Context: an optimization exercise on an open-source flow, tuned for small area, a short achievable clock period and few clock cycles. The choices shown serve that exercise and are no tape-out recipe.
RTL that was checked went through simulation tests only; none was proved equivalent to the original.
Not every run is shown, and edits may drop behaviour that the tests do not exercise.
Only the layout flow was run in runs 2 to 9; the RTL was not checked for function there.

<file path="flow/config.mk">
export PLATFORM = sky130hd
export DESIGN_NAME = code_converter_top
export DESIGN_NICKNAME = code_converter_top
export VERILOG_FILES = /design/flow/design.v
export SDC_FILE = /design/flow/constraint.sdc
export NUM_CORES = 4
export LEC_CHECK = 0
export CAP_MARGIN = 20
export CORE_MARGIN = 2
export CORE_UTILIZATION = 40
export SLEW_MARGIN = 20
</file>
<file path="flow/constraint.sdc">
create_clock -name core_clock -period 6.5 [get_ports {clk}]
set_input_delay 1.3000 -clock core_clock [delete_from_list [all_inputs] [get_ports {clk}]]
set_output_delay 1.3000 -clock core_clock [all_outputs]
set_load 0.01 [all_outputs]
</file>
<file path="flow/design.v">
`timescale 1ns/1ps
module bin2gray #(parameter WIDTH = 8)(
  input  wire [WIDTH-1:0] bin,
  output wire [WIDTH-1:0] gray
);
  assign gray = bin ^ (bin >> 1);
endmodule
`timescale 1ns/1ps
module gray2bin #(parameter WIDTH = 8)(
  input  wire [WIDTH-1:0] gray,
  output wire [WIDTH-1:0] bin
);
  genvar i;
  assign bin[WIDTH-1] = gray[WIDTH-1];
  generate
    for (i = WIDTH-2; i >= 0; i = i - 1) begin : G2B
      assign bin[i] = bin[i+1] ^ gray[i];
    end
  endgenerate
endmodule
`timescale 1ns/1ps
module bcd_to_ex3_digit(
  input  wire [3:0] bcd,    
  output wire [3:0] ex3     
);
  assign ex3 = bcd + 4'd3;
endmodule
`timescale 1ns/1ps
module ex3_to_bcd_digit(
  input  wire [3:0] ex3,    
  output wire [3:0] bcd     
);
  assign bcd = ex3 - 4'd3;
endmodule
`timescale 1ns/1ps
module bcd_to_ex3_vector #(parameter DIGITS = 3)(
  input  wire [DIGITS*4-1:0] bcd_in,
  output wire [DIGITS*4-1:0] ex3_out
);
  genvar i;
  generate
    for (i = 0; i < DIGITS; i = i + 1) begin : B2E
      bcd_to_ex3_digit u(.bcd(bcd_in[i*4 +: 4]), .ex3(ex3_out[i*4 +: 4]));
    end
  endgenerate
endmodule
`timescale 1ns/1ps
module ex3_to_bcd_vector #(parameter DIGITS = 3)(
  input  wire [DIGITS*4-1:0] ex3_in,
  output wire [DIGITS*4-1:0] bcd_out
);
  genvar i;
  generate
    for (i = 0; i < DIGITS; i = i + 1) begin : E2B
      ex3_to_bcd_digit u(.ex3(ex3_in[i*4 +: 4]), .bcd(bcd_out[i*4 +: 4]));
    end
  endgenerate
endmodule
`timescale 1ns/1ps
module bin2bcd_dd #(
  parameter WIDTH  = 8,    
  parameter DIGITS = 3     
)(
  input  wire              clk,
  input  wire              rst,
  input  wire              start,
  input  wire [WIDTH-1:0]  bin_in,
  output reg               busy,
  output reg               done,
  output reg  [DIGITS*4-1:0] bcd_out
);
  reg [WIDTH-1:0]        bin_shift;
  reg [DIGITS*4-1:0]     bcd_work;
  reg [$clog2(WIDTH+1)-1:0] count;
  localparam S_IDLE = 2'd0, S_PREP = 2'd1, S_LOOP = 2'd2, S_DONE = 2'd3;
  reg [1:0] state, nxt;
  integer d;
  reg [DIGITS*4-1:0]     bcd_adj;
  always @(posedge clk or posedge rst) begin
    if (rst) state <= S_IDLE;
    else     state <= nxt;
  end
  always @(*) begin
    busy = 1'b0; done = 1'b0; nxt = state;
    case (state)
      S_IDLE: begin
        if (start) nxt = S_PREP;
      end
      S_PREP: begin
        busy = 1'b1;
        nxt  = (WIDTH==0) ? S_DONE : S_LOOP;
      end
      S_LOOP: begin
        busy = 1'b1;
        if (count == 0) nxt = S_DONE;
        else            nxt = S_LOOP;
      end
      S_DONE: begin
        done = 1'b1;
        if (!start) nxt = S_IDLE;  
      end
      default: nxt = S_IDLE;
    endcase
  end
  always @(posedge clk or posedge rst) begin
    if (rst) begin
      bin_shift <= {WIDTH{1'b0}};
      bcd_work  <= {DIGITS*4{1'b0}};
      bcd_out   <= {DIGITS*4{1'b0}};
      count     <= '0;
    end
    else begin
      case (state)
        S_IDLE: begin
        end
        S_PREP: begin
          bin_shift <= bin_in;
          bcd_work  <= {DIGITS*4{1'b0}};
          count     <= WIDTH[$clog2(WIDTH+1)-1:0] - 1'b1;
        end
        S_LOOP: begin
          bcd_adj = bcd_work;
          for (d = 0; d < DIGITS; d = d + 1) begin
            if (bcd_work[d*4 +: 4] >= 5)
              bcd_adj[d*4 +: 4] = bcd_work[d*4 +: 4] + 4'd3;
          end
          {bcd_work, bin_shift} <= {bcd_adj, bin_shift} << 1;
          count <= count - 1'b1;
        end
        S_DONE: begin
          bcd_out <= bcd_work;
        end
      endcase
    end
  end
endmodule
`timescale 1ns/1ps
module bcd2bin_seq #(
  parameter WIDTH  = 8,
  parameter DIGITS = 3
)(
  input  wire                clk,
  input  wire                rst,
  input  wire                start,
  input  wire [DIGITS*4-1:0] bcd_in,  
  output reg                 busy,
  output reg                 done,
  output reg  [WIDTH-1:0]    bin_out
);
  localparam S_IDLE = 2'd0, S_PREP = 2'd1, S_ACCUM = 2'd2, S_DONE = 2'd3;
  reg [1:0] state, nxt;
  integer idx;
  reg [$clog2(DIGITS+1)-1:0] pos;
  reg [3:0] cur_digit;
  always @(posedge clk or posedge rst) begin
    if (rst) state <= S_IDLE;
    else     state <= nxt;
  end
  always @(*) begin
    busy = 1'b0; done = 1'b0; nxt = state;
    case (state)
      S_IDLE: begin
        if (start) nxt = S_PREP;
      end
      S_PREP: begin
        busy = 1'b1;
        nxt  = (DIGITS==0) ? S_DONE : S_ACCUM;
      end
      S_ACCUM: begin
        busy = 1'b1;
        if (pos == 0) nxt = S_DONE;
        else          nxt = S_ACCUM;
      end
      S_DONE: begin
        done = 1'b1;
        if (!start) nxt = S_IDLE;
      end
      default: nxt = S_IDLE;
    endcase
  end
  function [WIDTH-1:0] mul10(input [WIDTH-1:0] x);
    begin
      mul10 = (x << 3) + (x << 1);
    end
  endfunction
  always @(posedge clk or posedge rst) begin
    if (rst) begin
      bin_out <= {WIDTH{1'b0}};
      pos     <= '0;
    end else begin
      case (state)
        S_PREP: begin
          bin_out <= '0;
          pos     <= DIGITS[$clog2(DIGITS+1)-1:0] - 1'b1;
        end
        S_ACCUM: begin
          idx       = pos * 4;
          cur_digit = bcd_in[idx +: 4];
          bin_out   <= mul10(bin_out) + cur_digit;
          pos       <= pos - 1'b1;
        end
        default: ;
      endcase
    end
  end
endmodule
`timescale 1ns/1ps
module converter_datapath #(
  parameter WIDTH  = 8,
  parameter DIGITS = 3
)(
  input  wire                   clk,
  input  wire                   rst,
  input  wire [WIDTH-1:0]       bin_in,
  input  wire [WIDTH-1:0]       gray_in,
  input  wire [DIGITS*4-1:0]    bcd_in,
  input  wire [DIGITS*4-1:0]    ex3_in,
  input  wire                   start_bin2bcd,
  input  wire                   start_bcd2bin,
  input  wire [2:0]             op,           
  output wire                   busy_any,     
  output wire                   done_any,     
  output wire [WIDTH-1:0]       bin_out_comb,
  output wire [WIDTH-1:0]       gray_out_comb,
  output wire [DIGITS*4-1:0]    bcd_out_comb,
  output wire [DIGITS*4-1:0]    ex3_out_comb,
  output wire                   bin2bcd_busy,
  output wire                   bin2bcd_done,
  output wire                   bcd2bin_busy,
  output wire                   bcd2bin_done
);
  wire [WIDTH-1:0] gray_from_bin, bin_from_gray;
  bin2gray #(WIDTH) u_b2g(.bin(bin_in), .gray(gray_from_bin));
  gray2bin #(WIDTH) u_g2b(.gray(gray_in), .bin(bin_from_gray));
  wire [DIGITS*4-1:0] ex3_from_bcd, bcd_from_ex3;
  bcd_to_ex3_vector #(DIGITS) u_bcd2ex3(.bcd_in(bcd_in), .ex3_out(ex3_from_bcd));
  ex3_to_bcd_vector #(DIGITS) u_ex32bcd(.ex3_in(ex3_in), .bcd_out(bcd_from_ex3));
  wire [DIGITS*4-1:0] bcd_from_bin;
  bin2bcd_dd #(WIDTH, DIGITS) u_bin2bcd (
    .clk(clk), .rst(rst), .start(start_bin2bcd),
    .bin_in(bin_in), .busy(bin2bcd_busy), .done(bin2bcd_done), .bcd_out(bcd_from_bin)
  );
  wire [WIDTH-1:0] bin_from_bcd;
  bcd2bin_seq #(WIDTH, DIGITS) u_bcd2bin (
    .clk(clk), .rst(rst), .start(start_bcd2bin),
    .bcd_in(bcd_in), .busy(bcd2bin_busy), .done(bcd2bin_done), .bin_out(bin_from_bcd)
  );
  assign bin_out_comb  = (op == 3'd1) ? bin_from_gray :  
                         (op == 3'd3) ? bin_from_bcd  :  
                         {WIDTH{1'b0}};
  assign gray_out_comb = (op == 3'd0) ? gray_from_bin :  
                         {WIDTH{1'b0}};
  assign bcd_out_comb  = (op == 3'd2) ? bcd_from_bin  :  
                         (op == 3'd5) ? bcd_from_ex3  :  
                         {DIGITS*4{1'b0}};
  assign ex3_out_comb  = (op == 3'd4) ? ex3_from_bcd  :  
                         {DIGITS*4{1'b0}};
  assign busy_any =
      ((op == 3'd2) & bin2bcd_busy) |
      ((op == 3'd3) & bcd2bin_busy);
  assign done_any =
      ((op == 3'd0) ? 1'b1 : 1'b0) |          
      ((op == 3'd1) ? 1'b1 : 1'b0) |          
      ((op == 3'd2) ? bin2bcd_done : 1'b0) |  
      ((op == 3'd3) ? bcd2bin_done : 1'b0) |  
      ((op == 3'd4) ? 1'b1 : 1'b0) |          
      ((op == 3'd5) ? 1'b1 : 1'b0);           
endmodule
`timescale 1ns/1ps
module converter_controller(
  input  wire        clk,
  input  wire        rst,
  input  wire        start,
  input  wire [2:0]  op,
  input  wire        bin2bcd_busy,
  input  wire        bin2bcd_done,
  input  wire        bcd2bin_busy,
  input  wire        bcd2bin_done,
  output reg         start_bin2bcd,
  output reg         start_bcd2bin,
  output reg         busy,
  output reg         done,
  output reg         latch_bin,
  output reg         latch_gray,
  output reg         latch_bcd,
  output reg         latch_ex3
);
  localparam S_IDLE = 3'd0,
             S_KICK = 3'd1,
             S_WAIT = 3'd2,
             S_DONE = 3'd3;
  reg [2:0] state, nxt;
  wire is_seq = (op == 3'd2) | (op == 3'd3);
  wire engine_done = (op == 3'd2) ? bin2bcd_done :
                     (op == 3'd3) ? bcd2bin_done : 1'b1;  
  wire engine_busy = (op == 3'd2) ? bin2bcd_busy :
                     (op == 3'd3) ? bcd2bin_busy : 1'b0;
  always @(posedge clk or posedge rst) begin
    if (rst) state <= S_IDLE;
    else     state <= nxt;
  end
  always @(*) begin
    start_bin2bcd = 1'b0;
    start_bcd2bin = 1'b0;
    latch_bin  = 1'b0;
    latch_gray = 1'b0;
    latch_bcd  = 1'b0;
    latch_ex3  = 1'b0;
    busy = 1'b0;
    done = 1'b0;
    nxt  = state;
    case (state)
      S_IDLE: begin
        if (start) nxt = S_KICK;
      end
      S_KICK: begin
        busy = 1'b1;
        if (op == 3'd2)      start_bin2bcd = 1'b1;  
        else if (op == 3'd3) start_bcd2bin = 1'b1;  
        if (is_seq) nxt = S_WAIT;
        else        nxt = S_DONE;  
      end
      S_WAIT: begin
        busy = 1'b1;
        if (engine_done) nxt = S_DONE;
      end
      S_DONE: begin
        case (op)
          3'd0: latch_gray = 1'b1;  
          3'd1: latch_bin  = 1'b1;  
          3'd2: latch_bcd  = 1'b1;  
          3'd3: latch_bin  = 1'b1;  
          3'd4: latch_ex3  = 1'b1;  
          3'd5: latch_bcd  = 1'b1;  
          default: ;
        endcase
        done = 1'b1;
        if (!start) nxt = S_IDLE;  
      end
      default: nxt = S_IDLE;
    endcase
  end
endmodule
`timescale 1ns/1ps
module code_converter_top #(
  parameter WIDTH  = 32,
  parameter DIGITS = 10
)(
  input  wire                   clk,
  input  wire                   rst,
  input  wire                   start,
  input  wire [2:0]             opcode,
  input  wire [WIDTH-1:0]       bin_in,
  input  wire [WIDTH-1:0]       gray_in,
  input  wire [DIGITS*4-1:0]    bcd_in,
  input  wire [DIGITS*4-1:0]    ex3_in,
  output reg  [WIDTH-1:0]       bin_out,
  output reg  [WIDTH-1:0]       gray_out,
  output reg  [DIGITS*4-1:0]    bcd_out,
  output reg  [DIGITS*4-1:0]    ex3_out,
  output wire                   busy,
  output wire                   done
);
  wire start_bin2bcd, start_bcd2bin;
  wire bin2bcd_busy, bin2bcd_done;
  wire bcd2bin_busy, bcd2bin_done;
  wire [WIDTH-1:0]    bin_out_comb;
  wire [WIDTH-1:0]    gray_out_comb;
  wire [DIGITS*4-1:0] bcd_out_comb;
  wire [DIGITS*4-1:0] ex3_out_comb;
  wire latch_bin, latch_gray, latch_bcd, latch_ex3;
  converter_datapath #(.WIDTH(WIDTH), .DIGITS(DIGITS)) u_dp (
    .clk(clk), .rst(rst),
    .bin_in(bin_in), .gray_in(gray_in), .bcd_in(bcd_in), .ex3_in(ex3_in),
    .start_bin2bcd(start_bin2bcd), .start_bcd2bin(start_bcd2bin),
    .op(opcode),
    .busy_any(), .done_any(),  
    .bin_out_comb(bin_out_comb),
    .gray_out_comb(gray_out_comb),
    .bcd_out_comb(bcd_out_comb),
    .ex3_out_comb(ex3_out_comb),
    .bin2bcd_busy(bin2bcd_busy), .bin2bcd_done(bin2bcd_done),
    .bcd2bin_busy(bcd2bin_busy), .bcd2bin_done(bcd2bin_done)
  );
  converter_controller u_ctrl (
    .clk(clk), .rst(rst), .start(start), .op(opcode),
    .bin2bcd_busy(bin2bcd_busy), .bin2bcd_done(bin2bcd_done),
    .bcd2bin_busy(bcd2bin_busy), .bcd2bin_done(bcd2bin_done),
    .start_bin2bcd(start_bin2bcd), .start_bcd2bin(start_bcd2bin),
    .busy(busy), .done(done),
    .latch_bin(latch_bin), .latch_gray(latch_gray),
    .latch_bcd(latch_bcd), .latch_ex3(latch_ex3)
  );
  always @(posedge clk or posedge rst) begin
    if (rst) begin
      bin_out  <= {WIDTH{1'b0}};
      gray_out <= {WIDTH{1'b0}};
      bcd_out  <= {DIGITS*4{1'b0}};
      ex3_out  <= {DIGITS*4{1'b0}};
    end else begin
      if (latch_bin)  bin_out  <= bin_out_comb;
      if (latch_gray) gray_out <= gray_out_comb;
      if (latch_bcd)  bcd_out  <= bcd_out_comb;
      if (latch_ex3)  ex3_out  <= ex3_out_comb;
    end
  end
endmodule
</file>
<file path="flow/run.sh">
#!/bin/bash
# synth_recipe.tcl (not shown) runs the flow's synth.tcl, then flattens the netlist and writes it again
# the make line also repeats each setting of config.mk as NAME=value (left out here)
make -C /OpenROAD-flow-scripts/flow DESIGN_CONFIG=/design/flow/config.mk WORK_HOME=/design/flow/orfs CLKGATE_MAP_FILE= SYNTH_SCRIPT=/design/flow/synth_recipe.tcl finish
</file>
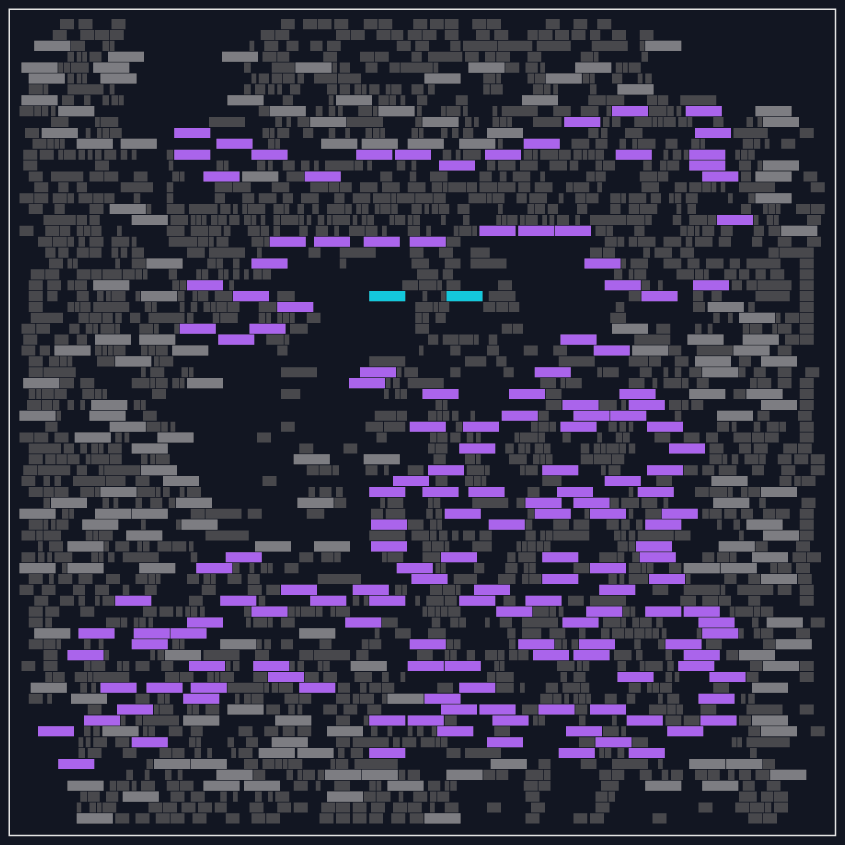
Fig. 1. Sequential cells colored by instance or generate block (run 1).
(4 px per um) Other sequential cells in the stronger gray, the rest of the logic in the fainter gray.
- `u_ctrl`: cyan (flops 2)
- `u_dp`: purple (flops 158)
- not colored: 144
Post-Route Utilization: 53.26%
floorplan die area: 0.04251 sq mm
Post-Layout Cell Count: 2496

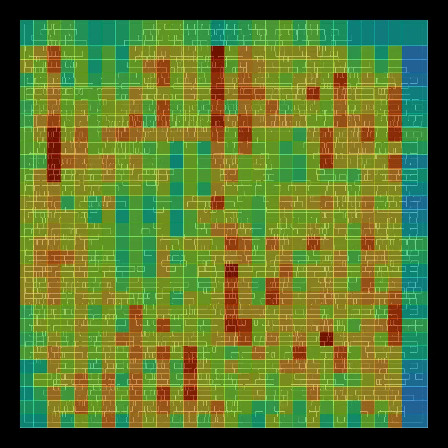
Fig. 2. Track usage over the die (run 1).
met2 Resource Use GR: 33.37%
average wire per cell in the routed design: 17.15 um
global-route usage over all layers: 20.42%
most crowded layer after global routing: met2
Global Route met3 Usage: 5.708%

==> run summary, run 1 <==
The clock sink count is about 300. The share of flip-flops with an asynchronous set or reset after synthesis is 100.0%. The clock period minus worst slack is 6.145 ns.

The via count came out at around 13000. Fill cells in the final layout number 3700. The data arrival time at the worst-slack endpoint is ~6.5 ns. The cell depth of the worst hold path came out at 2. The floorplan row count is 74. The relative slew slack came out at between 20% and 30%. The number of clock buffers in the layout is 54. The flow ran to the end and the layout has no timing, DRC or antenna violations. The number of antenna violations at the first check in global routing came to 2. By instance count, the leading cell after synthesis is dfrtp_1. From left edge to right edge, the die measures slightly above 200 um. The number of global-route vias before repair came out at 13120.

Tracing the worst setup path back leads to its startpoint at bcd_in[11]. The portion of netlist area occupied by mux cells came out at ~6.4%. The number of optimization iterations in the first detailed-route pass came out at 5. The number of flops mapped to enable cells by yosys came out at 0.

The setup TNS came out at 0 ns. Using the TritonRoute via totals, the vias-per-cell ratio works out to 5.128. The post-synthesis area per instance is just over 10 sq um.

The total congestion overflow is 0. The number of placed cells counting well taps came out at about 2400.

After detailed routing, the wire length on met1 is 19.33 mm. The chip height came out at just over 200 um. By startpoint and endpoint, the worst setup path is classified as in2reg. The TritonCTS buffer count came out at 37. The met1 routing resource usage after global routing came out at between 20% and 30%.

The worst hold-check slack came out at between 0.4 and 0.5 ns.
Testbench counts for the RTL of run 1, summed over its fixed seeds: cycles 34,250.
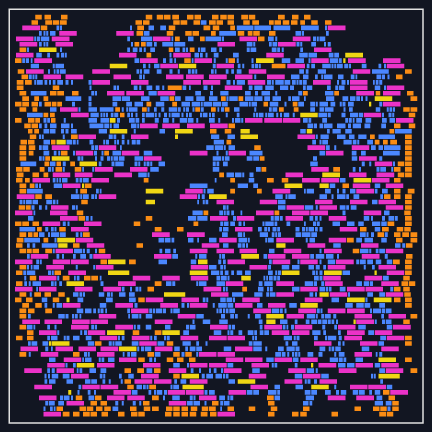
Fig. 3. Cells colored by class (run 1).
(2 px per um)
- sequential cells: magenta (cells 304)
- clock drivers and dummy loads: yellow (cells 63)
- combinational and other logic: blue (cells 1224)
- remaining buffers and delay cells: orange (cells 371)
post-route standard cell area excluding fillers: 0.02160 sq mm
area of the placeable core: 0.04055 sq mm

[run 1: sequential cells by signal, summed over array words and instances, names as in the netlist]
| name | cells |
|---|---|
| gray_out | 32 |
| u_dp.u_bin2bcd.bin_shift | 32 |
| u_dp.u_bcd2bin.bin_out | 32 |
| u_dp.u_bin2bcd.bcd_work | 40 |
| u_dp.u_bin2bcd.bcd_out | 40 |
| u_ctrl.state | 2 |
| bin_out | 32 |
| u_dp.u_bcd2bin.pos | 4 |
| u_dp.u_bin2bcd.count | 6 |
| u_dp.u_bcd2bin.state | 2 |
| ex3_out | 40 |
| u_dp.u_bin2bcd.state | 2 |
| bcd_out | 40 |
[run 1: worst reg2reg max path, delay by kind of cell, from the launching register on]
family                   cells  cell delay (ns)
AND/OR/NAND/NOR              1             0.06
multiplexers                 1             0.52
adder cells (fa/ha/maj)      3             0.71
buffers and inverters        3             0.52
flip-flops                   1             0.58
AO/OA/AOI/OAI               21             3.13
[run 1: what timing repair did]
item,CTS,global route
setup endpoints to repair,3,12
pin swaps,0,11
resized for setup,4,17
buffers inserted,0,5
Fig. 4: run 1, M2 wires
(3 px per um)
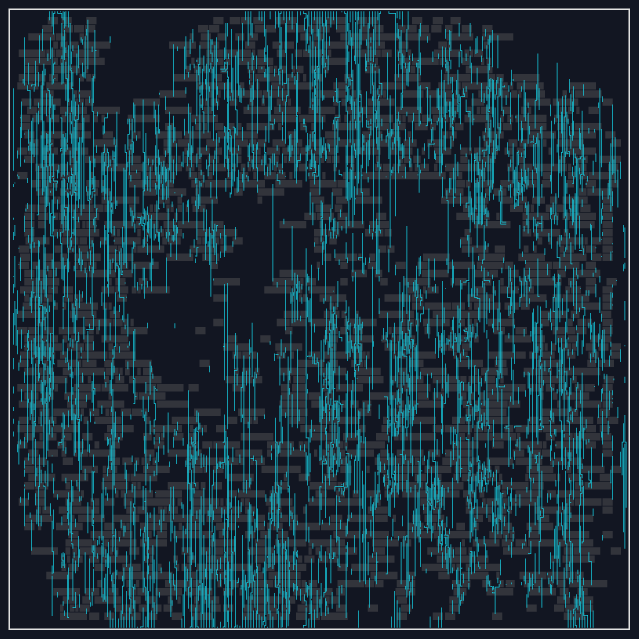

## Run 2: what changed since run 1
==> flow/design.v (replaced) <==
`timescale 1ns/1ps
module code_converter_top #(
  parameter WIDTH  = 32,
  parameter DIGITS = 10
)(
  input  wire                   clk,
  input  wire                   rst,
  input  wire                   start,
  input  wire [2:0]             opcode,
  input  wire [WIDTH-1:0]       bin_in,
  input  wire [WIDTH-1:0]       gray_in,
  input  wire [DIGITS*4-1:0]    bcd_in,
  input  wire [DIGITS*4-1:0]    ex3_in,
  output reg  [WIDTH-1:0]       bin_out,
  output reg  [WIDTH-1:0]       gray_out,
  output reg  [DIGITS*4-1:0]    bcd_out,
  output reg  [DIGITS*4-1:0]    ex3_out,
  output wire                   busy,
  output wire                   done
);
  function [3:0] add3(input [3:0] d);
    begin
      add3[3] = d[3] | (d[2] & (d[1] | d[0]));
      add3[2] = (d[2] & ~d[1] & ~d[0]) | (d[3] & d[0]);
      add3[1] = (d[1] & (~d[2] | d[0])) | (d[3] & ~d[0]);
      add3[0] = (~d[3] & ~d[2] & d[0]) | (d[2] & d[1] & ~d[0]) | (d[3] & ~d[0]);
    end
  endfunction
  function [39:0] dstep(input [39:0] x, input b);
    integer i;
    reg c;
    reg [3:0] f;
    begin
      c = b;
      for (i = 0; i < 10; i = i + 1) begin
        f = add3(x[4*i +: 4]);
        dstep[4*i +: 4] = {f[2:0], c};
        c = f[3];
      end
    end
  endfunction
  function [39:0] dd8(input [39:0] x, input [7:0] p);
    integer j;
    reg [39:0] t;
    begin
      t = x;
      for (j = 7; j >= 0; j = j - 1)
        t = dstep(t, p[j]);
      dd8 = t;
    end
  endfunction
  function [14:0] v4(input [15:0] d);
    begin
      v4 = 15'd1000 * d[15:12] + 15'd100 * d[11:8] + 15'd10 * d[7:4] + d[3:0];
    end
  endfunction
  function [31:0] g2b(input [31:0] g);
    integer s;
    reg [31:0] t;
    begin
      t = g;
      for (s = 1; s < 32; s = s * 2)
        t = t ^ (t >> s);
      g2b = t;
    end
  endfunction
  function [39:0] addn(input [39:0] x, input [3:0] k);
    integer i;
    begin
      for (i = 0; i < 10; i = i + 1)
        addn[4*i +: 4] = x[4*i +: 4] + k;
    end
  endfunction
  reg       run;     
  reg       last;    
  reg       isb2d;   
  reg [1:0] ph;
  wire op_multi = (opcode[2:1] == 2'b01);
  wire go       = start & ~run;
  assign done = last | (go & ~op_multi);
  assign busy = run & ~last;
  always @(posedge clk or posedge rst) begin
    if (rst) begin
      run   <= 1'b0;
      last  <= 1'b0;
      isb2d <= 1'b0;
      ph    <= 2'd0;
    end else if (run) begin
      ph <= ph + 2'd1;
      if (last) begin
        run  <= 1'b0;
        last <= 1'b0;
      end else begin
        last <= isb2d ? (ph == 2'd2) : 1'b1;
      end
    end else if (go & op_multi) begin
      run   <= 1'b1;
      last  <= 1'b0;
      isb2d <= ~opcode[0];
      ph    <= 2'd1;
    end
  end
  reg [28:0] W;    
  reg [7:0]  P;    
  reg [20:0] A;    
  reg [14:0] V;    
  wire [39:0] dd_run = dd8({11'd0, W}, P);
  wire [31:0] acc    = {11'd0, A} * 32'd10000 + {17'd0, V};
  always @(posedge clk) begin
    if (run) begin
      W <= dd_run[28:0];
      P <= (ph == 2'd1) ? bin_in[15:8] : bin_in[7:0];
      A <= acc[20:0];
      V <= v4(bcd_in[15:0]);
    end else begin
      W <= dd8(40'd0, bin_in[31:24]);
      P <= bin_in[23:16];
      A <= 21'd10 * bcd_in[39:36] + bcd_in[35:32];
      V <= v4(bcd_in[31:16]);
    end
  end
  always @(posedge clk or posedge rst) begin
    if (rst) begin
      bin_out  <= {WIDTH{1'b0}};
      gray_out <= {WIDTH{1'b0}};
      bcd_out  <= {DIGITS*4{1'b0}};
      ex3_out  <= {DIGITS*4{1'b0}};
    end else begin
      if (go & (opcode == 3'd0)) gray_out <= bin_in ^ (bin_in >> 1);
      if (go & (opcode == 3'd1)) bin_out <= g2b(gray_in);
      else if (last & ~isb2d)   bin_out <= acc;
      if (go & (opcode == 3'd5)) bcd_out <= addn(ex3_in, 4'd13);
      else if (last & isb2d)    bcd_out <= dd_run;
      if (go & (opcode == 3'd4)) ex3_out <= addn(bcd_in, 4'd3);
    end
  end
endmodule
--- a/flow/config.mk
+++ b/flow/config.mk
@@ -6,6 +6,8 @@
 export NUM_CORES = 4
 export LEC_CHECK = 0
+export ABC_CLOCK_PERIOD_IN_PS = 3500
 export CAP_MARGIN = 20
 export CORE_MARGIN = 2
 export CORE_UTILIZATION = 40
+export SETUP_SLACK_MARGIN = 3.0
 export SLEW_MARGIN = 20
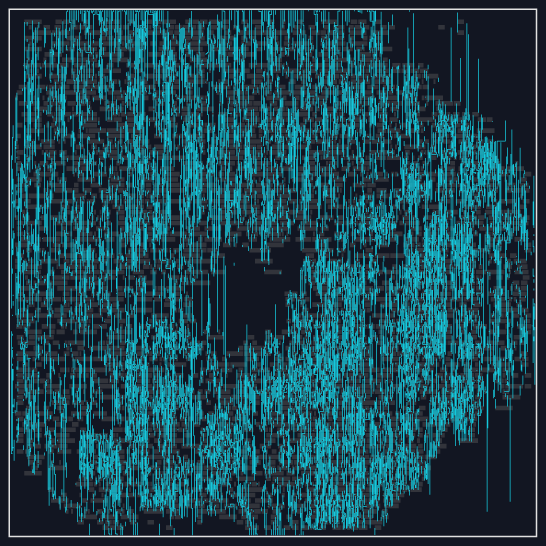
Fig. 5. M2 wires (run 2).
(2 px per um)
- main direction: vertical
- share of all routed wire: 48%
- nets with wire on the layer: 3895
- wire length on this layer: 45.6 mm
- longest straight run: 79.2 um
total wire length: 95.99 mm
total via count in the routed design: 28650

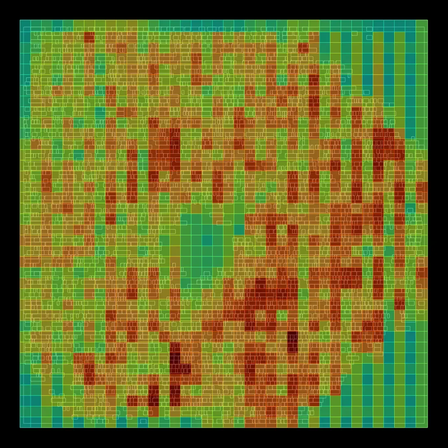
Fig. 6. Track usage over the die (run 2).
Global Route met3 Usage: 3.973%
met2 Resource Use GR: 42.32%

==> run 2 against run 1 <==
Still clean. Worst hold slack better by 0.0014 ns. Non-clock buffer count is 448 higher. Global-route usage is 5.0 points higher. Critical endpoint is now bin_out[29]$_DFFE_PP0P_. Largest cell class unchanged.
==> run summary, run 2 <==
The count of placed standard cells in the final layout, fillers left out came out at 4966 (was 2496). The total congestion overflow is 0 (unchanged). The portion of netlist area occupied by mux cells is 1.624% (was 6.390%). The die extent in x came to 262.9 um (was 206.2 um). The category of the critical setup timing path is reg2reg (was in2reg). The final non-filler cell area is 0.04064 sq mm (was 0.02160 sq mm). The number of placed cells counting well taps is 4423 (was 2426).

The relative slew slack is 29.36% (was 28.83%). The maximum number of pins on one net before global-route repair is 81 (was 101). The routability-driven placement congestion ratio is 0.8825 (was 0.8336). In the final layout, the registers with the most flip-flops are bcd_out x40, ex3_out x40.

The die area was 0.06913 sq mm (was 0.04251 sq mm). The TritonCTS buffer count is 34 (was 37). The number of vias per cell is 5.768 (was 5.128).

The floorplan row count came to 94 (was 74). The chip height was 262.9 um (was 206.2 um). The number of optimization iterations in the first detailed-route pass came to 6 (was 5). The inverter count is 298 (was 108).

The post-synthesis area per instance is 7.823 sq um (was 10.14 sq um). The cell with the most instances after synthesis is inv_1 (was dfrtp_1). The total global routing track utilization came out at 25.37% (was 20.42%).

The clock sink count is 222 (was 304). The layout sequential cell count came out at 222 (was 304). The final net count is 4534 (was 2203). The area share of fa/ha/maj cells after synthesis is 17.32% (was 8.893%). The cell accounting for the most synthesized area was dfrtp_1 (unchanged). The cell with the largest stage delay on the worst path is fa_1 (was mux4_2). The setup TNS is 0 ns (unchanged). The worst hold-check slack is 0.4783 ns (was 0.4768 ns). The routed wire length per instance came out at 19.33 um (was 17.15 um). The ratio of final minimum period to clock period came out at 83.95% (was 94.54%). The number of fillers in the final layout is 5616 (was 3700).

The number of flops mapped to enable cells by yosys came out at 0 (unchanged). The area of the multi-input gates is 0.02418 sq mm (was 0.008122 sq mm). The max-cap violation count came out at 0 (unchanged).

The number of global-route vias before repair came out at 26790 (was 13120). The proportion of synthesized chip area in sequential cells is 19.35% (was 46.53%). The data arrival time at the worst-slack endpoint is 5.92 ns (was 6.52 ns).

The post-layout utilization of the core is 61.49% (was 53.26%). The number of clock buffers in the layout is 45 (was 54). Synth top area cells: dfrtp_1, ha_1, fa_1, dfxtp_1, a21oi_1 (was dfrtp_1, ha_1, o21ai_0, xnor2_1, a21oi_1).

The final max-slew violation count is 0 (unchanged). Status: finished clean (unchanged). Commonest cells after routing, fill and taps aside: buf_4, clkdlybuf4s50_1, nand2_1 (was dfrtp_1, clkdlybuf4s50_1, o21ai_0).

The number of antenna violations at the first check in global routing is 4 (was 2).
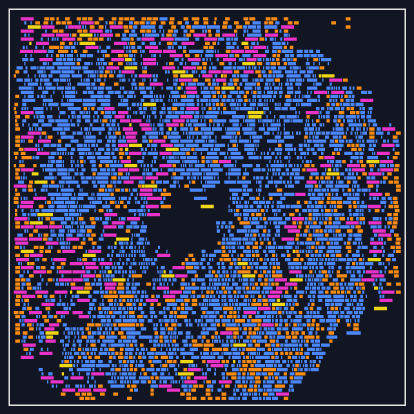
Fig. 7. Cells colored by class (run 2).
(1.5 px per um)
- remaining buffers and delay cells: orange (cells 819)
- clock drivers and dummy loads: yellow (cells 62)
- combinational and other logic: blue (cells 2997)
- sequential cells: magenta (cells 222)
area of the placeable core: 0.06610 sq mm
sequential share of cell area: 13.15%

==> run 2: routing by layer <==
layer / vias to the layer above / wire length, um / track usage [%]
met2: 975 / 45600 / 42.32
met5: - / 44 / 0
met4: 6 / 2199 / 5.282
met3: 166 / 6307 / 3.973
met1: 13820 / 41830 / 34.66
li1: 13680 / - / -
==> run 2: repair_timing <==
| action | 4_1_cts | 5_1_grt |
|---|---|---|
| resized for setup | 650 | 325 |
| cloned | 11 | 4 |
| endpoints found under the setup margin | 120 | 116 |
| pin swaps | 278 | 290 |
| setup buffers | 301 | 163 |
==> run 2: worst paths after layout <==
kind | depth (start not counted) | endpoint | from
worst max-delay path | 23 | bin_out[29]$_DFFE_PP0P_ | A[8]$_DFF_P_
worst min-delay path | 2 | ex3_out[18]$_DFFE_PP0P_ | ex3_out[18]$_DFFE_PP0P_
worst max register to register | 23 | bin_out[29]$_DFFE_PP0P_ | A[8]$_DFF_P_
worst min register to register | 2 | ex3_out[18]$_DFFE_PP0P_ | ex3_out[18]$_DFFE_PP0P_
max in group asynchronous | 3 | bin_out[26]$_DFFE_PP0P_ | rst
min in group asynchronous | 2 | ex3_out[2]$_DFFE_PP0P_ | rst
Fig. 8: run 2, signal wires on met1
(1.5 px per um)
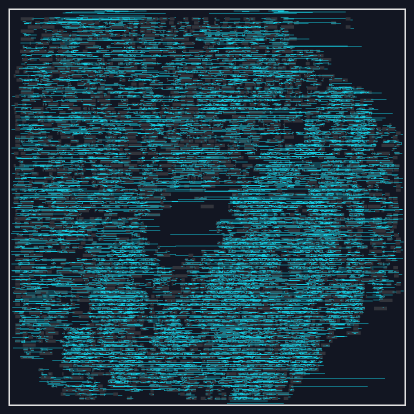

## Run 3: what changed since run 2
--- a/flow/design.v
+++ b/flow/design.v
@@ -50,7 +50,68 @@
     end
   endfunction
-  function [14:0] v4(input [15:0] d);
+  function [10:0] m100(input [3:0] x);
     begin
-      v4 = 15'd1000 * d[15:12] + 15'd100 * d[11:8] + 15'd10 * d[7:4] + d[3:0];
+      case (x)
+        4'd0: m100 = 11'd0;
+        4'd1: m100 = 11'd100;
+        4'd2: m100 = 11'd200;
+        4'd3: m100 = 11'd300;
+        4'd4: m100 = 11'd400;
+        4'd5: m100 = 11'd500;
+        4'd6: m100 = 11'd600;
+        4'd7: m100 = 11'd700;
+        4'd8: m100 = 11'd800;
+        4'd9: m100 = 11'd900;
+        4'd10: m100 = 11'd1000;
+        4'd11: m100 = 11'd1100;
+        4'd12: m100 = 11'd1200;
+        4'd13: m100 = 11'd1300;
+        4'd14: m100 = 11'd1400;
+        4'd15: m100 = 11'd1500;
+        default: m100 = 11'd0;
+      endcase
+    end
+  endfunction
+  function [7:0] m10(input [3:0] x);
+    begin
+      case (x)
+        4'd0: m10 = 8'd0;
+        4'd1: m10 = 8'd10;
+        4'd2: m10 = 8'd20;
+        4'd3: m10 = 8'd30;
+        4'd4: m10 = 8'd40;
+        4'd5: m10 = 8'd50;
+        4'd6: m10 = 8'd60;
+        4'd7: m10 = 8'd70;
+        4'd8: m10 = 8'd80;
+        4'd9: m10 = 8'd90;
+        4'd10: m10 = 8'd100;
+        4'd11: m10 = 8'd110;
+        4'd12: m10 = 8'd120;
+        4'd13: m10 = 8'd130;
+        4'd14: m10 = 8'd140;
+        4'd15: m10 = 8'd150;
+        default: m10 = 8'd0;
+      endcase
+    end
+  endfunction
+  function [63:0] csa(input [31:0] x, input [31:0] y, input [31:0] z);
+    begin
+      csa = {((x & y) | (x & z) | (y & z)) << 1, x ^ y ^ z};
+    end
+  endfunction
+  function [10:0] v3(input [11:0] d);
+    reg [63:0] s;
+    begin
+      s  = csa({21'd0, m100(d[11:8])}, {24'd0, m10(d[7:4])}, {28'd0, d[3:0]});
+      v3 = s[10:0] + s[42:32];
+    end
+  endfunction
+  function [31:0] horner(input [23:0] a, input [10:0] p);
+    reg [63:0] s1, s2;
+    begin
+      s1 = csa({a[21:0], 10'd2}, ~{4'd0, a, 4'd0}, ~{5'd0, a, 3'd0});
+      s2 = csa(s1[31:0], s1[63:32], {21'd0, p});
+      horner = s2[31:0] + s2[63:32];
     end
   endfunction
@@ -92,5 +153,5 @@
         last <= 1'b0;
       end else begin
-        last <= isb2d ? (ph == 2'd2) : 1'b1;
+        last <= (ph == 2'd2);
       end
     end else if (go & op_multi) begin
@@ -103,19 +164,19 @@
   reg [28:0] W;    
   reg [7:0]  P;    
-  reg [20:0] A;    
-  reg [14:0] V;    
+  reg [23:0] A;    
+  reg [10:0] Q;    
   wire [39:0] dd_run = dd8({11'd0, W}, P);
-  wire [31:0] acc    = {11'd0, A} * 32'd10000 + {17'd0, V};
+  wire [31:0] acc    = horner(A, Q);
   always @(posedge clk) begin
     if (run) begin
       W <= dd_run[28:0];
       P <= (ph == 2'd1) ? bin_in[15:8] : bin_in[7:0];
-      A <= acc[20:0];
-      V <= v4(bcd_in[15:0]);
+      A <= acc[23:0];
+      Q <= v3((ph == 2'd1) ? bcd_in[23:12] : bcd_in[11:0]);
     end else begin
       W <= dd8(40'd0, bin_in[31:24]);
       P <= bin_in[23:16];
-      A <= 21'd10 * bcd_in[39:36] + bcd_in[35:32];
-      V <= v4(bcd_in[31:16]);
+      A <= {20'd0, bcd_in[39:36]};
+      Q <= v3(bcd_in[35:24]);
     end
   end
--- a/flow/config.mk
+++ b/flow/config.mk
@@ -6,5 +6,5 @@
 export NUM_CORES = 4
 export LEC_CHECK = 0
-export ABC_CLOCK_PERIOD_IN_PS = 3500
+export ABC_AREA = 1
 export CAP_MARGIN = 20
 export CORE_MARGIN = 2
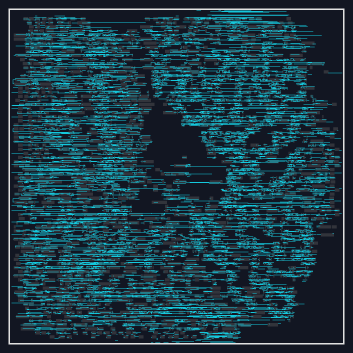
Fig. 9. Signal wires on met1 (run 3).
(1.5 px per um)
- wire length on this layer: 25.8 mm
- nets with wire on the layer: 3241
- share of all routed wire: 45%
global-route met1 utilization: 29.19%
total wire length: 57.55 mm
total via count in the routed design: 19000

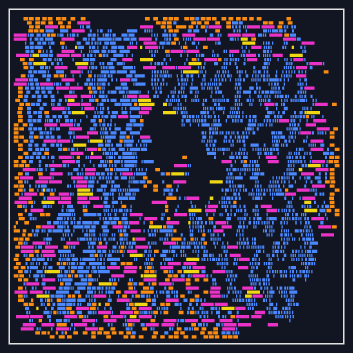
Fig. 10. Cells colored by class (run 3).
(1.5 px per um)
- clock drivers and dummy loads: yellow (cells 54)
- sequential cells: magenta (cells 221)
- combinational and other logic: blue (cells 2542)
- remaining buffers and delay cells: orange (cells 355)

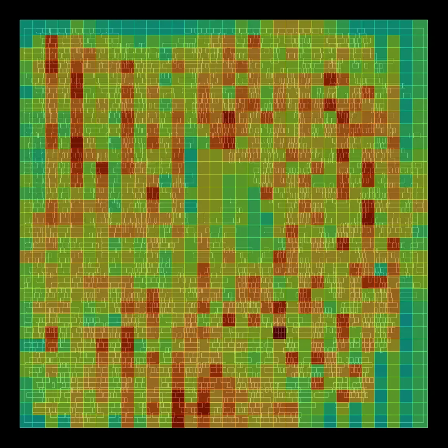
Fig. 11. Track usage over the die (run 3).
Global Route met3 Usage: 3.923%
global-route usage over all layers: 22.54%
met2 Resource Use GR: 39.11%
average wire per cell in the routed design: 15.23 um

==> run 3 against run 2 <==
Synthesized cell count decreased by 18%. Clock skew increased by 0.0034 ns. Non-clock buffer count decreased by 464. Worst hold slack about the same. Still clean on timing, DRC and antenna. Die area decreased by 29%. Routed wire length decreased by 40%. Final cell count decreased by 24%. First-iteration DRC count decreased by 57%. Register-to-register slack improved by 1.8 ns.
==> run summary, run 3 <==
The area of the core came to 0.04675 sq mm (was 0.06610 sq mm). The layout sequential cell count is 221 (was 222). Commonest cells after routing, fill and taps aside: nand2_1, inv_1, clkdlybuf4s50_1 (was buf_4, clkdlybuf4s50_1, nand2_1).

The capture endpoint of the worst hold path is A[1]$_DFF_P_ (was ex3_out[18]$_DFFE_PP0P_). The inverter count was 358 (was 298). The cell accounting for the most synthesized area was dfrtp_1 (unchanged). The total congestion overflow is 0 (unchanged). The total of cells resized after clock tree synthesis came out at 86 (was 650).

The number of fillers in the final layout is 4538 (was 5616). The die extent in x was 222.1 um (was 262.9 um). The end of the worst register-to-register path was bin_out[27]$_DFFE_PP0P_ (was bin_out[29]$_DFFE_PP0P_). The max-cap violation count came out at 0 (unchanged).

The peak-usage layer in the global routing report was met2 (unchanged). The top routing layer in use was met5 (unchanged). The number of antenna violations at the first check in global routing is 3 (was 4).

The proportion of synthesized chip area in sequential cells is 27.18% (was 19.35%). Status: finished clean (unchanged). The routability-driven placement congestion ratio came out at 0.8666 (was 0.8825). The final max-slew violation count is 0 (unchanged). The floorplan row count is 79 (was 94). The post-CTS setup buffer count is 17 (was 301). Leading registers by flop count: bcd_out x40, ex3_out x40 (unchanged).

The final net count is 3446 (was 4534). The number of flops mapped to enable cells by yosys is 0 (unchanged). The post-synthesis area per instance is 6.753 sq um (was 7.823 sq um). The chip height is 222.1 um (was 262.9 um). The routed length on met3 was 3.039 mm (was 6.307 mm). The number of global-route vias before repair came out at 18530 (was 26790).
run 3: cells by family after synthesis:
group | synth area share (%)
AOI/OAI and AO/OA | 14.26
xor gates and xnor gates | 8.979
adders and majority gates | 10.81
buffers and inverters | 8.143
DFF | 27.18
muxes | 0.05262
and+or+nand+nor | 30.57
run 3: critical path: stages, from the launching register on:
cell and delay (ns):
dfxtp_4 0.36, fa_1 0.53, inv_1 0.05, fa_1 0.51, inv_2 0.05, ha_4 0.23, a21o_1 0.16, a31oi_2 0.17
o21ai_2 0.09, a21boi_2 0.17, o21bai_2 0.11, a21boi_2 0.21, buf_4 0.15, o21bai_4 0.10, a21boi_2 0.22, xor2_1 0.10
or2_4 0.25, a21oi_2 0.12
run 3: through the flow:
stage	setup WS, ns	cells	instance area, sq um	utilization, %
5_1_grt	2.706	3779	24910	53.29
6_report	2.849	3779	24910	53.29
4_1_cts	2.705	3747	24030	51.40
3_5_place_dp	1.808	3676	22710	48.58
2_1_floorplan	2.723	2817	19100	-
3_3_place_gp	1.849	3676	22710	48.58
Fig. 12: run 3, M2 wires
(2 px per um)
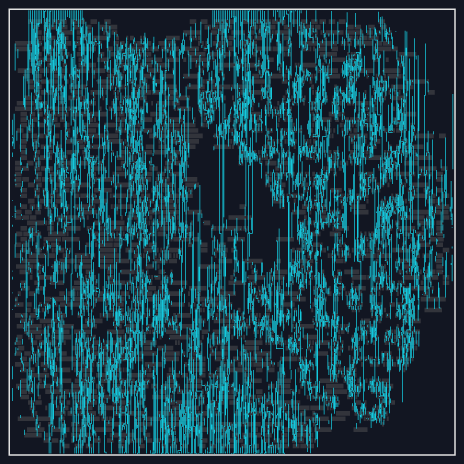

## Run 4: what changed since run 3
--- a/flow/config.mk
+++ b/flow/config.mk
@@ -10,4 +10,4 @@
 export CORE_MARGIN = 2
 export CORE_UTILIZATION = 40
-export SETUP_SLACK_MARGIN = 3.0
+export SETUP_SLACK_MARGIN = 2.0
 export SLEW_MARGIN = 20
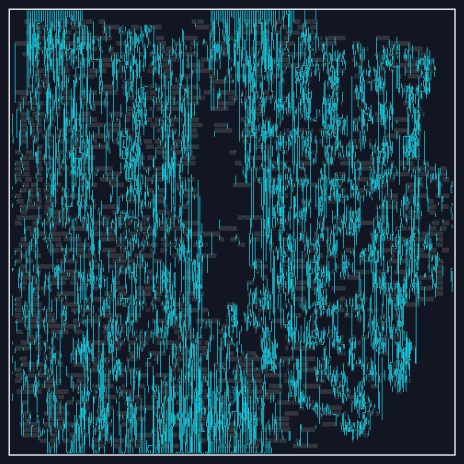
Fig. 13. M2 wires (run 4).
(2 px per um)
- share of all routed wire: 46%
- longest straight run: 76.2 um
- nets with wire on the layer: 2781

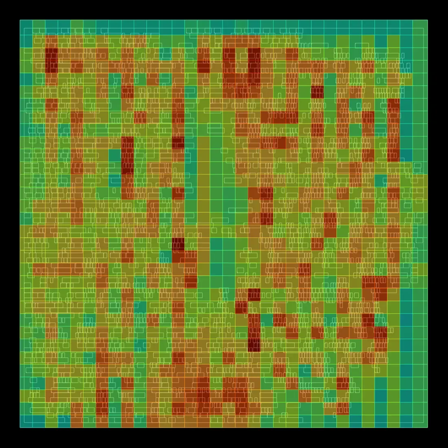
Fig. 14. Track usage over the die (run 4).
met2 Resource Use GR: 38.06%
global-route usage over all layers: 22.34%
Global Route met3 Usage: 4.532%

==> run 4 against run 3 <==
Still clean. Die area unchanged. Clock skew down 0.0075 ns. Synthesized cell count unchanged. Worst setup slack worse by 0.54 ns. Via count down 0.99%. Synthesized area unchanged.
==> run summary, run 4 <==
The most used cell along the critical path was inv_1 (was a21boi_2). Status: finished clean (unchanged). The share of flip-flops with an asynchronous set or reset after synthesis came out at 67.42% (unchanged).

The number of antenna violations at the first check in global routing is 5 (was 3). The via count came out at 18810 (was 19000). The fraction of area in registers came out at 21.85% (was 20.89%).

The proportion of synthesized chip area in sequential cells came out at 27.18% (unchanged). The max-cap violation count came out at 0 (unchanged). The cell with the largest stage delay on the worst path is fa_1 (unchanged).

The critical path's largest stage delay is 0.51 ns (was 0.53 ns). The number of optimization iterations in the first detailed-route pass came out at 5 (unchanged).

The post-placement cell area came to 0.02263 sq mm (was 0.02271 sq mm). The area of the multi-input gates came out at 0.01232 sq mm (was 0.01313 sq mm). The number of placed cells counting well taps was 3675 (was 3676). Leading registers by flop count: bcd_out x40, ex3_out x40 (unchanged). The area of the core came out at 0.04675 sq mm (unchanged). The met1 routing resource usage after global routing is 28.57% (was 29.19%). The worst-case setup margin in the final layout came out at 2.313 ns (was 2.849 ns). The startpoint of the tightest hold check path is gray_out[29]$_DFFE_PP0P_ (was Q[1]$_DFF_P_). The maximum number of pins on one net before global-route repair came to 150 (unchanged). The relative slew slack came to 41.34% (was 41.16%).
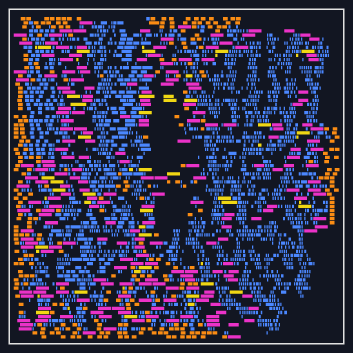
Fig. 15. Cells colored by class (run 4).
(1.5 px per um)
- remaining buffers and delay cells: orange (cells 306)
- combinational and other logic: blue (cells 2542)
- sequential cells: magenta (cells 221)
- clock drivers and dummy loads: yellow (cells 54)
Post-Route Utilization: 50.61%
row count: 79

-- run 4: cell counts after synthesis --
Identical to the previous run, type by type.
-- run 4: cell families after synthesis --
family / Yosys count / synth area share [%]
AND/OR/NAND/NOR: 1373 / 30.57
AO/OA/AOI/OAI: 468 / 14.26
buffers and inverters: 412 / 8.143
flip-flops: 221 / 27.18
XOR/XNOR: 195 / 8.979
adder cells (fa/ha/maj): 147 / 10.81
multiplexers: 1 / 0.05262
-- run 4: how the worst max path moves through the flow --
stage                         endpoint  slack, ns       startpoint  depth (start not counted)
5_1_grt        bin_out[29]$_DFFE_PP0P_       1.92  A[7]$_SDFF_PN0_                         20
2_1_floorplan             Q[9]$_DFF_P_       2.39        bcd_in[4]                         20
4_1_cts                   Q[9]$_DFF_P_       2.03        bcd_in[4]                         21
3_3_place_gp              Q[9]$_DFF_P_       1.55        bcd_in[4]                         21
6_report       bin_out[29]$_DFFE_PP0P_       2.31  A[7]$_SDFF_PN0_                         20
3_5_place_dp              Q[9]$_DFF_P_       1.42        bcd_in[4]                         21
Fig. 16: run 4, gate-type map
(2 px per um)
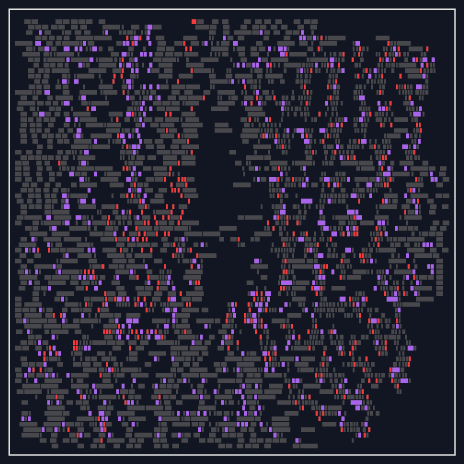

## Run 5: what changed since run 4
--- a/flow/config.mk
+++ b/flow/config.mk
@@ -10,4 +10,4 @@
 export CORE_MARGIN = 2
 export CORE_UTILIZATION = 40
-export SETUP_SLACK_MARGIN = 2.0
+export SETUP_SLACK_MARGIN = 2.6
 export SLEW_MARGIN = 20
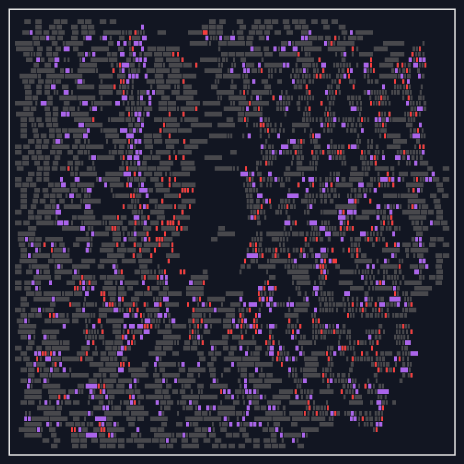
Fig. 17. Gate-type map (run 5).
(2 px per um)
- inv cells: red (cells 358; most used inv_1; where widely spread)
- aoi and oai cells: purple (cells 459; most used o21ai_0; where widely spread)

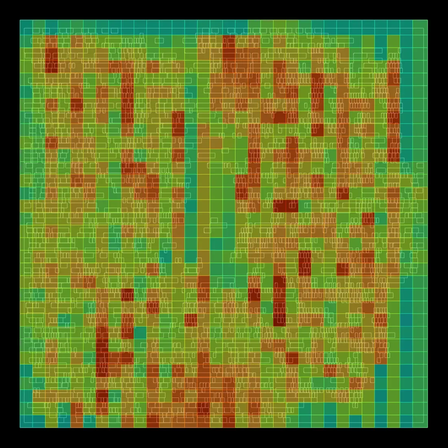
Fig. 18. Track usage over the die (run 5).
met2 Resource Use GR: 39.08%
Global Route met3 Usage: 2.968%
Post-Route Utilization: 51.28%
global-route usage over all layers: 22.53%

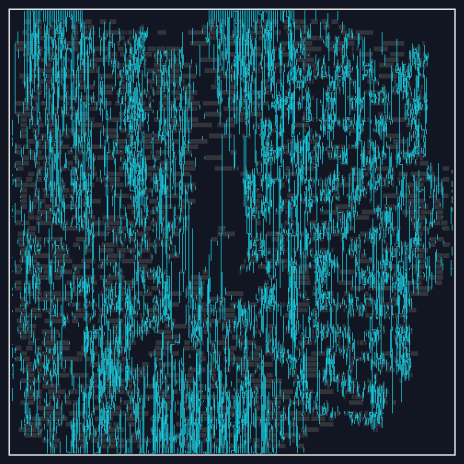
Fig. 19. M2 wires (run 5).
(2 px per um)
- nets with wire on the layer: 2751
- longest straight run: 87.0 um
total wire length: 56.33 mm
total via count in the routed design: 18770

==> run 5 against run 4 <==
Synthesized area stayed put. Sequential share of layout area fell by 0.27 points. Global-route usage is 0.19 points higher. Routed wire length grew 1.3%. Final cell count is 0.16% higher. Maximum frequency rose by 10%.
==> run summary, run 5 <==
The beginning of the worst register-to-register path is A[0]$_DFF_P_ (was A[7]$_SDFF_PN0_). The die extent in x is 222.1 um (unchanged). The cell accounting for the most synthesized area was dfrtp_1 (unchanged). The floorplan row count came out at 79 (unchanged). Leading registers by flop count: bcd_out x40, ex3_out x40 (unchanged). The area of the core was 0.04675 sq mm (unchanged). The die area is 0.04932 sq mm (unchanged). Cell-by-cell listing of the critical path: clkdlybuf4s50_1, inv_1, o21ai_4, xor2_1, fa_1, inv_1, fa_1, o21ai_2, nand2_1, inv_1, nor2_1, inv_1, a21oi_2, or2_2, nand2_1, a21boi_1, o21ai_0 (was inv_1, fa_1, inv_1, fa_1, inv_1, ha_1, inv_1, nor3_1, inv_1, o21ai_1, a21boi_1, o21bai_1, a21boi_1, o21ai_1, nand2_1, inv_1, nor2_1, o21bai_1, xor2_1, o221ai_1). The total of cells resized after clock tree synthesis came out at 29 (was 1). The share of flip-flops with an asynchronous set or reset after synthesis came out at 67.42% (unchanged). The sum of met2 wire segment lengths after detailed routing is 26.71 mm (was 25.75 mm). The peak-usage layer in the global routing report is met2 (unchanged). The number of optimization iterations in the first detailed-route pass was 5 (unchanged). The path depth of the worst reg2reg path is 17 (was 20). Status: finished clean (unchanged).

The relative slew slack is 42.30% (was 41.34%). The maximum number of pins on one net before global-route repair is 150 (unchanged). The critical path's largest stage delay came out at 0.55 ns (was 0.51 ns).

The setup TNS came out at 0 ns (unchanged). The chip height came to 222.1 um (unchanged). The post-CTS setup buffer count came out at 4 (was 0). The final max-slew violation count is 0 (unchanged). The clock sink count came out at 221 (unchanged). Commonest cells after routing, fill and taps aside: nand2_1, inv_1, clkdlybuf4s50_1 (unchanged). The total routed wire length on the met1 layer came to 26.13 mm (was 24.97 mm).

The number of vias per cell came to 5.021 (was 5.038). The number of fillers in the final layout was 4529 (was 4640). The max-cap violation count came out at 0 (unchanged).
==> run 5: cell counts after synthesis <==
Identical to the previous run, type by type.
==> run 5: logic make-up after synthesis <==
group           count (synthesis)  synth area share (%)
compound gates                468                 14.26
simple gates                 1373                 30.57
flops                         221                 27.18
xor+xnor                      195                 8.979
mux                             1               0.05262
buf+inv                       412                 8.143
fa+ha+maj                     147                 10.81
==> run 5: through the flow <==
stage,setup slack [ns],std cells,cell area (sq um)
after floorplan,2.617,2817,19030
after global placement,1.771,3676,22640
after detailed placement,1.662,3676,22640
after CTS,2.581,3732,23760
after global routing,2.523,3739,23970
final,2.710,3739,23970
==> run 5: critical path: cells and delay by family <==
family	cells	cell delay (ns)
XOR/XNOR	1	0.12
adder cells (fa/ha/maj)	2	1.00
buffers and inverters	5	0.79
AO/OA/AOI/OAI	5	0.62
AND/OR/NAND/NOR	4	0.44
==> run 5: layout make-up <==
class                   instances  area, sq um  share of cell area [%]
repair buffers                317         3151                   13.14
flip-flops and latches        221         5172                   21.58
clock buffers                  43        878.3                   3.664
clock inverters                 9        145.1                  0.6054
multi-input cells            2184        12520                   52.21
well taps                     607        759.5                   3.168
inverters                     358         1353                   5.642
Fig. 20: run 5, signal wires on met1
(1.5 px per um)
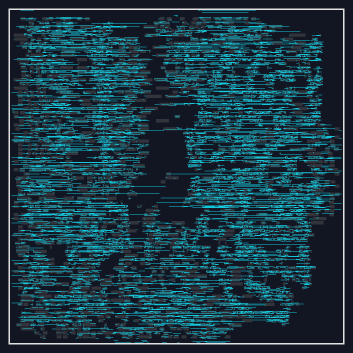

==> run 6: a larger rewrite; changed files in full <==
==> flow/design.v <==
`timescale 1ns/1ps
module code_converter_top #(
  parameter WIDTH  = 32,
  parameter DIGITS = 10
)(
  input  wire                   clk,
  input  wire                   rst,
  input  wire                   start,
  input  wire [2:0]             opcode,
  input  wire [WIDTH-1:0]       bin_in,
  input  wire [WIDTH-1:0]       gray_in,
  input  wire [DIGITS*4-1:0]    bcd_in,
  input  wire [DIGITS*4-1:0]    ex3_in,
  output reg  [WIDTH-1:0]       bin_out,
  output reg  [WIDTH-1:0]       gray_out,
  output reg  [DIGITS*4-1:0]    bcd_out,
  output reg  [DIGITS*4-1:0]    ex3_out,
  output wire                   busy,
  output wire                   done
);
  function [3:0] add3(input [3:0] d);
    begin
      add3[3] = d[3] | (d[2] & (d[1] | d[0]));
      add3[2] = (d[2] & ~d[1] & ~d[0]) | (d[3] & d[0]);
      add3[1] = (d[1] & (~d[2] | d[0])) | (d[3] & ~d[0]);
      add3[0] = (~d[3] & ~d[2] & d[0]) | (d[2] & d[1] & ~d[0]) | (d[3] & ~d[0]);
    end
  endfunction
  function [39:0] dstep(input [39:0] x, input b);
    integer i;
    reg c;
    reg [3:0] f;
    begin
      c = b;
      for (i = 0; i < 10; i = i + 1) begin
        f = add3(x[4*i +: 4]);
        dstep[4*i +: 4] = {f[2:0], c};
        c = f[3];
      end
    end
  endfunction
  function [39:0] dd8(input [39:0] x, input [7:0] p);
    integer j;
    reg [39:0] t;
    begin
      t = x;
      for (j = 7; j >= 0; j = j - 1)
        t = dstep(t, p[j]);
      dd8 = t;
    end
  endfunction
  function [10:0] m100(input [3:0] x);
    begin
      case (x)
        4'd0:  m100 = 11'd0;    4'd1:  m100 = 11'd100;
        4'd2:  m100 = 11'd200;  4'd3:  m100 = 11'd300;
        4'd4:  m100 = 11'd400;  4'd5:  m100 = 11'd500;
        4'd6:  m100 = 11'd600;  4'd7:  m100 = 11'd700;
        4'd8:  m100 = 11'd800;  4'd9:  m100 = 11'd900;
        4'd10: m100 = 11'd1000; 4'd11: m100 = 11'd1100;
        4'd12: m100 = 11'd1200; 4'd13: m100 = 11'd1300;
        4'd14: m100 = 11'd1400; default: m100 = 11'd1500;
      endcase
    end
  endfunction
  function [7:0] m10(input [3:0] x);
    begin
      case (x)
        4'd0:  m10 = 8'd0;    4'd1:  m10 = 8'd10;
        4'd2:  m10 = 8'd20;   4'd3:  m10 = 8'd30;
        4'd4:  m10 = 8'd40;   4'd5:  m10 = 8'd50;
        4'd6:  m10 = 8'd60;   4'd7:  m10 = 8'd70;
        4'd8:  m10 = 8'd80;   4'd9:  m10 = 8'd90;
        4'd10: m10 = 8'd100;  4'd11: m10 = 8'd110;
        4'd12: m10 = 8'd120;  4'd13: m10 = 8'd130;
        4'd14: m10 = 8'd140;  default: m10 = 8'd150;
      endcase
    end
  endfunction
  function [63:0] csa(input [31:0] x, input [31:0] y, input [31:0] z);
    begin
      csa = {((x & y) | (x & z) | (y & z)) << 1, x ^ y ^ z};
    end
  endfunction
  function [10:0] v3(input [11:0] d);
    begin
      v3 = m100(d[11:8]) + {3'd0, m10(d[7:4])} + {7'd0, d[3:0]};
    end
  endfunction
  function [30:0] horner(input [20:0] a, input [10:0] p);
    reg [63:0] s1, s2;
    reg [31:0] t;
    begin
      s1 = csa({1'b0, a, 10'd2}, ~{7'd0, a, 4'd0}, ~{8'd0, a, 3'd0});
      s2 = csa(s1[31:0], s1[63:32], {21'd0, p});
      t  = s2[31:0] + s2[63:32];
      horner = t[30:0];
    end
  endfunction
  function [31:0] g2b(input [31:0] g);
    integer s, j;
    reg [31:0] t;
    begin
      t = g;
      for (s = 1; s < 32; s = s * 2)
        for (j = 2*s-1; j < 32; j = j + 2*s)
          t[31-j] = t[31-j] ^ t[31-(j-s)];
      for (s = 8; s >= 1; s = s / 2)
        for (j = 3*s-1; j < 32; j = j + 2*s)
          t[31-j] = t[31-j] ^ t[31-(j-s)];
      g2b = t;
    end
  endfunction
  function [39:0] addn(input [39:0] x, input [3:0] k);
    integer i;
    begin
      for (i = 0; i < 10; i = i + 1)
        addn[4*i +: 4] = x[4*i +: 4] + k;
    end
  endfunction
  reg       mid, last;
  reg       isb2d;   
  reg [1:0] ph;
  wire      run = mid | last;
  wire op_multi = (opcode[2:1] == 2'b01);
  assign done = last | (start & ~op_multi);
  assign busy = mid;
  always @(posedge clk or posedge rst) begin
    if (rst) begin
      mid   <= 1'b0;
      last  <= 1'b0;
      isb2d <= 1'b0;
      ph    <= 2'd0;
    end else if (mid) begin
      ph   <= ph + 2'd1;
      mid  <= (ph != 2'd1);
      last <= (ph == 2'd1);
    end else if (last) begin
      last <= 1'b0;
    end else if (start & op_multi) begin
      mid   <= 1'b1;
      isb2d <= ~opcode[0];
      ph    <= 2'd0;
    end
  end
  reg [28:0] W;    
  reg [7:0]  P;    
  reg [30:0] A;    
  reg [10:0] Q;    
  wire [39:0] dd_run = dd8({11'd0, W}, P);
  wire [30:0] acc    = horner(A[20:0], Q);
  wire [31:0] b2d    = {A, 1'b0} + {A[28:0], 3'b000} + {28'd0, Q[3:0]};
  always @(posedge clk) begin
    if (mid & ph[0]) Q <= {7'd0, bcd_in[3:0]};
    else             Q <= v3(mid ? bcd_in[15:4] : bcd_in[27:16]);
    if (mid) begin
      W <= dd_run[28:0];
      P <= ph[0] ? bin_in[7:0] : bin_in[15:8];
      A <= acc;
    end else begin
      W <= dd8(40'd0, bin_in[31:24]);
      P <= bin_in[23:16];
      A <= {20'd0, v3(bcd_in[39:28])};
    end
  end
  always @(posedge clk or posedge rst) begin
    if (rst) begin
      bin_out  <= {WIDTH{1'b0}};
      gray_out <= {WIDTH{1'b0}};
      bcd_out  <= {DIGITS*4{1'b0}};
      ex3_out  <= {DIGITS*4{1'b0}};
    end else begin
      if (start & (opcode == 3'd0)) gray_out <= bin_in ^ (bin_in >> 1);
      if (start & (opcode == 3'd1)) bin_out <= g2b(gray_in);
      else if (last & ~isb2d)      bin_out <= b2d;
      if (start & (opcode == 3'd5)) bcd_out <= addn(ex3_in, 4'd13);
      else if (last & isb2d)       bcd_out <= dd_run;
      if (start & (opcode == 3'd4)) ex3_out <= addn(bcd_in, 4'd3);
    end
  end
endmodule
==> flow/config.mk <==
export PLATFORM = sky130hd
export DESIGN_NAME = code_converter_top
export DESIGN_NICKNAME = code_converter_top
export VERILOG_FILES = /design/flow/design.v
export SDC_FILE = /design/flow/constraint.sdc
export NUM_CORES = 4
export LEC_CHECK = 0
export ABC_AREA = 1
export CAP_MARGIN = 20
export CORE_MARGIN = 2
export CORE_UTILIZATION = 40
export SETUP_SLACK_MARGIN = 3.2
export SLEW_MARGIN = 20
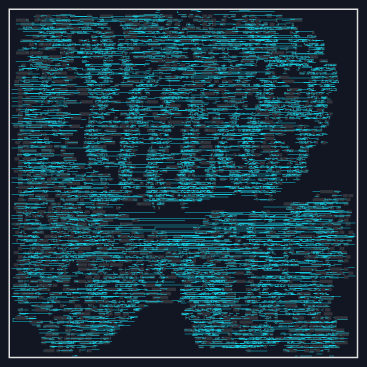
Fig. 21. Signal wires on met1 (run 6).
(1.5 px per um)
- nets with wire on the layer: 3576
- wire length on this layer: 28.1 mm
- longest straight run: 123 um
- main direction: horizontal
- share of all routed wire: 44%

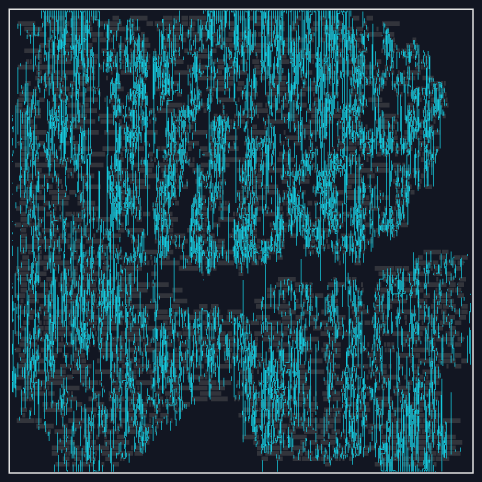
Fig. 22. M2 wires (run 6).
(2 px per um)
- wire length on this layer: 29.9 mm
- longest straight run: 64.6 um
total wire length: 63.26 mm
met2 Resource Use GR: 38.03%
total via count in the routed design: 21360

==> run 6 against run 5 <==
Still clean. Critical path depth grew 3. Synthesized area grew 8.5%. Global-route usage shrank 0.26 points. Utilization grew 4.2 points. Largest cell class unchanged. Highest routed layer is now met5.
==> run summary, run 6 <==
The die extent in x is 231.2 um (was 222.1 um). The beginning of the worst register-to-register path is A[3]$_DFF_P_ (was A[0]$_DFF_P_). The cell accounting for the most synthesized area is dfrtp_1 (unchanged). The number of fillers in the final layout is 4865 (was 4529).

The chip height came out at 231.2 um (was 222.1 um). The count of inserted tapcells came out at 680 (was 607). The total global routing track utilization was 22.27% (was 22.53%).

The main combinational cell family by area after synthesis was simple AND/OR/NAND/NOR gates (unchanged). The capture endpoint of the worst hold path is gray_out[10]$_DFFE_PP0P_ (was A[0]$_DFF_P_). The category of the critical setup timing path was in2reg (unchanged). The met1 routing resource usage after global routing is 28.50% (was 30.08%). Status: finished clean (unchanged). The inverter count is 372 (was 358). The number of antenna violations at the first check in global routing is 5 (was 0).

The portion of netlist area occupied by mux cells came out at 0.04848% (was 0.05262%). The cell depth of the worst hold path came out at 2 (unchanged). The layout sequential cell count came out at 228 (was 221). The clock distribution area overhead in the final layout came to 3.950% (was 4.269%).

The area-dominant cell class after layout is multi-input gates (unchanged). The number of optimization iterations in the first detailed-route pass is 6 (was 5). The critical path's largest stage delay came to 0.31 ns (was 0.55 ns). The area of the multi-input gates is 0.01544 sq mm (was 0.01252 sq mm). The launching element of the worst setup path is bcd_in[20] (was bcd_in[6]). The number of vias per cell was 5.117 (was 5.021).

The number of flops mapped to enable cells by yosys came out at 0 (unchanged). The fraction of area in registers came out at 19.10% (was 21.58%). The final net count is 3820 (was 3407).

The setup TNS is 0 ns (unchanged). The share of flip-flops with an asynchronous set or reset after synthesis is 65.35% (was 67.42%). Synth top area cells: dfrtp_1, nand2_1, ha_1, dfxtp_1, nand3_1 (was dfrtp_1, nand2_1, ha_1, dfxtp_1, inv_1). The non-clock buffering overhead in the final layout is 14.40% (was 13.14%). The global-route met3 utilization is 4.134% (was 2.968%). The multi-input gate share of total cell area came out at 54.42% (was 52.21%). The kind of cell adding the most delay to the critical path is simple AND/OR/NAND/NOR gates (was adder cells). The max-cap violation count is 0 (unchanged). The total routed wire length on the met1 layer came out at 28.07 mm (was 26.13 mm).
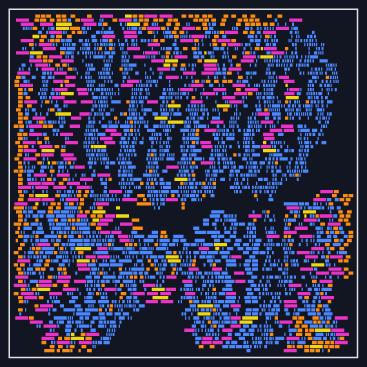
Fig. 23. Cells colored by class (run 6).
(1.5 px per um)
- clock drivers and dummy loads: yellow (cells 56)
- combinational and other logic: blue (cells 2779)
- remaining buffers and delay cells: orange (cells 430)
- sequential cells: magenta (cells 228)
area of the placeable core: 0.05120 sq mm
post-route standard cell area excluding fillers: 0.02838 sq mm

==> run 6: cell types whose count changed in the layout (fill, tap and decap cells not counted), sizes merged, moves of 11 or more <==
| cell | delta |
|---|---|
| a21oi | +65 |
| a31oi | +17 |
| buf | +123 |
| clkdlybuf4s50 | -33 |
| ha | +55 |
| inv | +11 |
| nand2 | +75 |
| nand3 | +11 |
| nor2 | +31 |
| xnor2 | -43 |
| xor2 | -12 |
==> run 6: worst max-delay path by stage <==
stage	endpoint	slack [ns]	depth (start not counted)
after floorplan	Q[9]$_SDFF_PP0_	2.89	22
after global placement	Q[9]$_SDFF_PP0_	1.93	23
after detailed placement	Q[9]$_SDFF_PP0_	1.96	23
after CTS	Q[9]$_SDFF_PP0_	3.14	21
after global routing	A[28]$_SDFF_PN0_	2.95	18
final	Q[10]$_SDFF_PP0_	3.12	20
==> run 6: what timing repair did <==
| action | CTS | global route |
|---|---|---|
| setup buffers | 59 | 66 |
| pin swaps | 70 | 179 |
| resized for setup | 175 | 394 |
| cloned | 0 | 1 |
| endpoints found under the setup margin | 64 | 93 |
| hold buffers | 0 | 0 |
Fig. 24: run 6, track usage over the die
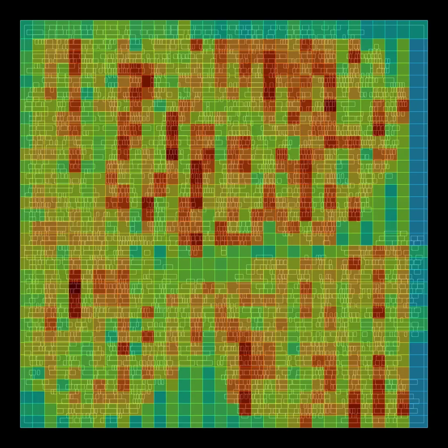

## Run 7: files that changed since run 6, shown whole
==> flow/design.v <==
`timescale 1ns/1ps
module bin2gray #(parameter WIDTH = 32)(
  input  wire [WIDTH-1:0] bin,
  output wire [WIDTH-1:0] gray
);
  assign gray = bin ^ (bin >> 1);
endmodule
`timescale 1ns/1ps
module gray2bin #(parameter WIDTH = 32)(
  input  wire [WIDTH-1:0] gray,
  output reg  [WIDTH-1:0] bin
);
  integer s, j;
  always @(*) begin
    bin = gray;
    for (s = 1; s < WIDTH; s = s * 2)
      for (j = 2*s-1; j < WIDTH; j = j + 2*s)
        bin[WIDTH-1-j] = bin[WIDTH-1-j] ^ bin[WIDTH-1-(j-s)];
    for (s = WIDTH / 4; s >= 1; s = s / 2)
      for (j = 3*s-1; j < WIDTH; j = j + 2*s)
        bin[WIDTH-1-j] = bin[WIDTH-1-j] ^ bin[WIDTH-1-(j-s)];
  end
endmodule
`timescale 1ns/1ps
module nibble_add #(parameter DIGITS = 10, parameter K = 3)(
  input  wire [DIGITS*4-1:0] x,
  output reg  [DIGITS*4-1:0] y
);
  integer i;
  always @(*)
    for (i = 0; i < DIGITS; i = i + 1)
      y[4*i +: 4] = x[4*i +: 4] + K[3:0];
endmodule
`timescale 1ns/1ps
module bin2bcd_dd(
  input  wire [28:0] w,
  input  wire [7:0]  p,
  output wire [39:0] o
);
  function [3:0] add3(input [3:0] d);
    begin
      add3[3] = d[3] | (d[2] & (d[1] | d[0]));
      add3[2] = (d[2] & ~d[1] & ~d[0]) | (d[3] & d[0]);
      add3[1] = (d[1] & (~d[2] | d[0])) | (d[3] & ~d[0]);
      add3[0] = (~d[3] & ~d[2] & d[0]) | (d[2] & d[1] & ~d[0]) | (d[3] & ~d[0]);
    end
  endfunction
  function [39:0] dstep(input [39:0] x, input b);
    integer i;
    reg c;
    reg [3:0] f;
    begin
      c = b;
      for (i = 0; i < 10; i = i + 1) begin
        f = add3(x[4*i +: 4]);
        dstep[4*i +: 4] = {f[2:0], c};
        c = f[3];
      end
    end
  endfunction
  function [39:0] dd8(input [39:0] x, input [7:0] p);
    integer j;
    reg [39:0] t;
    begin
      t = x;
      for (j = 7; j >= 0; j = j - 1)
        t = dstep(t, p[j]);
      dd8 = t;
    end
  endfunction
  assign o = dd8({11'd0, w}, p);
endmodule
module bin2bcd_byte(
  input  wire [7:0]  p,
  output wire [28:0] o
);
  function [3:0] add3(input [3:0] d);
    begin
      add3[3] = d[3] | (d[2] & (d[1] | d[0]));
      add3[2] = (d[2] & ~d[1] & ~d[0]) | (d[3] & d[0]);
      add3[1] = (d[1] & (~d[2] | d[0])) | (d[3] & ~d[0]);
      add3[0] = (~d[3] & ~d[2] & d[0]) | (d[2] & d[1] & ~d[0]) | (d[3] & ~d[0]);
    end
  endfunction
  function [39:0] dstep(input [39:0] x, input b);
    integer i;
    reg c;
    reg [3:0] f;
    begin
      c = b;
      for (i = 0; i < 10; i = i + 1) begin
        f = add3(x[4*i +: 4]);
        dstep[4*i +: 4] = {f[2:0], c};
        c = f[3];
      end
    end
  endfunction
  function [39:0] dd8(input [39:0] x, input [7:0] p);
    integer j;
    reg [39:0] t;
    begin
      t = x;
      for (j = 7; j >= 0; j = j - 1)
        t = dstep(t, p[j]);
      dd8 = t;
    end
  endfunction
  wire [39:0] t = dd8(40'd0, p);
  assign o = t[28:0];
endmodule
`timescale 1ns/1ps
module bcd2bin_v3(
  input  wire [11:0] d,
  output wire [10:0] v
);
  function [10:0] m100(input [3:0] x);
    begin
      case (x)
        4'd0:  m100 = 11'd0;    4'd1:  m100 = 11'd100;
        4'd2:  m100 = 11'd200;  4'd3:  m100 = 11'd300;
        4'd4:  m100 = 11'd400;  4'd5:  m100 = 11'd500;
        4'd6:  m100 = 11'd600;  4'd7:  m100 = 11'd700;
        4'd8:  m100 = 11'd800;  4'd9:  m100 = 11'd900;
        4'd10: m100 = 11'd1000; 4'd11: m100 = 11'd1100;
        4'd12: m100 = 11'd1200; 4'd13: m100 = 11'd1300;
        4'd14: m100 = 11'd1400; default: m100 = 11'd1500;
      endcase
    end
  endfunction
  function [7:0] m10(input [3:0] x);
    begin
      case (x)
        4'd0:  m10 = 8'd0;    4'd1:  m10 = 8'd10;
        4'd2:  m10 = 8'd20;   4'd3:  m10 = 8'd30;
        4'd4:  m10 = 8'd40;   4'd5:  m10 = 8'd50;
        4'd6:  m10 = 8'd60;   4'd7:  m10 = 8'd70;
        4'd8:  m10 = 8'd80;   4'd9:  m10 = 8'd90;
        4'd10: m10 = 8'd100;  4'd11: m10 = 8'd110;
        4'd12: m10 = 8'd120;  4'd13: m10 = 8'd130;
        4'd14: m10 = 8'd140;  default: m10 = 8'd150;
      endcase
    end
  endfunction
  assign v = m100(d[11:8]) + {3'd0, m10(d[7:4])} + {7'd0, d[3:0]};
endmodule
module bcd2bin_horner(
  input  wire [20:0] a,
  input  wire [10:0] p,
  output wire [30:0] o
);
  function [63:0] csa(input [31:0] x, input [31:0] y, input [31:0] z);
    begin
      csa = {((x & y) | (x & z) | (y & z)) << 1, x ^ y ^ z};
    end
  endfunction
  wire [63:0] s1 = csa({1'b0, a, 10'd2}, ~{7'd0, a, 4'd0}, ~{8'd0, a, 3'd0});
  wire [63:0] s2 = csa(s1[31:0], s1[63:32], {21'd0, p});
  wire [31:0] t  = s2[31:0] + s2[63:32];
  assign o = t[30:0];
endmodule
module bcd2bin_last(
  input  wire [30:0] a,
  input  wire [3:0]  d,
  output wire [31:0] o
);
  assign o = {a, 1'b0} + {a[28:0], 3'b000} + {28'd0, d};
endmodule
`timescale 1ns/1ps
module code_converter_top #(
  parameter WIDTH  = 32,
  parameter DIGITS = 10
)(
  input  wire                   clk,
  input  wire                   rst,
  input  wire                   start,
  input  wire [2:0]             opcode,
  input  wire [WIDTH-1:0]       bin_in,
  input  wire [WIDTH-1:0]       gray_in,
  input  wire [DIGITS*4-1:0]    bcd_in,
  input  wire [DIGITS*4-1:0]    ex3_in,
  output reg  [WIDTH-1:0]       bin_out,
  output reg  [WIDTH-1:0]       gray_out,
  output reg  [DIGITS*4-1:0]    bcd_out,
  output reg  [DIGITS*4-1:0]    ex3_out,
  output wire                   busy,
  output wire                   done
);
  reg       mid, last;
  reg       isb2d;   
  reg [1:0] ph;
  wire op_multi = (opcode[2:1] == 2'b01);
  assign done = last | (start & ~op_multi);
  assign busy = mid;
  always @(posedge clk or posedge rst) begin
    if (rst) begin
      mid   <= 1'b0;
      last  <= 1'b0;
      isb2d <= 1'b0;
      ph    <= 2'd0;
    end else if (mid) begin
      ph   <= ph + 2'd1;
      mid  <= (ph != 2'd1);
      last <= (ph == 2'd1);
    end else if (last) begin
      last <= 1'b0;
    end else if (start & op_multi) begin
      mid   <= 1'b1;
      isb2d <= ~opcode[0];
      ph    <= 2'd0;
    end
  end
  reg [28:0] W;    
  reg [7:0]  P;    
  reg [30:0] A;    
  reg [10:0] Q;    
  wire [39:0] dd_run;
  wire [28:0] dd_first;
  bin2bcd_dd   u_dd  (.w(W), .p(P), .o(dd_run));
  bin2bcd_byte u_dd0 (.p(bin_in[31:24]), .o(dd_first));
  wire [10:0] a_first, q_next;
  wire [30:0] acc;
  wire [31:0] b2d;
  bcd2bin_v3     u_v3a (.d(bcd_in[39:28]), .v(a_first));
  bcd2bin_v3     u_v3q (.d(mid ? bcd_in[15:4] : bcd_in[27:16]), .v(q_next));
  bcd2bin_horner u_hor (.a(A[20:0]), .p(Q), .o(acc));
  bcd2bin_last   u_lst (.a(A), .d(Q[3:0]), .o(b2d));
  always @(posedge clk) begin
    if (mid & ph[0]) Q <= {7'd0, bcd_in[3:0]};
    else             Q <= q_next;
    if (mid) begin
      W <= dd_run[28:0];
      P <= ph[0] ? bin_in[7:0] : bin_in[15:8];
      A <= acc;
    end else begin
      W <= dd_first;
      P <= bin_in[23:16];
      A <= {20'd0, a_first};
    end
  end
  wire [WIDTH-1:0]    gray_c, bin_c;
  wire [DIGITS*4-1:0] ex3_c, bcd_c;
  bin2gray #(WIDTH) u_b2g (.bin(bin_in), .gray(gray_c));
  gray2bin #(WIDTH) u_g2b (.gray(gray_in), .bin(bin_c));
  nibble_add #(DIGITS, 3)  u_b2e (.x(bcd_in), .y(ex3_c));
  nibble_add #(DIGITS, 13) u_e2b (.x(ex3_in), .y(bcd_c));
  always @(posedge clk or posedge rst) begin
    if (rst) begin
      bin_out  <= {WIDTH{1'b0}};
      gray_out <= {WIDTH{1'b0}};
      bcd_out  <= {DIGITS*4{1'b0}};
      ex3_out  <= {DIGITS*4{1'b0}};
    end else begin
      if (start & (opcode == 3'd0)) gray_out <= gray_c;
      if (start & (opcode == 3'd1)) bin_out <= bin_c;
      else if (last & ~isb2d)      bin_out <= b2d;
      if (start & (opcode == 3'd5)) bcd_out <= bcd_c;
      else if (last & isb2d)       bcd_out <= dd_run;
      if (start & (opcode == 3'd4)) ex3_out <= ex3_c;
    end
  end
endmodule
==> flow/config.mk <==
export PLATFORM = sky130hd
export DESIGN_NAME = code_converter_top
export DESIGN_NICKNAME = code_converter_top
export VERILOG_FILES = /design/flow/design.v
export SDC_FILE = /design/flow/constraint.sdc
export NUM_CORES = 4
export LEC_CHECK = 0
export ABC_AREA = 1
export CAP_MARGIN = 20
export CORE_MARGIN = 2
export CORE_UTILIZATION = 40
export SETUP_SLACK_MARGIN = 3.2
export SLEW_MARGIN = 20
export SYNTH_HIERARCHICAL = 1
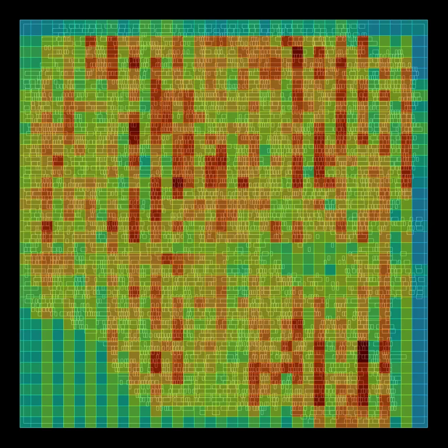
Fig. 25. Track usage over the die (run 7).
Post-Route Utilization: 50.38%
Global Route met3 Usage: 3.981%

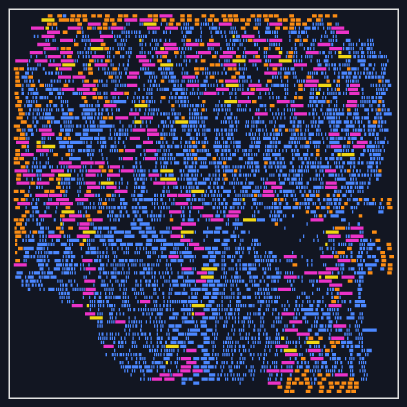
Fig. 26. Cells colored by class (run 7).
(1.5 px per um)
- combinational and other logic: blue (cells 4083)
- remaining buffers and delay cells: orange (cells 361)
- sequential cells: magenta (cells 228)
- clock drivers and dummy loads: yellow (cells 56)
sequential share of cell area: 16.58%
post-route standard cell area excluding fillers: 0.03236 sq mm
row count: 93

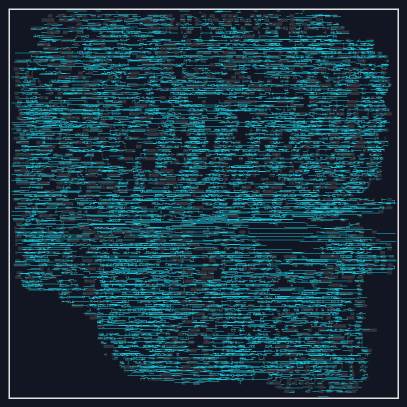
Fig. 27. Signal wires on met1 (run 7).
(1.5 px per um)
- longest straight run: 120 um
- nets with wire on the layer: 4702

==> run 7 against run 6 <==
Still clean. Critical path depth shrank 15. Worst setup slack improved by 0.15 ns. Worst hold slack got worse by 0.013 ns. Maximum frequency grew 4.5%. Die area is 25% higher. Flip-flop and latch count is the same. Utilization fell by 5.1 points. Non-clock buffer count down 69. Clock-buffer cell count is 4 lower.
==> run summary, run 7 <==
The routability-driven placement congestion ratio is 0.9059 (was 0.8789). The peak-usage layer in the global routing report is met2 (unchanged). The data arrival time at the worst-slack endpoint is 1.93 ns (was 3.88 ns). The via count came out at 26600 (was 21360). The proportion of synthesized chip area in sequential cells came out at 20.53% (was 25.72%).

The met1 routing resource usage after global routing came out at 29.27% (was 28.50%). The clock sink count is 228 (unchanged).

The number of placed cells counting well taps was 5475 (was 3991). The max-cap violation count came to 0 (unchanged).

The pre-CTS worst setup slack is 2.417 ns (was 1.955 ns). The footprint of the flip-flops and latches came to 0.005366 sq mm (was 0.005419 sq mm).

The total congestion overflow came out at 0 (unchanged). The number of flops mapped to enable cells by yosys is 0 (unchanged). The launching element of the worst setup path is opcode[1] (was bcd_in[20]). The final max-slew violation count is 0 (unchanged). The ratio of final minimum period to clock period is 49.71% (was 51.94%).

The share of flip-flops with an asynchronous set or reset after synthesis is 65.35% (unchanged). The path depth of the worst reg2reg path is 25 (was 18).

The worst hold-check slack came out at 0.4717 ns (was 0.4848 ns). The cell with the most instances after synthesis is nand2_1 (unchanged). The area of the multi-input gates is 0.01880 sq mm (was 0.01544 sq mm). Status: finished clean (unchanged).
==> run 7: metal layers <==
layer / share of wire (%) / up-vias
li1: - / 14070
met1: 46 / 11970
met2: 47 / 443
met3: 5.4 / 104
met4: 2.1 / 12
met5: 0.11 / -
==> run 7: cell type report <==
cell class	instances	share of cell area [%]
Sequential cell	228	16.58
Inverter	701	8.217
Timing Repair Buffer	361	10.74
Clock inverter	21	0.5568
Clock buffer	35	2.475
Tap cell	855	3.306
Antenna cell	1	0.007734
Multi-Input combinational cell	3382	58.11
==> run 7: cell families after synthesis <==
group	count (synthesis)	synth area share [%]
AOI/OAI and AO/OA	213	5.022
xor gates and xnor gates	99	3.725
adders and majority gates	204	10.68
buffers and inverters	808	12.65
DFF	228	20.53
other	2	0.02904
and+or+nand+nor	2846	47.36
==> run 7: critical path: stages <==
cell,delay [ns]
buf_2,0.14
inv_1,0.09
o21ai_1,0.13
nand2_1,0.06
clkdlybuf4s15_2,0.22
==> run 7: timing repair <==
action | 4_1_cts | 5_1_grt
pin swaps | 8 | 115
setup endpoints to repair | 15 | 88
buffers inserted | 4 | 47
resized for setup | 29 | 428
hold buffers | 0 | 0
Fig. 28: run 7, gate-type map
(2 px per um)
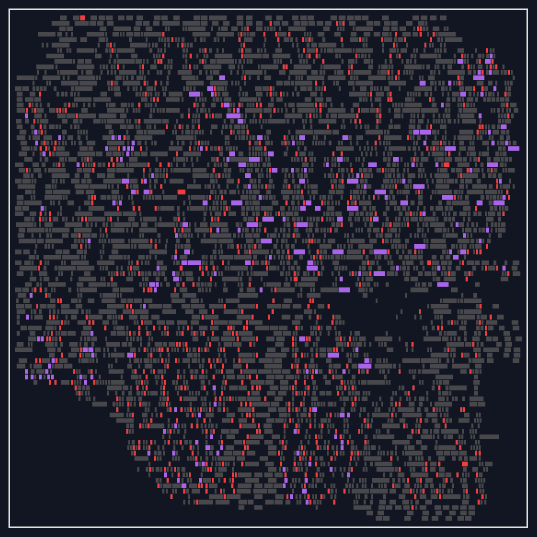

## Run 8: files that changed since run 7, shown whole
removed: flow/run.sh
==> flow/design.v <==
`timescale 1ns/1ps
module bin2gray #(parameter WIDTH = 32)(
  input  wire [WIDTH-1:0] bin,
  output wire [WIDTH-1:0] gray
);
  assign gray = bin ^ (bin >> 1);
endmodule
`timescale 1ns/1ps
module gray2bin #(parameter WIDTH = 32)(
  input  wire [WIDTH-1:0] gray,
  output reg  [WIDTH-1:0] bin
);
  integer s, j;
  always @(*) begin
    bin = gray;
    for (s = 1; s < WIDTH; s = s * 2)
      for (j = 2*s-1; j < WIDTH; j = j + 2*s)
        bin[WIDTH-1-j] = bin[WIDTH-1-j] ^ bin[WIDTH-1-(j-s)];
    for (s = WIDTH / 4; s >= 1; s = s / 2)
      for (j = 3*s-1; j < WIDTH; j = j + 2*s)
        bin[WIDTH-1-j] = bin[WIDTH-1-j] ^ bin[WIDTH-1-(j-s)];
  end
endmodule
`timescale 1ns/1ps
module nibble_add #(parameter DIGITS = 10, parameter K = 3)(
  input  wire [DIGITS*4-1:0] x,
  output reg  [DIGITS*4-1:0] y
);
  integer i;
  always @(*)
    for (i = 0; i < DIGITS; i = i + 1)
      y[4*i +: 4] = x[4*i +: 4] + K[3:0];
endmodule
`timescale 1ns/1ps
module bin2bcd_dd(
  input  wire [28:0] w,
  input  wire [7:0]  p,
  output wire [39:0] o
);
  function [3:0] add3(input [3:0] d);
    begin
      add3[3] = d[3] | (d[2] & (d[1] | d[0]));
      add3[2] = (d[2] & ~d[1] & ~d[0]) | (d[3] & d[0]);
      add3[1] = (d[1] & (~d[2] | d[0])) | (d[3] & ~d[0]);
      add3[0] = (~d[3] & ~d[2] & d[0]) | (d[2] & d[1] & ~d[0]) | (d[3] & ~d[0]);
    end
  endfunction
  function [39:0] dstep(input [39:0] x, input b);
    integer i;
    reg c;
    reg [3:0] f;
    begin
      c = b;
      for (i = 0; i < 10; i = i + 1) begin
        f = add3(x[4*i +: 4]);
        dstep[4*i +: 4] = {f[2:0], c};
        c = f[3];
      end
    end
  endfunction
  function [39:0] dd8(input [39:0] x, input [7:0] p);
    integer j;
    reg [39:0] t;
    begin
      t = x;
      for (j = 7; j >= 0; j = j - 1)
        t = dstep(t, p[j]);
      dd8 = t;
    end
  endfunction
  assign o = dd8({11'd0, w}, p);
endmodule
module bin2bcd_first(
  input  wire [23:0] b,
  output wire [1:0]  z,
  output wire [28:0] o
);
  function [3:0] add3(input [3:0] d);
    begin
      add3[3] = d[3] | (d[2] & (d[1] | d[0]));
      add3[2] = (d[2] & ~d[1] & ~d[0]) | (d[3] & d[0]);
      add3[1] = (d[1] & (~d[2] | d[0])) | (d[3] & ~d[0]);
      add3[0] = (~d[3] & ~d[2] & d[0]) | (d[2] & d[1] & ~d[0]) | (d[3] & ~d[0]);
    end
  endfunction
  function [39:0] dstep(input [39:0] x, input b);
    integer i;
    reg c;
    reg [3:0] f;
    begin
      c = b;
      for (i = 0; i < 10; i = i + 1) begin
        f = add3(x[4*i +: 4]);
        dstep[4*i +: 4] = {f[2:0], c};
        c = f[3];
      end
    end
  endfunction
  function [39:0] dd8(input [39:0] x, input [7:0] p);
    integer j;
    reg [39:0] t;
    begin
      t = x;
      for (j = 7; j >= 0; j = j - 1)
        t = dstep(t, p[j]);
      dd8 = t;
    end
  endfunction
  assign z = (b[23:16] != 8'd0) ? 2'd0 : (b[15:8] != 8'd0) ? 2'd1 : 2'd2;
  wire [7:0]  p = (z == 2'd0) ? b[23:16] : (z == 2'd1) ? b[15:8] : b[7:0];
  wire [39:0] t = dd8(40'd0, p);
  assign o = t[28:0];
endmodule
`timescale 1ns/1ps
module bcd2bin_v3(
  input  wire [11:0] d,
  output wire [10:0] v
);
  function [10:0] m100(input [3:0] x);
    begin
      case (x)
        4'd0:  m100 = 11'd0;    4'd1:  m100 = 11'd100;
        4'd2:  m100 = 11'd200;  4'd3:  m100 = 11'd300;
        4'd4:  m100 = 11'd400;  4'd5:  m100 = 11'd500;
        4'd6:  m100 = 11'd600;  4'd7:  m100 = 11'd700;
        4'd8:  m100 = 11'd800;  4'd9:  m100 = 11'd900;
        4'd10: m100 = 11'd1000; 4'd11: m100 = 11'd1100;
        4'd12: m100 = 11'd1200; 4'd13: m100 = 11'd1300;
        4'd14: m100 = 11'd1400; default: m100 = 11'd1500;
      endcase
    end
  endfunction
  function [7:0] m10(input [3:0] x);
    begin
      case (x)
        4'd0:  m10 = 8'd0;    4'd1:  m10 = 8'd10;
        4'd2:  m10 = 8'd20;   4'd3:  m10 = 8'd30;
        4'd4:  m10 = 8'd40;   4'd5:  m10 = 8'd50;
        4'd6:  m10 = 8'd60;   4'd7:  m10 = 8'd70;
        4'd8:  m10 = 8'd80;   4'd9:  m10 = 8'd90;
        4'd10: m10 = 8'd100;  4'd11: m10 = 8'd110;
        4'd12: m10 = 8'd120;  4'd13: m10 = 8'd130;
        4'd14: m10 = 8'd140;  default: m10 = 8'd150;
      endcase
    end
  endfunction
  assign v = m100(d[11:8]) + {3'd0, m10(d[7:4])} + {7'd0, d[3:0]};
endmodule
module bcd2bin_first(
  input  wire [27:0] d,
  output wire [1:0]  z,
  output wire [10:0] a
);
  assign z = (d[27:24] != 4'd0) ? 2'd0 : (d[23:12] != 12'd0) ? 2'd1 : 2'd2;
  wire [10:0] v;
  bcd2bin_v3 u_v (.d((z == 2'd1) ? d[23:12] : d[11:0]), .v(v));
  assign a = (z == 2'd0) ? {7'd0, d[27:24]} : v;
endmodule
module bcd2bin_group(
  input  wire [35:0] d,
  input  wire [1:0]  k,
  output wire [10:0] v
);
  bcd2bin_v3 u_v (.d((k == 2'd1) ? d[35:24] : (k == 2'd2) ? d[23:12] : d[11:0]), .v(v));
endmodule
`timescale 1ns/1ps
module code_converter_top #(
  parameter WIDTH  = 32,
  parameter DIGITS = 10
)(
  input  wire                   clk,
  input  wire                   rst,
  input  wire                   start,
  input  wire [2:0]             opcode,
  input  wire [WIDTH-1:0]       bin_in,
  input  wire [WIDTH-1:0]       gray_in,
  input  wire [DIGITS*4-1:0]    bcd_in,
  input  wire [DIGITS*4-1:0]    ex3_in,
  output reg  [WIDTH-1:0]       bin_out,
  output reg  [WIDTH-1:0]       gray_out,
  output reg  [DIGITS*4-1:0]    bcd_out,
  output reg  [DIGITS*4-1:0]    ex3_out,
  output wire                   busy,
  output wire                   done
);
  function [3:0] add3(input [3:0] d);
    begin
      add3[3] = d[3] | (d[2] & (d[1] | d[0]));
      add3[2] = (d[2] & ~d[1] & ~d[0]) | (d[3] & d[0]);
      add3[1] = (d[1] & (~d[2] | d[0])) | (d[3] & ~d[0]);
      add3[0] = (~d[3] & ~d[2] & d[0]) | (d[2] & d[1] & ~d[0]) | (d[3] & ~d[0]);
    end
  endfunction
  function [39:0] dstep(input [39:0] x, input b);
    integer i;
    reg c;
    reg [3:0] f;
    begin
      c = b;
      for (i = 0; i < 10; i = i + 1) begin
        f = add3(x[4*i +: 4]);
        dstep[4*i +: 4] = {f[2:0], c};
        c = f[3];
      end
    end
  endfunction
  function [39:0] dd8(input [39:0] x, input [7:0] p);
    integer j;
    reg [39:0] t;
    begin
      t = x;
      for (j = 7; j >= 0; j = j - 1)
        t = dstep(t, p[j]);
      dd8 = t;
    end
  endfunction
  function [63:0] csa(input [31:0] x, input [31:0] y, input [31:0] z);
    begin
      csa = {((x & y) | (x & z) | (y & z)) << 1, x ^ y ^ z};
    end
  endfunction
  function [31:0] horner(input [23:0] a, input [10:0] p);
    reg [63:0] s1, s2;
    begin
      s1 = csa({a[21:0], 10'd2}, ~{4'd0, a, 4'd0}, ~{5'd0, a, 3'd0});
      s2 = csa(s1[31:0], s1[63:32], {21'd0, p});
      horner = s2[31:0] + s2[63:32];
    end
  endfunction
  reg       mid, last;
  reg       isb2d;   
  reg [1:0] idx;
  wire op_multi = (opcode[2:1] == 2'b01);
  assign done = last | (start & ~op_multi);
  assign busy = mid;
  wire [1:0]  z2, z3;
  wire [28:0] w0;
  wire [10:0] a0, qn;
  bin2bcd_first u_f2 (.b(bin_in[31:8]), .z(z2), .o(w0));
  bcd2bin_first u_f3 (.d(bcd_in[39:12]), .z(z3), .a(a0));
  wire [1:0] z = opcode[0] ? z3 : z2;
  wire [1:0] k = (mid ? idx : z) + 2'd1;
  bcd2bin_group u_q (.d(bcd_in[35:0]), .k(k), .v(qn));
  always @(posedge clk or posedge rst) begin
    if (rst) begin
      mid   <= 1'b0;
      last  <= 1'b0;
      isb2d <= 1'b0;
      idx   <= 2'd0;
    end else if (mid) begin
      idx <= idx + 2'd1;
      if (idx == 2'd2) begin
        mid  <= 1'b0;
        last <= 1'b1;
      end
    end else if (last) begin
      last <= 1'b0;
    end else if (start & op_multi) begin
      isb2d <= ~opcode[0];
      idx   <= z + 2'd1;
      if (z == 2'd2) last <= 1'b1;
      else           mid  <= 1'b1;
    end
  end
  reg [28:0] W;    
  reg [7:0]  P;    
  reg [23:0] A;    
  reg [10:0] Q;    
  wire [39:0] dd_run = dd8({11'd0, W}, P);
  wire [31:0] acc    = horner(A, Q);
  always @(posedge clk) begin
    P <= (k == 2'd1) ? bin_in[23:16] : (k == 2'd2) ? bin_in[15:8] : bin_in[7:0];
    Q <= qn;
    if (mid) begin
      W <= dd_run[28:0];
      A <= acc[23:0];
    end else begin
      W <= w0;
      A <= {13'd0, a0};
    end
  end
  wire [WIDTH-1:0]    gray_c, bin_c;
  wire [DIGITS*4-1:0] ex3_c, bcd_c;
  bin2gray #(WIDTH) u_b2g (.bin(bin_in), .gray(gray_c));
  gray2bin #(WIDTH) u_g2b (.gray(gray_in), .bin(bin_c));
  nibble_add #(DIGITS, 3)  u_b2e (.x(bcd_in), .y(ex3_c));
  nibble_add #(DIGITS, 13) u_e2b (.x(ex3_in), .y(bcd_c));
  always @(posedge clk or posedge rst) begin
    if (rst) begin
      bin_out  <= {WIDTH{1'b0}};
      gray_out <= {WIDTH{1'b0}};
      bcd_out  <= {DIGITS*4{1'b0}};
      ex3_out  <= {DIGITS*4{1'b0}};
    end else begin
      if (start & (opcode == 3'd0)) gray_out <= gray_c;
      if (start & (opcode == 3'd1)) bin_out <= bin_c;
      else if (last & ~isb2d)      bin_out <= acc;
      if (start & (opcode == 3'd5)) bcd_out <= bcd_c;
      else if (last & isb2d)       bcd_out <= dd_run;
      if (start & (opcode == 3'd4)) ex3_out <= ex3_c;
    end
  end
endmodule
==> flow/flow/run.sh <==
#!/bin/bash
# The standard flow (standard.sh), except that the port buffers are plain
# buffers instead of the delay cells buffer_ports picks by default.
set -euo pipefail
export BUFFER_PORTS_ARGS="-buffer_cell sky130_fd_sc_hd__buf_2"
bash standard.sh > standard.log 2>&1
==> flow/standard.sh <==
#!/bin/bash
# synth_recipe.tcl (not shown) runs the flow's synth.tcl, then flattens the netlist and writes it again
# the make line also repeats each setting of config.mk as NAME=value (left out here)
make -C /OpenROAD-flow-scripts/flow DESIGN_CONFIG=/design/flow/config.mk WORK_HOME=/design/flow/orfs CLKGATE_MAP_FILE= SYNTH_SCRIPT=/design/flow/synth_recipe.tcl "${@:-finish}"
==> flow/config.mk <==
export PLATFORM = sky130hd
export DESIGN_NAME = code_converter_top
export DESIGN_NICKNAME = code_converter_top
export VERILOG_FILES = /design/flow/design.v
export SDC_FILE = /design/flow/constraint.sdc
export NUM_CORES = 4
export LEC_CHECK = 0
export ABC_AREA = 1
export CAP_MARGIN = 20
export CORE_MARGIN = 2
export CORE_UTILIZATION = 40
export SETUP_SLACK_MARGIN = 2.8
export SLEW_MARGIN = 20
export SYNTH_HIERARCHICAL = 1
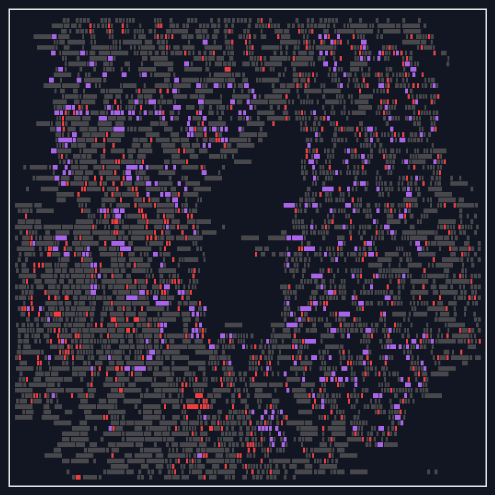
Fig. 29. Gate-type map (run 8).
(2 px per um)
- inv cells: red (cells 510; most used inv_1; where widely spread)
- aoi and oai cells: purple (cells 339; most used a21oi_1; where widely spread)
most common library cell in the layout ignoring fill and taps: nand2_1
multi-input gate share of the layout cell area: 57.14%
Post-Layout Cell Count: 4455

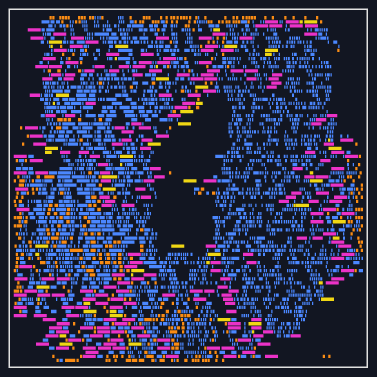
Fig. 30. Cells colored by class (run 8).
(1.5 px per um)
- clock drivers and dummy loads: yellow (cells 56)
- combinational and other logic: blue (cells 3086)
- remaining buffers and delay cells: orange (cells 396)
- sequential cells: magenta (cells 221)

==> run 8 against run 7 <==
Still clean. Via count down 18%. Final cell count fell by 20%. Critical path depth is 23 higher. Utilization fell by 0.70 points. Register-to-register slack worse by 0.39 ns. Critical path type is now in2reg. Largest cell class unchanged.
==> run summary, run 8 <==
Status: finished clean (unchanged). The total congestion overflow is 0 (unchanged). The number of optimization iterations in the first detailed-route pass came out at 5 (unchanged). The number of antenna violations at the first check in global routing is 1 (was 8). The final non-filler cell area came out at 0.02679 sq mm (was 0.03236 sq mm). The sum of met2 wire segment lengths after detailed routing is 30.73 mm (was 35.89 mm).

The area-dominant cell class after layout is multi-input gates (unchanged). The layout multi-input combinational cell count came out at 2576 (was 3382). The number of global-route vias before repair is 20390 (was 24700). The chip height came out at 237.7 um (was 258.3 um).

The fraction of area in registers is 19.36% (was 16.58%). The share of flip-flops with an asynchronous set or reset after synthesis came to 67.42% (was 65.35%). The cts-stage hold buffer count is 0 (unchanged). The footprint of the flip-flops and latches came out at 0.005185 sq mm (was 0.005366 sq mm). The number of cells on the critical path came out at 28 (was 5).

The routed length on met3 is 3.010 mm (was 4.137 mm). The post-synthesis area per instance is 6.505 sq um (was 5.878 sq um). The die area came to 0.05651 sq mm (was 0.06671 sq mm).

The top routing layer in use was met4 (was met5). Leading registers by flop count: bcd_out x40, ex3_out x40 (unchanged). The count of plain and timing-repair buffers came out at 396 (was 361). The area of the core came out at 0.05392 sq mm (was 0.06423 sq mm). The clock sink count came to 221 (was 228). Commonest cells after routing, fill and taps aside: nand2_1, inv_1, nand3_1 (unchanged). The proportion of synthesized chip area in sequential cells was 23.66% (was 20.53%). The routability-driven placement congestion ratio is 0.8761 (was 0.9059).

The launching element of the worst setup path is bin_in[24] (was opcode[1]). The category of the critical setup timing path is in2reg (was in2out). The startpoint of the tightest hold check path is Q[0]$_DFF_P_ (was gray_out[12]$_DFFE_PP0P_). The number of flops mapped to enable cells by yosys is 0 (unchanged). The clock period minus worst slack came out at 4.300 ns (was 3.231 ns). The inverter count came out at 510 (was 701).

The capture endpoint of the worst hold path was A[0]$_DFF_P_ (was gray_out[12]$_DFFE_PP0P_). The clock distribution area overhead in the final layout was 3.737% (was 3.032%). The beginning of the worst register-to-register path was A[6]$_DFF_P_ (was W[12]$_DFF_P_).

The end of the worst register-to-register path is bin_out[27]$_DFFE_PP0P_ (was bcd_out[21]$_DFFE_PP0P_). The number of clock buffers in the layout came out at 47 (was 35). The number of fillers in the final layout was 5333 (was 6804). The area of the multi-input gates is 0.01531 sq mm (was 0.01880 sq mm). The via count came out at 21780 (was 26600). The kind of cell adding the most delay to the critical path is simple AND/OR/NAND/NOR gates (was buffers and inverters). The count of inserted tapcells came to 696 (was 855).

The most used cell along the critical path is nor2_4. The die extent in x is 237.7 um (was 258.3 um). The layout sequential cell count came to 221 (was 228).

The path depth of the worst reg2reg path came out at 21 (was 25). The final net count is 4035 (was 5058). Synth top area cells: nand2_1, dfrtp_1, inv_1, nand3_1, ha_1 (unchanged).
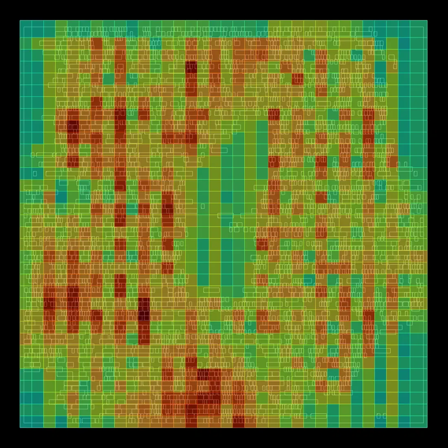
Fig. 31. Track usage over the die (run 8).
Post-Route Utilization: 49.68%
global-route met1 utilization: 30.22%
average wire per cell in the routed design: 14.83 um

==> run 8: routing by layer <==
| metal | global-route usage (%) | vias to the layer above |
|---|---|---|
| met2 | 38.92 | 451 |
| met5 | 0 | - |
| met3 | 3.077 | 104 |
| li1 | - | 11380 |
| met1 | 30.22 | 9839 |
| met4 | 5.584 | 0 |
==> run 8: metrics by stage <==
step	hold WS (ns)	setup WS (ns)
2_1_floorplan	0.4266	1.836
3_3_place_gp	0.4441	1.035
3_5_place_dp	0.4523	1.009
4_1_cts	0.4626	2.326
5_1_grt	0.4631	2.021
6_report	0.4609	2.200
==> run 8: cell families after synthesis <==
| logic type | share of synthesized area (%) |
|---|---|
| and+or+nand+nor | 37.35 |
| buffers and inverters | 10.77 |
| AOI/OAI and AO/OA | 10.69 |
| DFF | 23.66 |
| adders and majority gates | 9.586 |
| xor gates and xnor gates | 4.169 |
| muxes | 3.757 |
| other | 0.01716 |
==> run 8: repair_timing <==
item                       CTS  global route
pin swaps                   68            59
gates resized for setup    139            89
setup endpoints to repair   27            26
buffers inserted            54            36
cloned                       1             2
Fig. 32: run 8, signal wires on met1
(1.5 px per um)
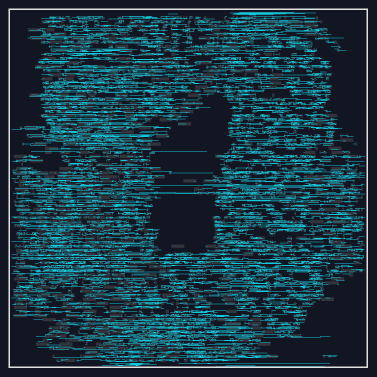

## Run 9: what changed since run 8
--- a/flow/config.mk
+++ b/flow/config.mk
@@ -12,3 +12,2 @@
 export SETUP_SLACK_MARGIN = 2.8
 export SLEW_MARGIN = 20
-export SYNTH_HIERARCHICAL = 1
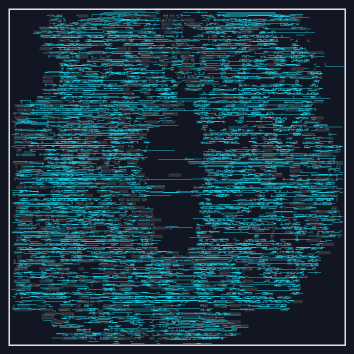
Fig. 33. Signal wires on met1 (run 9).
(1.5 px per um)
- share of all routed wire: 46%
- main direction: horizontal
- longest straight run: 64.9 um
- nets with wire on the layer: 3278
total wire length: 60.15 mm
global-route met1 utilization: 31.82%
total via count in the routed design: 19530

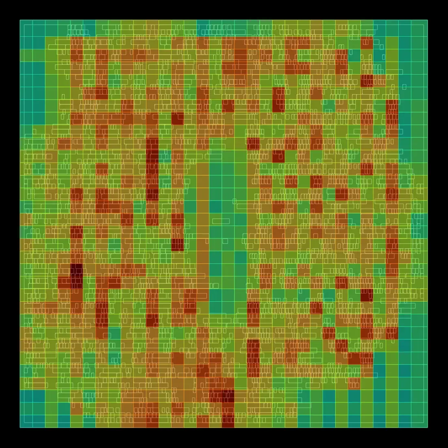
Fig. 34. Track usage over the die (run 9).
met2 Resource Use GR: 41.11%
average wire per cell in the routed design: 15.67 um
Post-Route Utilization: 50.56%
global-route usage over all layers: 23.78%

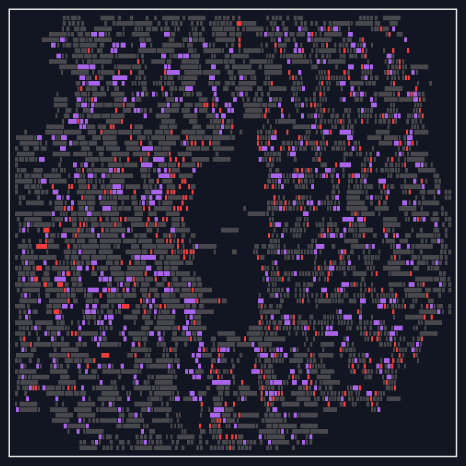
Fig. 35. Gate-type map (run 9).
(2 px per um)
- aoi and oai cells: purple (cells 483; most used o21ai_0; where widely spread)
- inv cells: red (cells 380; most used inv_1; where widely spread)
Post-Layout Cell Count: 3838
multi-input gate share of the layout cell area: 54.83%

==> run 9 against run 8 <==
Flip-flop and latch count unchanged. Utilization up 0.88 points. Worst hold slack better by 0.015 ns. Routed wire length down 8.9%. Still clean on timing, DRC and antenna. Final cell count down 14%. Non-clock buffer count down 1. Critical endpoint is now Q[9]$_DFF_P_. Global-route usage up 1.0 points. Register-to-register slack worse by 0.25 ns.
==> run summary, run 9 <==
The beginning of the worst register-to-register path was mid$_DFF_PP0_ (was A[6]$_DFF_P_). Synth top area cells: dfrtp_1, nand2_1, ha_1, dfxtp_1, inv_1 (was nand2_1, dfrtp_1, inv_1, nand3_1, ha_1). Leading registers by flop count: bcd_out x40, ex3_out x40 (unchanged). The total congestion overflow is 0 (unchanged). The path depth of the worst reg2reg path was 21 (unchanged). The number of cells on the critical path was 29 (was 28).

The number of placed cells counting well taps came to 3697 (was 4306). The antenna diode count is 0 (unchanged). Status: finished clean (unchanged). The relative slew slack came out at 38.10% (was 39.26%). The number of vias per cell is 5.087 (was 4.888).

The kind of cell adding the most delay to the critical path was adder cells (was simple AND/OR/NAND/NOR gates). The end of the worst register-to-register path was Q[9]$_DFF_P_ (was bin_out[27]$_DFFE_PP0P_). The share of flip-flops with an asynchronous set or reset after synthesis is 67.42% (unchanged).

The area of the core was 0.04755 sq mm (was 0.05392 sq mm). The die extent in x came out at 222.9 um (was 237.7 um). The number of flops mapped to enable cells by yosys came out at 0 (unchanged). The proportion of synthesized chip area in sequential cells is 26.96% (was 23.66%). The routability-driven placement congestion ratio is 0.8857 (was 0.8761). The clock period minus worst slack came out at 4.699 ns (was 4.300 ns). The cell with the most instances after synthesis was nand2_1 (unchanged). The post-placement cell area is 0.02151 sq mm (was 0.02426 sq mm).

The leading cell type in the layout, fill and taps excluded was nand2_1 (unchanged). The most used cell along the critical path is ha_4 (was nor2_4). The maximum number of pins on one net before global-route repair was 150 (unchanged). The pre-CTS worst setup slack came out at 0.4475 ns (was 1.009 ns). The number of fillers in the final layout is 4626 (was 5333). The cell depth of the worst hold path came to 2 (unchanged).

The max-cap violation count is 0 (unchanged). The capturing element of the worst setup path is Q[9]$_DFF_P_ (was Q[10]$_DFF_P_). The final net count is 3505 (was 4035). The launching element of the worst setup path is bcd_in[25] (was bin_in[24]). The data arrival time at the worst-slack endpoint was 5.19 ns (was 4.82 ns). The worst hold-check slack came out at 0.4758 ns (was 0.4609 ns). The clock sink count was 221 (unchanged). The number of optimization iterations in the first detailed-route pass is 5 (unchanged).

The worst-case setup margin in the final layout was 1.801 ns (was 2.200 ns). The chip height came out at 222.9 um (was 237.7 um). The ratio of final minimum period to clock period came out at 72.29% (was 66.15%).

The capturing element type of the critical path is a register (unchanged). The sum of buffers and inverters on the critical path is 6 (was 5). The cell accounting for the most synthesized area is dfrtp_1 (was nand2_1). The critical path's largest stage delay came out at 0.28 ns (was 0.35 ns). The TritonCTS buffer count is 29 (was 30). The post-synthesis area per instance was 6.785 sq um (was 6.505 sq um). The number of antenna violations at the first check in global routing is 1 (unchanged).

The final max-slew violation count was 0 (unchanged). The category of the critical setup timing path was in2reg (unchanged). The floorplan row count came to 80 (was 85).
## run 9: what timing repair did
action                                  CTS  global route
cloned                                    1             0
hold buffers                              0             0
buffers inserted                         51            35
gates resized for setup                 107           117
pin swaps                                40            71
endpoints found under the setup margin   35            43
## run 9: final cells by class
| type | count | area (sq um) | share of cell area [%] |
|---|---|---|---|
| Clock inverter | 11 | 196.4 | 0.8172 |
| Timing Repair Buffer | 395 | 2360 | 9.817 |
| Multi-Input combinational cell | 2173 | 13180 | 54.83 |
| Tap cell | 615 | 769.5 | 3.201 |
| Sequential cell | 221 | 5179 | 21.54 |
| Clock buffer | 43 | 869.6 | 3.618 |
| Inverter | 380 | 1485 | 6.178 |
## run 9: logic make-up after synthesis
group | synth area share [%]
flops | 26.96
simple gates | 29.72
xor+xnor | 7.805
compound gates | 15.71
buf+inv | 8.496
mux | 0.05221
fa+ha+maj | 11.25
## run 9: routing by layer
layer  vias to the layer above  GRT usage (%)  wire (um)
met2                       487          41.11      28410
met5                         -              0          0
met4                         0          5.477       1230
met1                      9062          31.82      27570
li1                       9896              -          -
met3                        80          2.739       2943
Fig. 36: run 9, cells colored by class
(1.5 px per um)
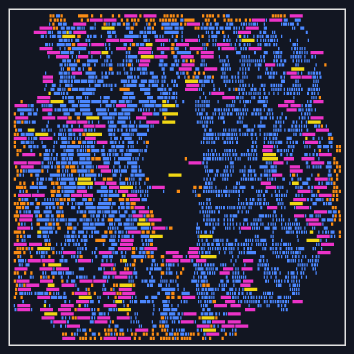

## Run 10: what changed since run 9
--- a/flow/design.v
+++ b/flow/design.v
@@ -107,6 +107,7 @@
     end
   endfunction
-  assign z = (b[23:16] != 8'd0) ? 2'd0 : (b[15:8] != 8'd0) ? 2'd1 : 2'd2;
-  wire [7:0]  p = (z == 2'd0) ? b[23:16] : (z == 2'd1) ? b[15:8] : b[7:0];
+  wire       n0 = (b[23:16] != 8'd0), n1 = (b[15:8] != 8'd0);
+  assign z = n0 ? 2'd0 : n1 ? 2'd1 : 2'd2;
+  wire [7:0]  p = b[23:16] | ({8{~n0}} & (b[15:8] | {8{~n1}} & b[7:0]));
   wire [39:0] t = dd8(40'd0, p);
   assign o = t[28:0];
@@ -145,22 +146,41 @@
     end
   endfunction
-  assign v = m100(d[11:8]) + {3'd0, m10(d[7:4])} + {7'd0, d[3:0]};
+  wire [10:0] x = m100(d[11:8]);
+  wire [10:0] y = {3'd0, m10(d[7:4])};
+  wire [10:0] w = {7'd0, d[3:0]};
+  wire [10:0] s = x ^ y ^ w;
+  wire [10:0] c = {(x[9:0] & y[9:0]) | (x[9:0] & w[9:0]) | (y[9:0] & w[9:0]), 1'b0};
+  reg [10:0] g, p, g2, p2;
+  integer l, i;
+  always @(*) begin
+    g = s & c;
+    p = s ^ c;
+    for (l = 1; l < 11; l = l * 2) begin
+      g2 = g;
+      p2 = p;
+      for (i = 0; i < 11; i = i + 1)
+        if (i & l) begin
+          g2[i] = g[i] | (p[i] & g[(i & ~(l - 1)) - 1]);
+          p2[i] = p[i] & p[(i & ~(l - 1)) - 1];
+        end
+      g = g2;
+      p = p2;
+    end
+  end
+  assign v = s ^ c ^ {g[9:0], 1'b0};
 endmodule
-module bcd2bin_first(
-  input  wire [27:0] d,
+module bcd2bin_groups(
+  input  wire [39:0] d,
   output wire [1:0]  z,
-  output wire [10:0] a
-);
-  assign z = (d[27:24] != 4'd0) ? 2'd0 : (d[23:12] != 12'd0) ? 2'd1 : 2'd2;
-  wire [10:0] v;
-  bcd2bin_v3 u_v (.d((z == 2'd1) ? d[23:12] : d[11:0]), .v(v));
-  assign a = (z == 2'd0) ? {7'd0, d[27:24]} : v;
-endmodule
-module bcd2bin_group(
-  input  wire [35:0] d,
-  input  wire [1:0]  k,
-  output wire [10:0] v
+  output wire [10:0] a,
+  output wire [10:0] v1,
+  output wire [10:0] v2,
+  output wire [10:0] v3
 );
-  bcd2bin_v3 u_v (.d((k == 2'd1) ? d[35:24] : (k == 2'd2) ? d[23:12] : d[11:0]), .v(v));
+  bcd2bin_v3 u_v1 (.d(d[35:24]), .v(v1));
+  bcd2bin_v3 u_v2 (.d(d[23:12]), .v(v2));
+  bcd2bin_v3 u_v3 (.d(d[11:0]),  .v(v3));
+  assign z = (d[39:36] != 4'd0) ? 2'd0 : (d[35:24] != 12'd0) ? 2'd1 : 2'd2;
+  assign a = (z == 2'd0) ? {7'd0, d[39:36]} : (z == 2'd1) ? v1 : v2;
 endmodule
 `timescale 1ns/1ps
@@ -236,10 +256,9 @@
   wire [1:0]  z2, z3;
   wire [28:0] w0;
-  wire [10:0] a0, qn;
-  bin2bcd_first u_f2 (.b(bin_in[31:8]), .z(z2), .o(w0));
-  bcd2bin_first u_f3 (.d(bcd_in[39:12]), .z(z3), .a(a0));
+  wire [10:0] a0, v1, v2, v3;
+  bin2bcd_first  u_f2 (.b(bin_in[31:8]), .z(z2), .o(w0));
+  bcd2bin_groups u_f3 (.d(bcd_in), .z(z3), .a(a0), .v1(v1), .v2(v2), .v3(v3));
   wire [1:0] z = opcode[0] ? z3 : z2;
   wire [1:0] k = (mid ? idx : z) + 2'd1;
-  bcd2bin_group u_q (.d(bcd_in[35:0]), .k(k), .v(qn));
   always @(posedge clk or posedge rst) begin
     if (rst) begin
@@ -271,5 +290,5 @@
   always @(posedge clk) begin
     P <= (k == 2'd1) ? bin_in[23:16] : (k == 2'd2) ? bin_in[15:8] : bin_in[7:0];
-    Q <= qn;
+    Q <= (k == 2'd1) ? v1 : (k == 2'd2) ? v2 : v3;
     if (mid) begin
       W <= dd_run[28:0];
--- a/flow/config.mk
+++ b/flow/config.mk
@@ -12,2 +12,3 @@
 export SETUP_SLACK_MARGIN = 2.8
 export SLEW_MARGIN = 20
+export SYNTH_HIERARCHICAL = 1
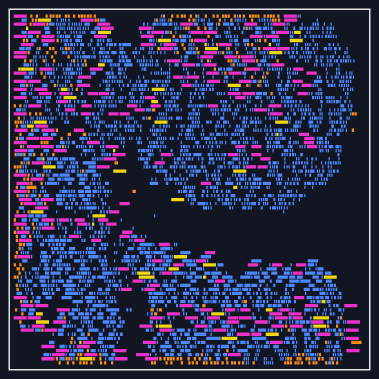
Fig. 37. Cells colored by class (run 10).
(1.5 px per um)
- combinational and other logic: blue (cells 3069)
- remaining buffers and delay cells: orange (cells 308)
- sequential cells: magenta (cells 221)
- clock drivers and dummy loads: yellow (cells 54)
post-route standard cell area excluding fillers: 0.02552 sq mm
area of the placeable core: 0.05488 sq mm
row count: 86
sequential share of cell area: 20.29%

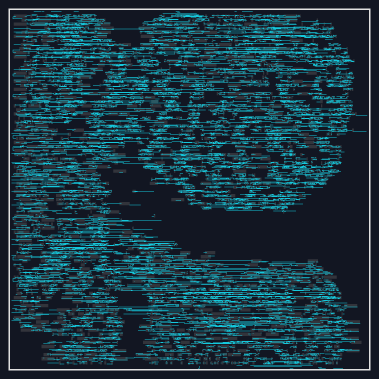
Fig. 38. Signal wires on met1 (run 10).
(1.5 px per um)
- nets with wire on the layer: 3679
- longest straight run: 85.6 um
- wire length on this layer: 27.7 mm
- share of all routed wire: 47%
- main direction: horizontal

==> run 10 against run 9 <==
Still clean. Register-to-register slack improved by 0.29 ns. Worst hold slack improved by 0.0056 ns. Critical path depth decreased by 12. Flip-flop and latch count unchanged. Routed wire length decreased by 2.9%. Sequential share of layout area decreased by 1.2 points. Worst setup slack improved by 1.1 ns. Utilization decreased by 4.0 points. Clock-buffer cell count decreased by 1. Critical path type is now reg2reg.
==> run summary, run 10 <==
The routability-driven placement congestion ratio was 0.8679 (was 0.8857). The number of optimization iterations in the first detailed-route pass is 5 (unchanged).

The number of antenna violations at the first check in global routing is 1 (unchanged). The cts-stage hold buffer count came out at 0 (unchanged). The count of placed standard cells in the final layout, fillers left out came out at 4357 (was 3838). The post-layout utilization of the core is 46.51% (was 50.56%). The total global routing track utilization came out at 19.96% (was 23.78%).

The capturing element type of the critical path is a register (unchanged). The capturing element of the worst setup path was bin_out[29]$_DFFE_PP0P_ (was Q[9]$_DFF_P_). The cell depth of the worst hold path came out at 2 (unchanged). The final max-slew violation count came out at 0 (unchanged). The share of flip-flops with an asynchronous set or reset after synthesis came out at 67.42% (unchanged). The final net count was 3953 (was 3505). The clock sink count is 221 (unchanged). The max-cap violation count came out at 0 (unchanged). The critical path's largest stage delay is 0.50 ns (was 0.28 ns). The capture endpoint of the worst hold path was bcd_out[30]$_DFFE_PP0P_ (was gray_out[18]$_DFFE_PP0P_).

The number of global-route vias before repair was 19400 (was 18920). The category of the critical setup timing path is reg2reg (was in2reg). The total congestion overflow is 0 (unchanged).

Traced cell by cell, the critical path runs through inv_1, fa_1, inv_1, fa_1, inv_1, ha_1, a21oi_1, a21boi_2, o21ai_2, a21boi_2, o21ai_2, a21oi_2, o21ai_2, a21oi_1, o21ai_0, o21bai_1, nand2_1. The pre-CTS worst setup slack is 1.737 ns (was 0.4475 ns). Status: finished clean (unchanged). The number of cells on the critical path is 17 (was 29). Synth top area cells: nand2_1, dfrtp_1, ha_1, inv_1, dfxtp_1 (was dfrtp_1, nand2_1, ha_1, dfxtp_1, inv_1). The total of cells resized after clock tree synthesis is 15 (was 107). The post-placement cell area came out at 0.02428 sq mm (was 0.02151 sq mm). The maximum number of pins on one net before global-route repair came out at 136 (was 150).

The leading cell type in the layout, fill and taps excluded is nand2_1 (unchanged). The number of placed cells counting well taps came out at 4298 (was 3697). The path depth of the worst reg2reg path is 17 (was 21). The cell with the most instances after synthesis is nand2_1 (unchanged).

The chip height came out at 239.3 um (was 222.9 um). The number of vias per cell came out at 4.837 (was 5.087). The kind of cell adding the most delay to the critical path is compound AO/OA/AOI/OAI gates (was adder cells). The setup TNS is 0 ns (unchanged). The clock period minus worst slack is 3.572 ns (was 4.699 ns). The die area came out at 0.05726 sq mm (was 0.04970 sq mm). The startpoint of the tightest hold check path is bcd_out[30]$_DFFE_PP0P_ (was gray_out[18]$_DFFE_PP0P_). The die extent in x came out at 239.3 um (was 222.9 um). The cell with the largest stage delay on the worst path is fa_1 (was ha_1).
Testbench counts for the RTL of run 10, summed over its fixed seeds: cycles 5,632.
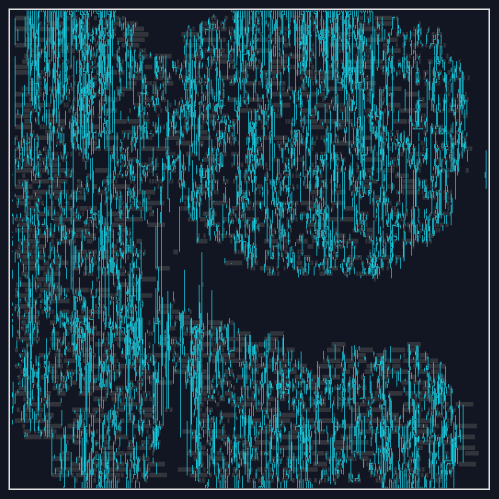
Fig. 39. M2 wires (run 10).
(2 px per um)
- nets with wire on the layer: 3057
- wire length on this layer: 27.4 mm
- main direction: vertical
met2 Resource Use GR: 34.36%
total via count in the routed design: 21080
total wire length: 58.39 mm

run 10: cell count changes after synthesis, sizes merged, moves of 22 or more:
cell / previous run / this run
nand2: 825 / 1178
nand3: 218 / 317
nor2: 249 / 286
nand4: 23 / 45
mux2: 0 / 72
o21ai: 250 / 142
buf: 5 / 43
xor2: 90 / 46
inv: 377 / 477
run 10: cell type report:
cell class	instances	area [sq um]
Antenna cell	1	2.502
Clock inverter	12	158.9
Tap cell	704	880.8
Multi-Input combinational cell	2586	15030
Clock buffer	42	844.6
Fill cell	5734	29350
Sequential cell	221	5180
Timing Repair Buffer	308	1604
Inverter	483	1827
run 10: cell families after synthesis:
group,Yosys count,share of synthesized area (%)
and+or+nand+nor,1848,36.96
buffers and inverters,557,10.03
AOI/OAI and AO/OA,375,10.55
DFF,221,23.35
adders and majority gates,174,11.12
xor gates and xnor gates,97,4.271
muxes,73,3.706
other,1,0.01693
run 10: layer usage:
metal | part of all wire [%] | vias up | global-route usage (%)
met3 | 3.7 | 63 | 2.697
met1 | 47 | 9510 | 26.53
met4 | 2.0 | 0 | 4.413
li1 | - | 11200 | -
met5 | 0 | - | 0
met2 | 47 | 304 | 34.36

==> screenshots <==
Gate-type map.
image #1
(2 px per um)
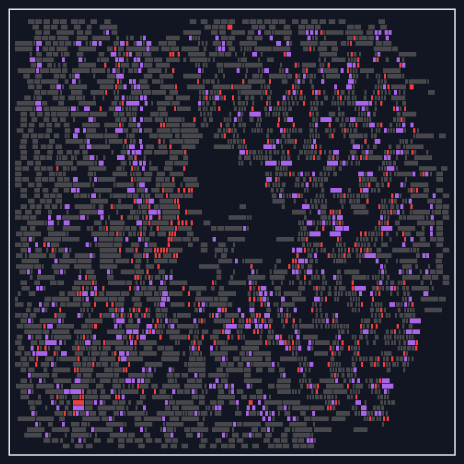
image #2
(2 px per um)
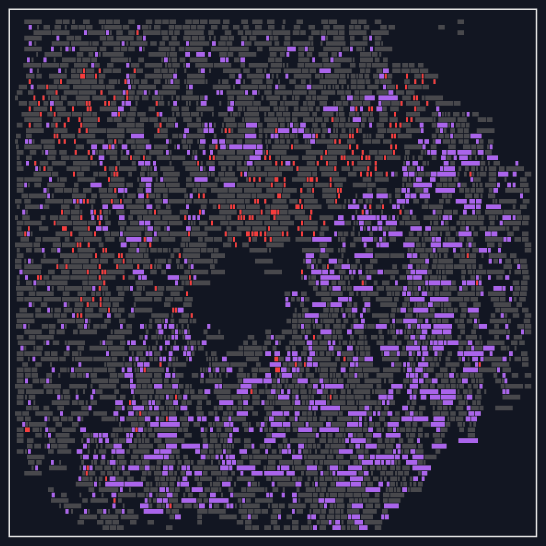
image #3
(2 px per um)
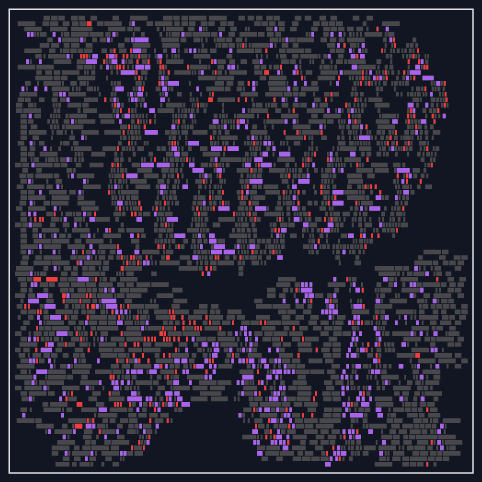
image #4
(2 px per um)
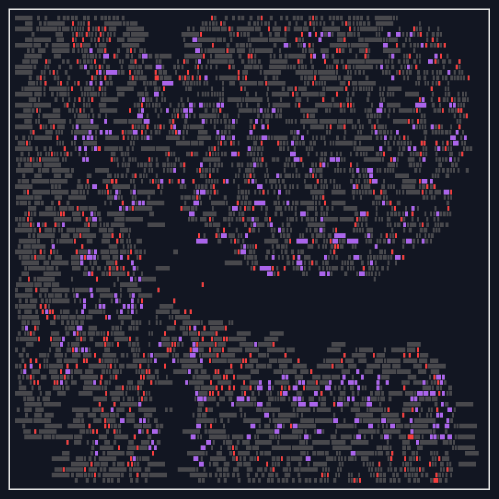
image #5
(3 px per um)
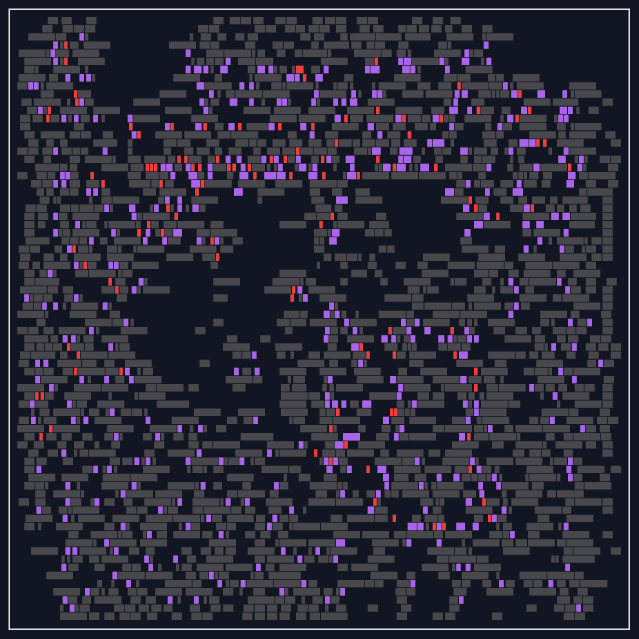
image #1: run 3
image #4: run 10
image #5: run 1
image #2: run 2
image #3: run 6
The one with the fewest cells is image #5.
The one with the smallest die is image #5.

Key to image #3:
- aoi and oai cells: purple (cells 532; most used o21ai_0; where widely spread)
- inv cells: red (cells 372; most used inv_1; where widely spread)


## Gallery

M2 wires.
(2 px per um)
(a)
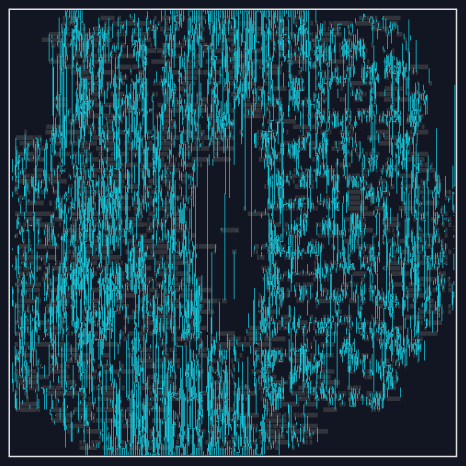
(b)
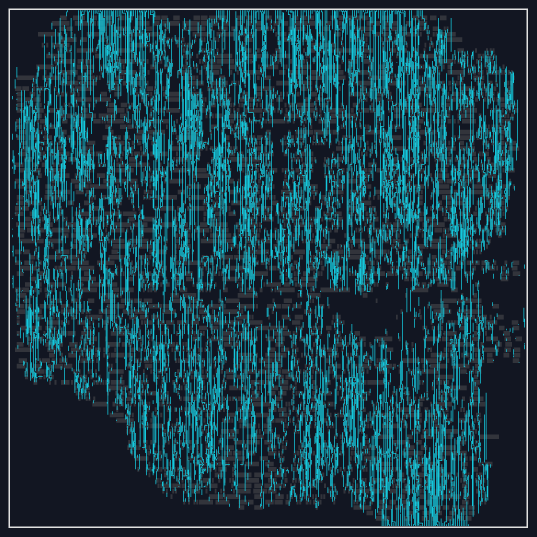
run 7: (b)
run 9: (a)

port drivers added, routing unchanged:
The flow's constraints put no driver on any port. The routed layouts listed below were extracted and timed again, unchanged, in two steps. Step 1 (the two cells are an assumption about what drives the block):
set clk [get_ports {clk}]
set_driving_cell -lib_cell sky130_fd_sc_hd__clkbuf_16 $clk
set_driving_cell -lib_cell sky130_fd_sc_hd__buf_2 [delete_from_list [all_inputs] $clk]
Step 2 adds t to the input delays and takes it off the output delays; t is the mean of the earliest and latest rising clock arrival at the registers after step 1. Input paths then give back, and output paths get back, about the clock's delay inside the block. Three values: ideal ports, drivers, drivers and shift; two values: the first two.
run | t (ns) | setup WS [ns] | worst setup path after step 2
run 1 | 0.589 | 0.355 / 0.389 / -0.199 | input to register
run 2 | 0.605 | 1.043 / 1.043 / 1.043 | register to register
run 3 | 0.613 | 2.849 / 2.849 / 2.431 | input to register
run 4 | 0.621 | 2.313 / 2.261 / 1.715 | input to register
run 5 | 0.611 | 2.710 / 2.719 / 2.132 | input to register
run 6 | 0.631 | 3.124 / 3.121 / 2.490 | input to register
run 7 | 0.653 | 3.269 / 3.239 / 2.738 | input to register
run 8 | 0.633 | 2.200 / 2.205 / 1.572 | input to register
run 9 | 0.615 | 1.801 / 1.819 / 1.203 | input to register
run 10 | 0.649 | 2.928 / 2.928 / 2.348 | input to register
With both steps, setup timing fails in run 1, where it was met with ideal ports. The setup slack of run 6, which loses most, moves by -0.003 ns with the drivers and by -0.634 ns with both steps.
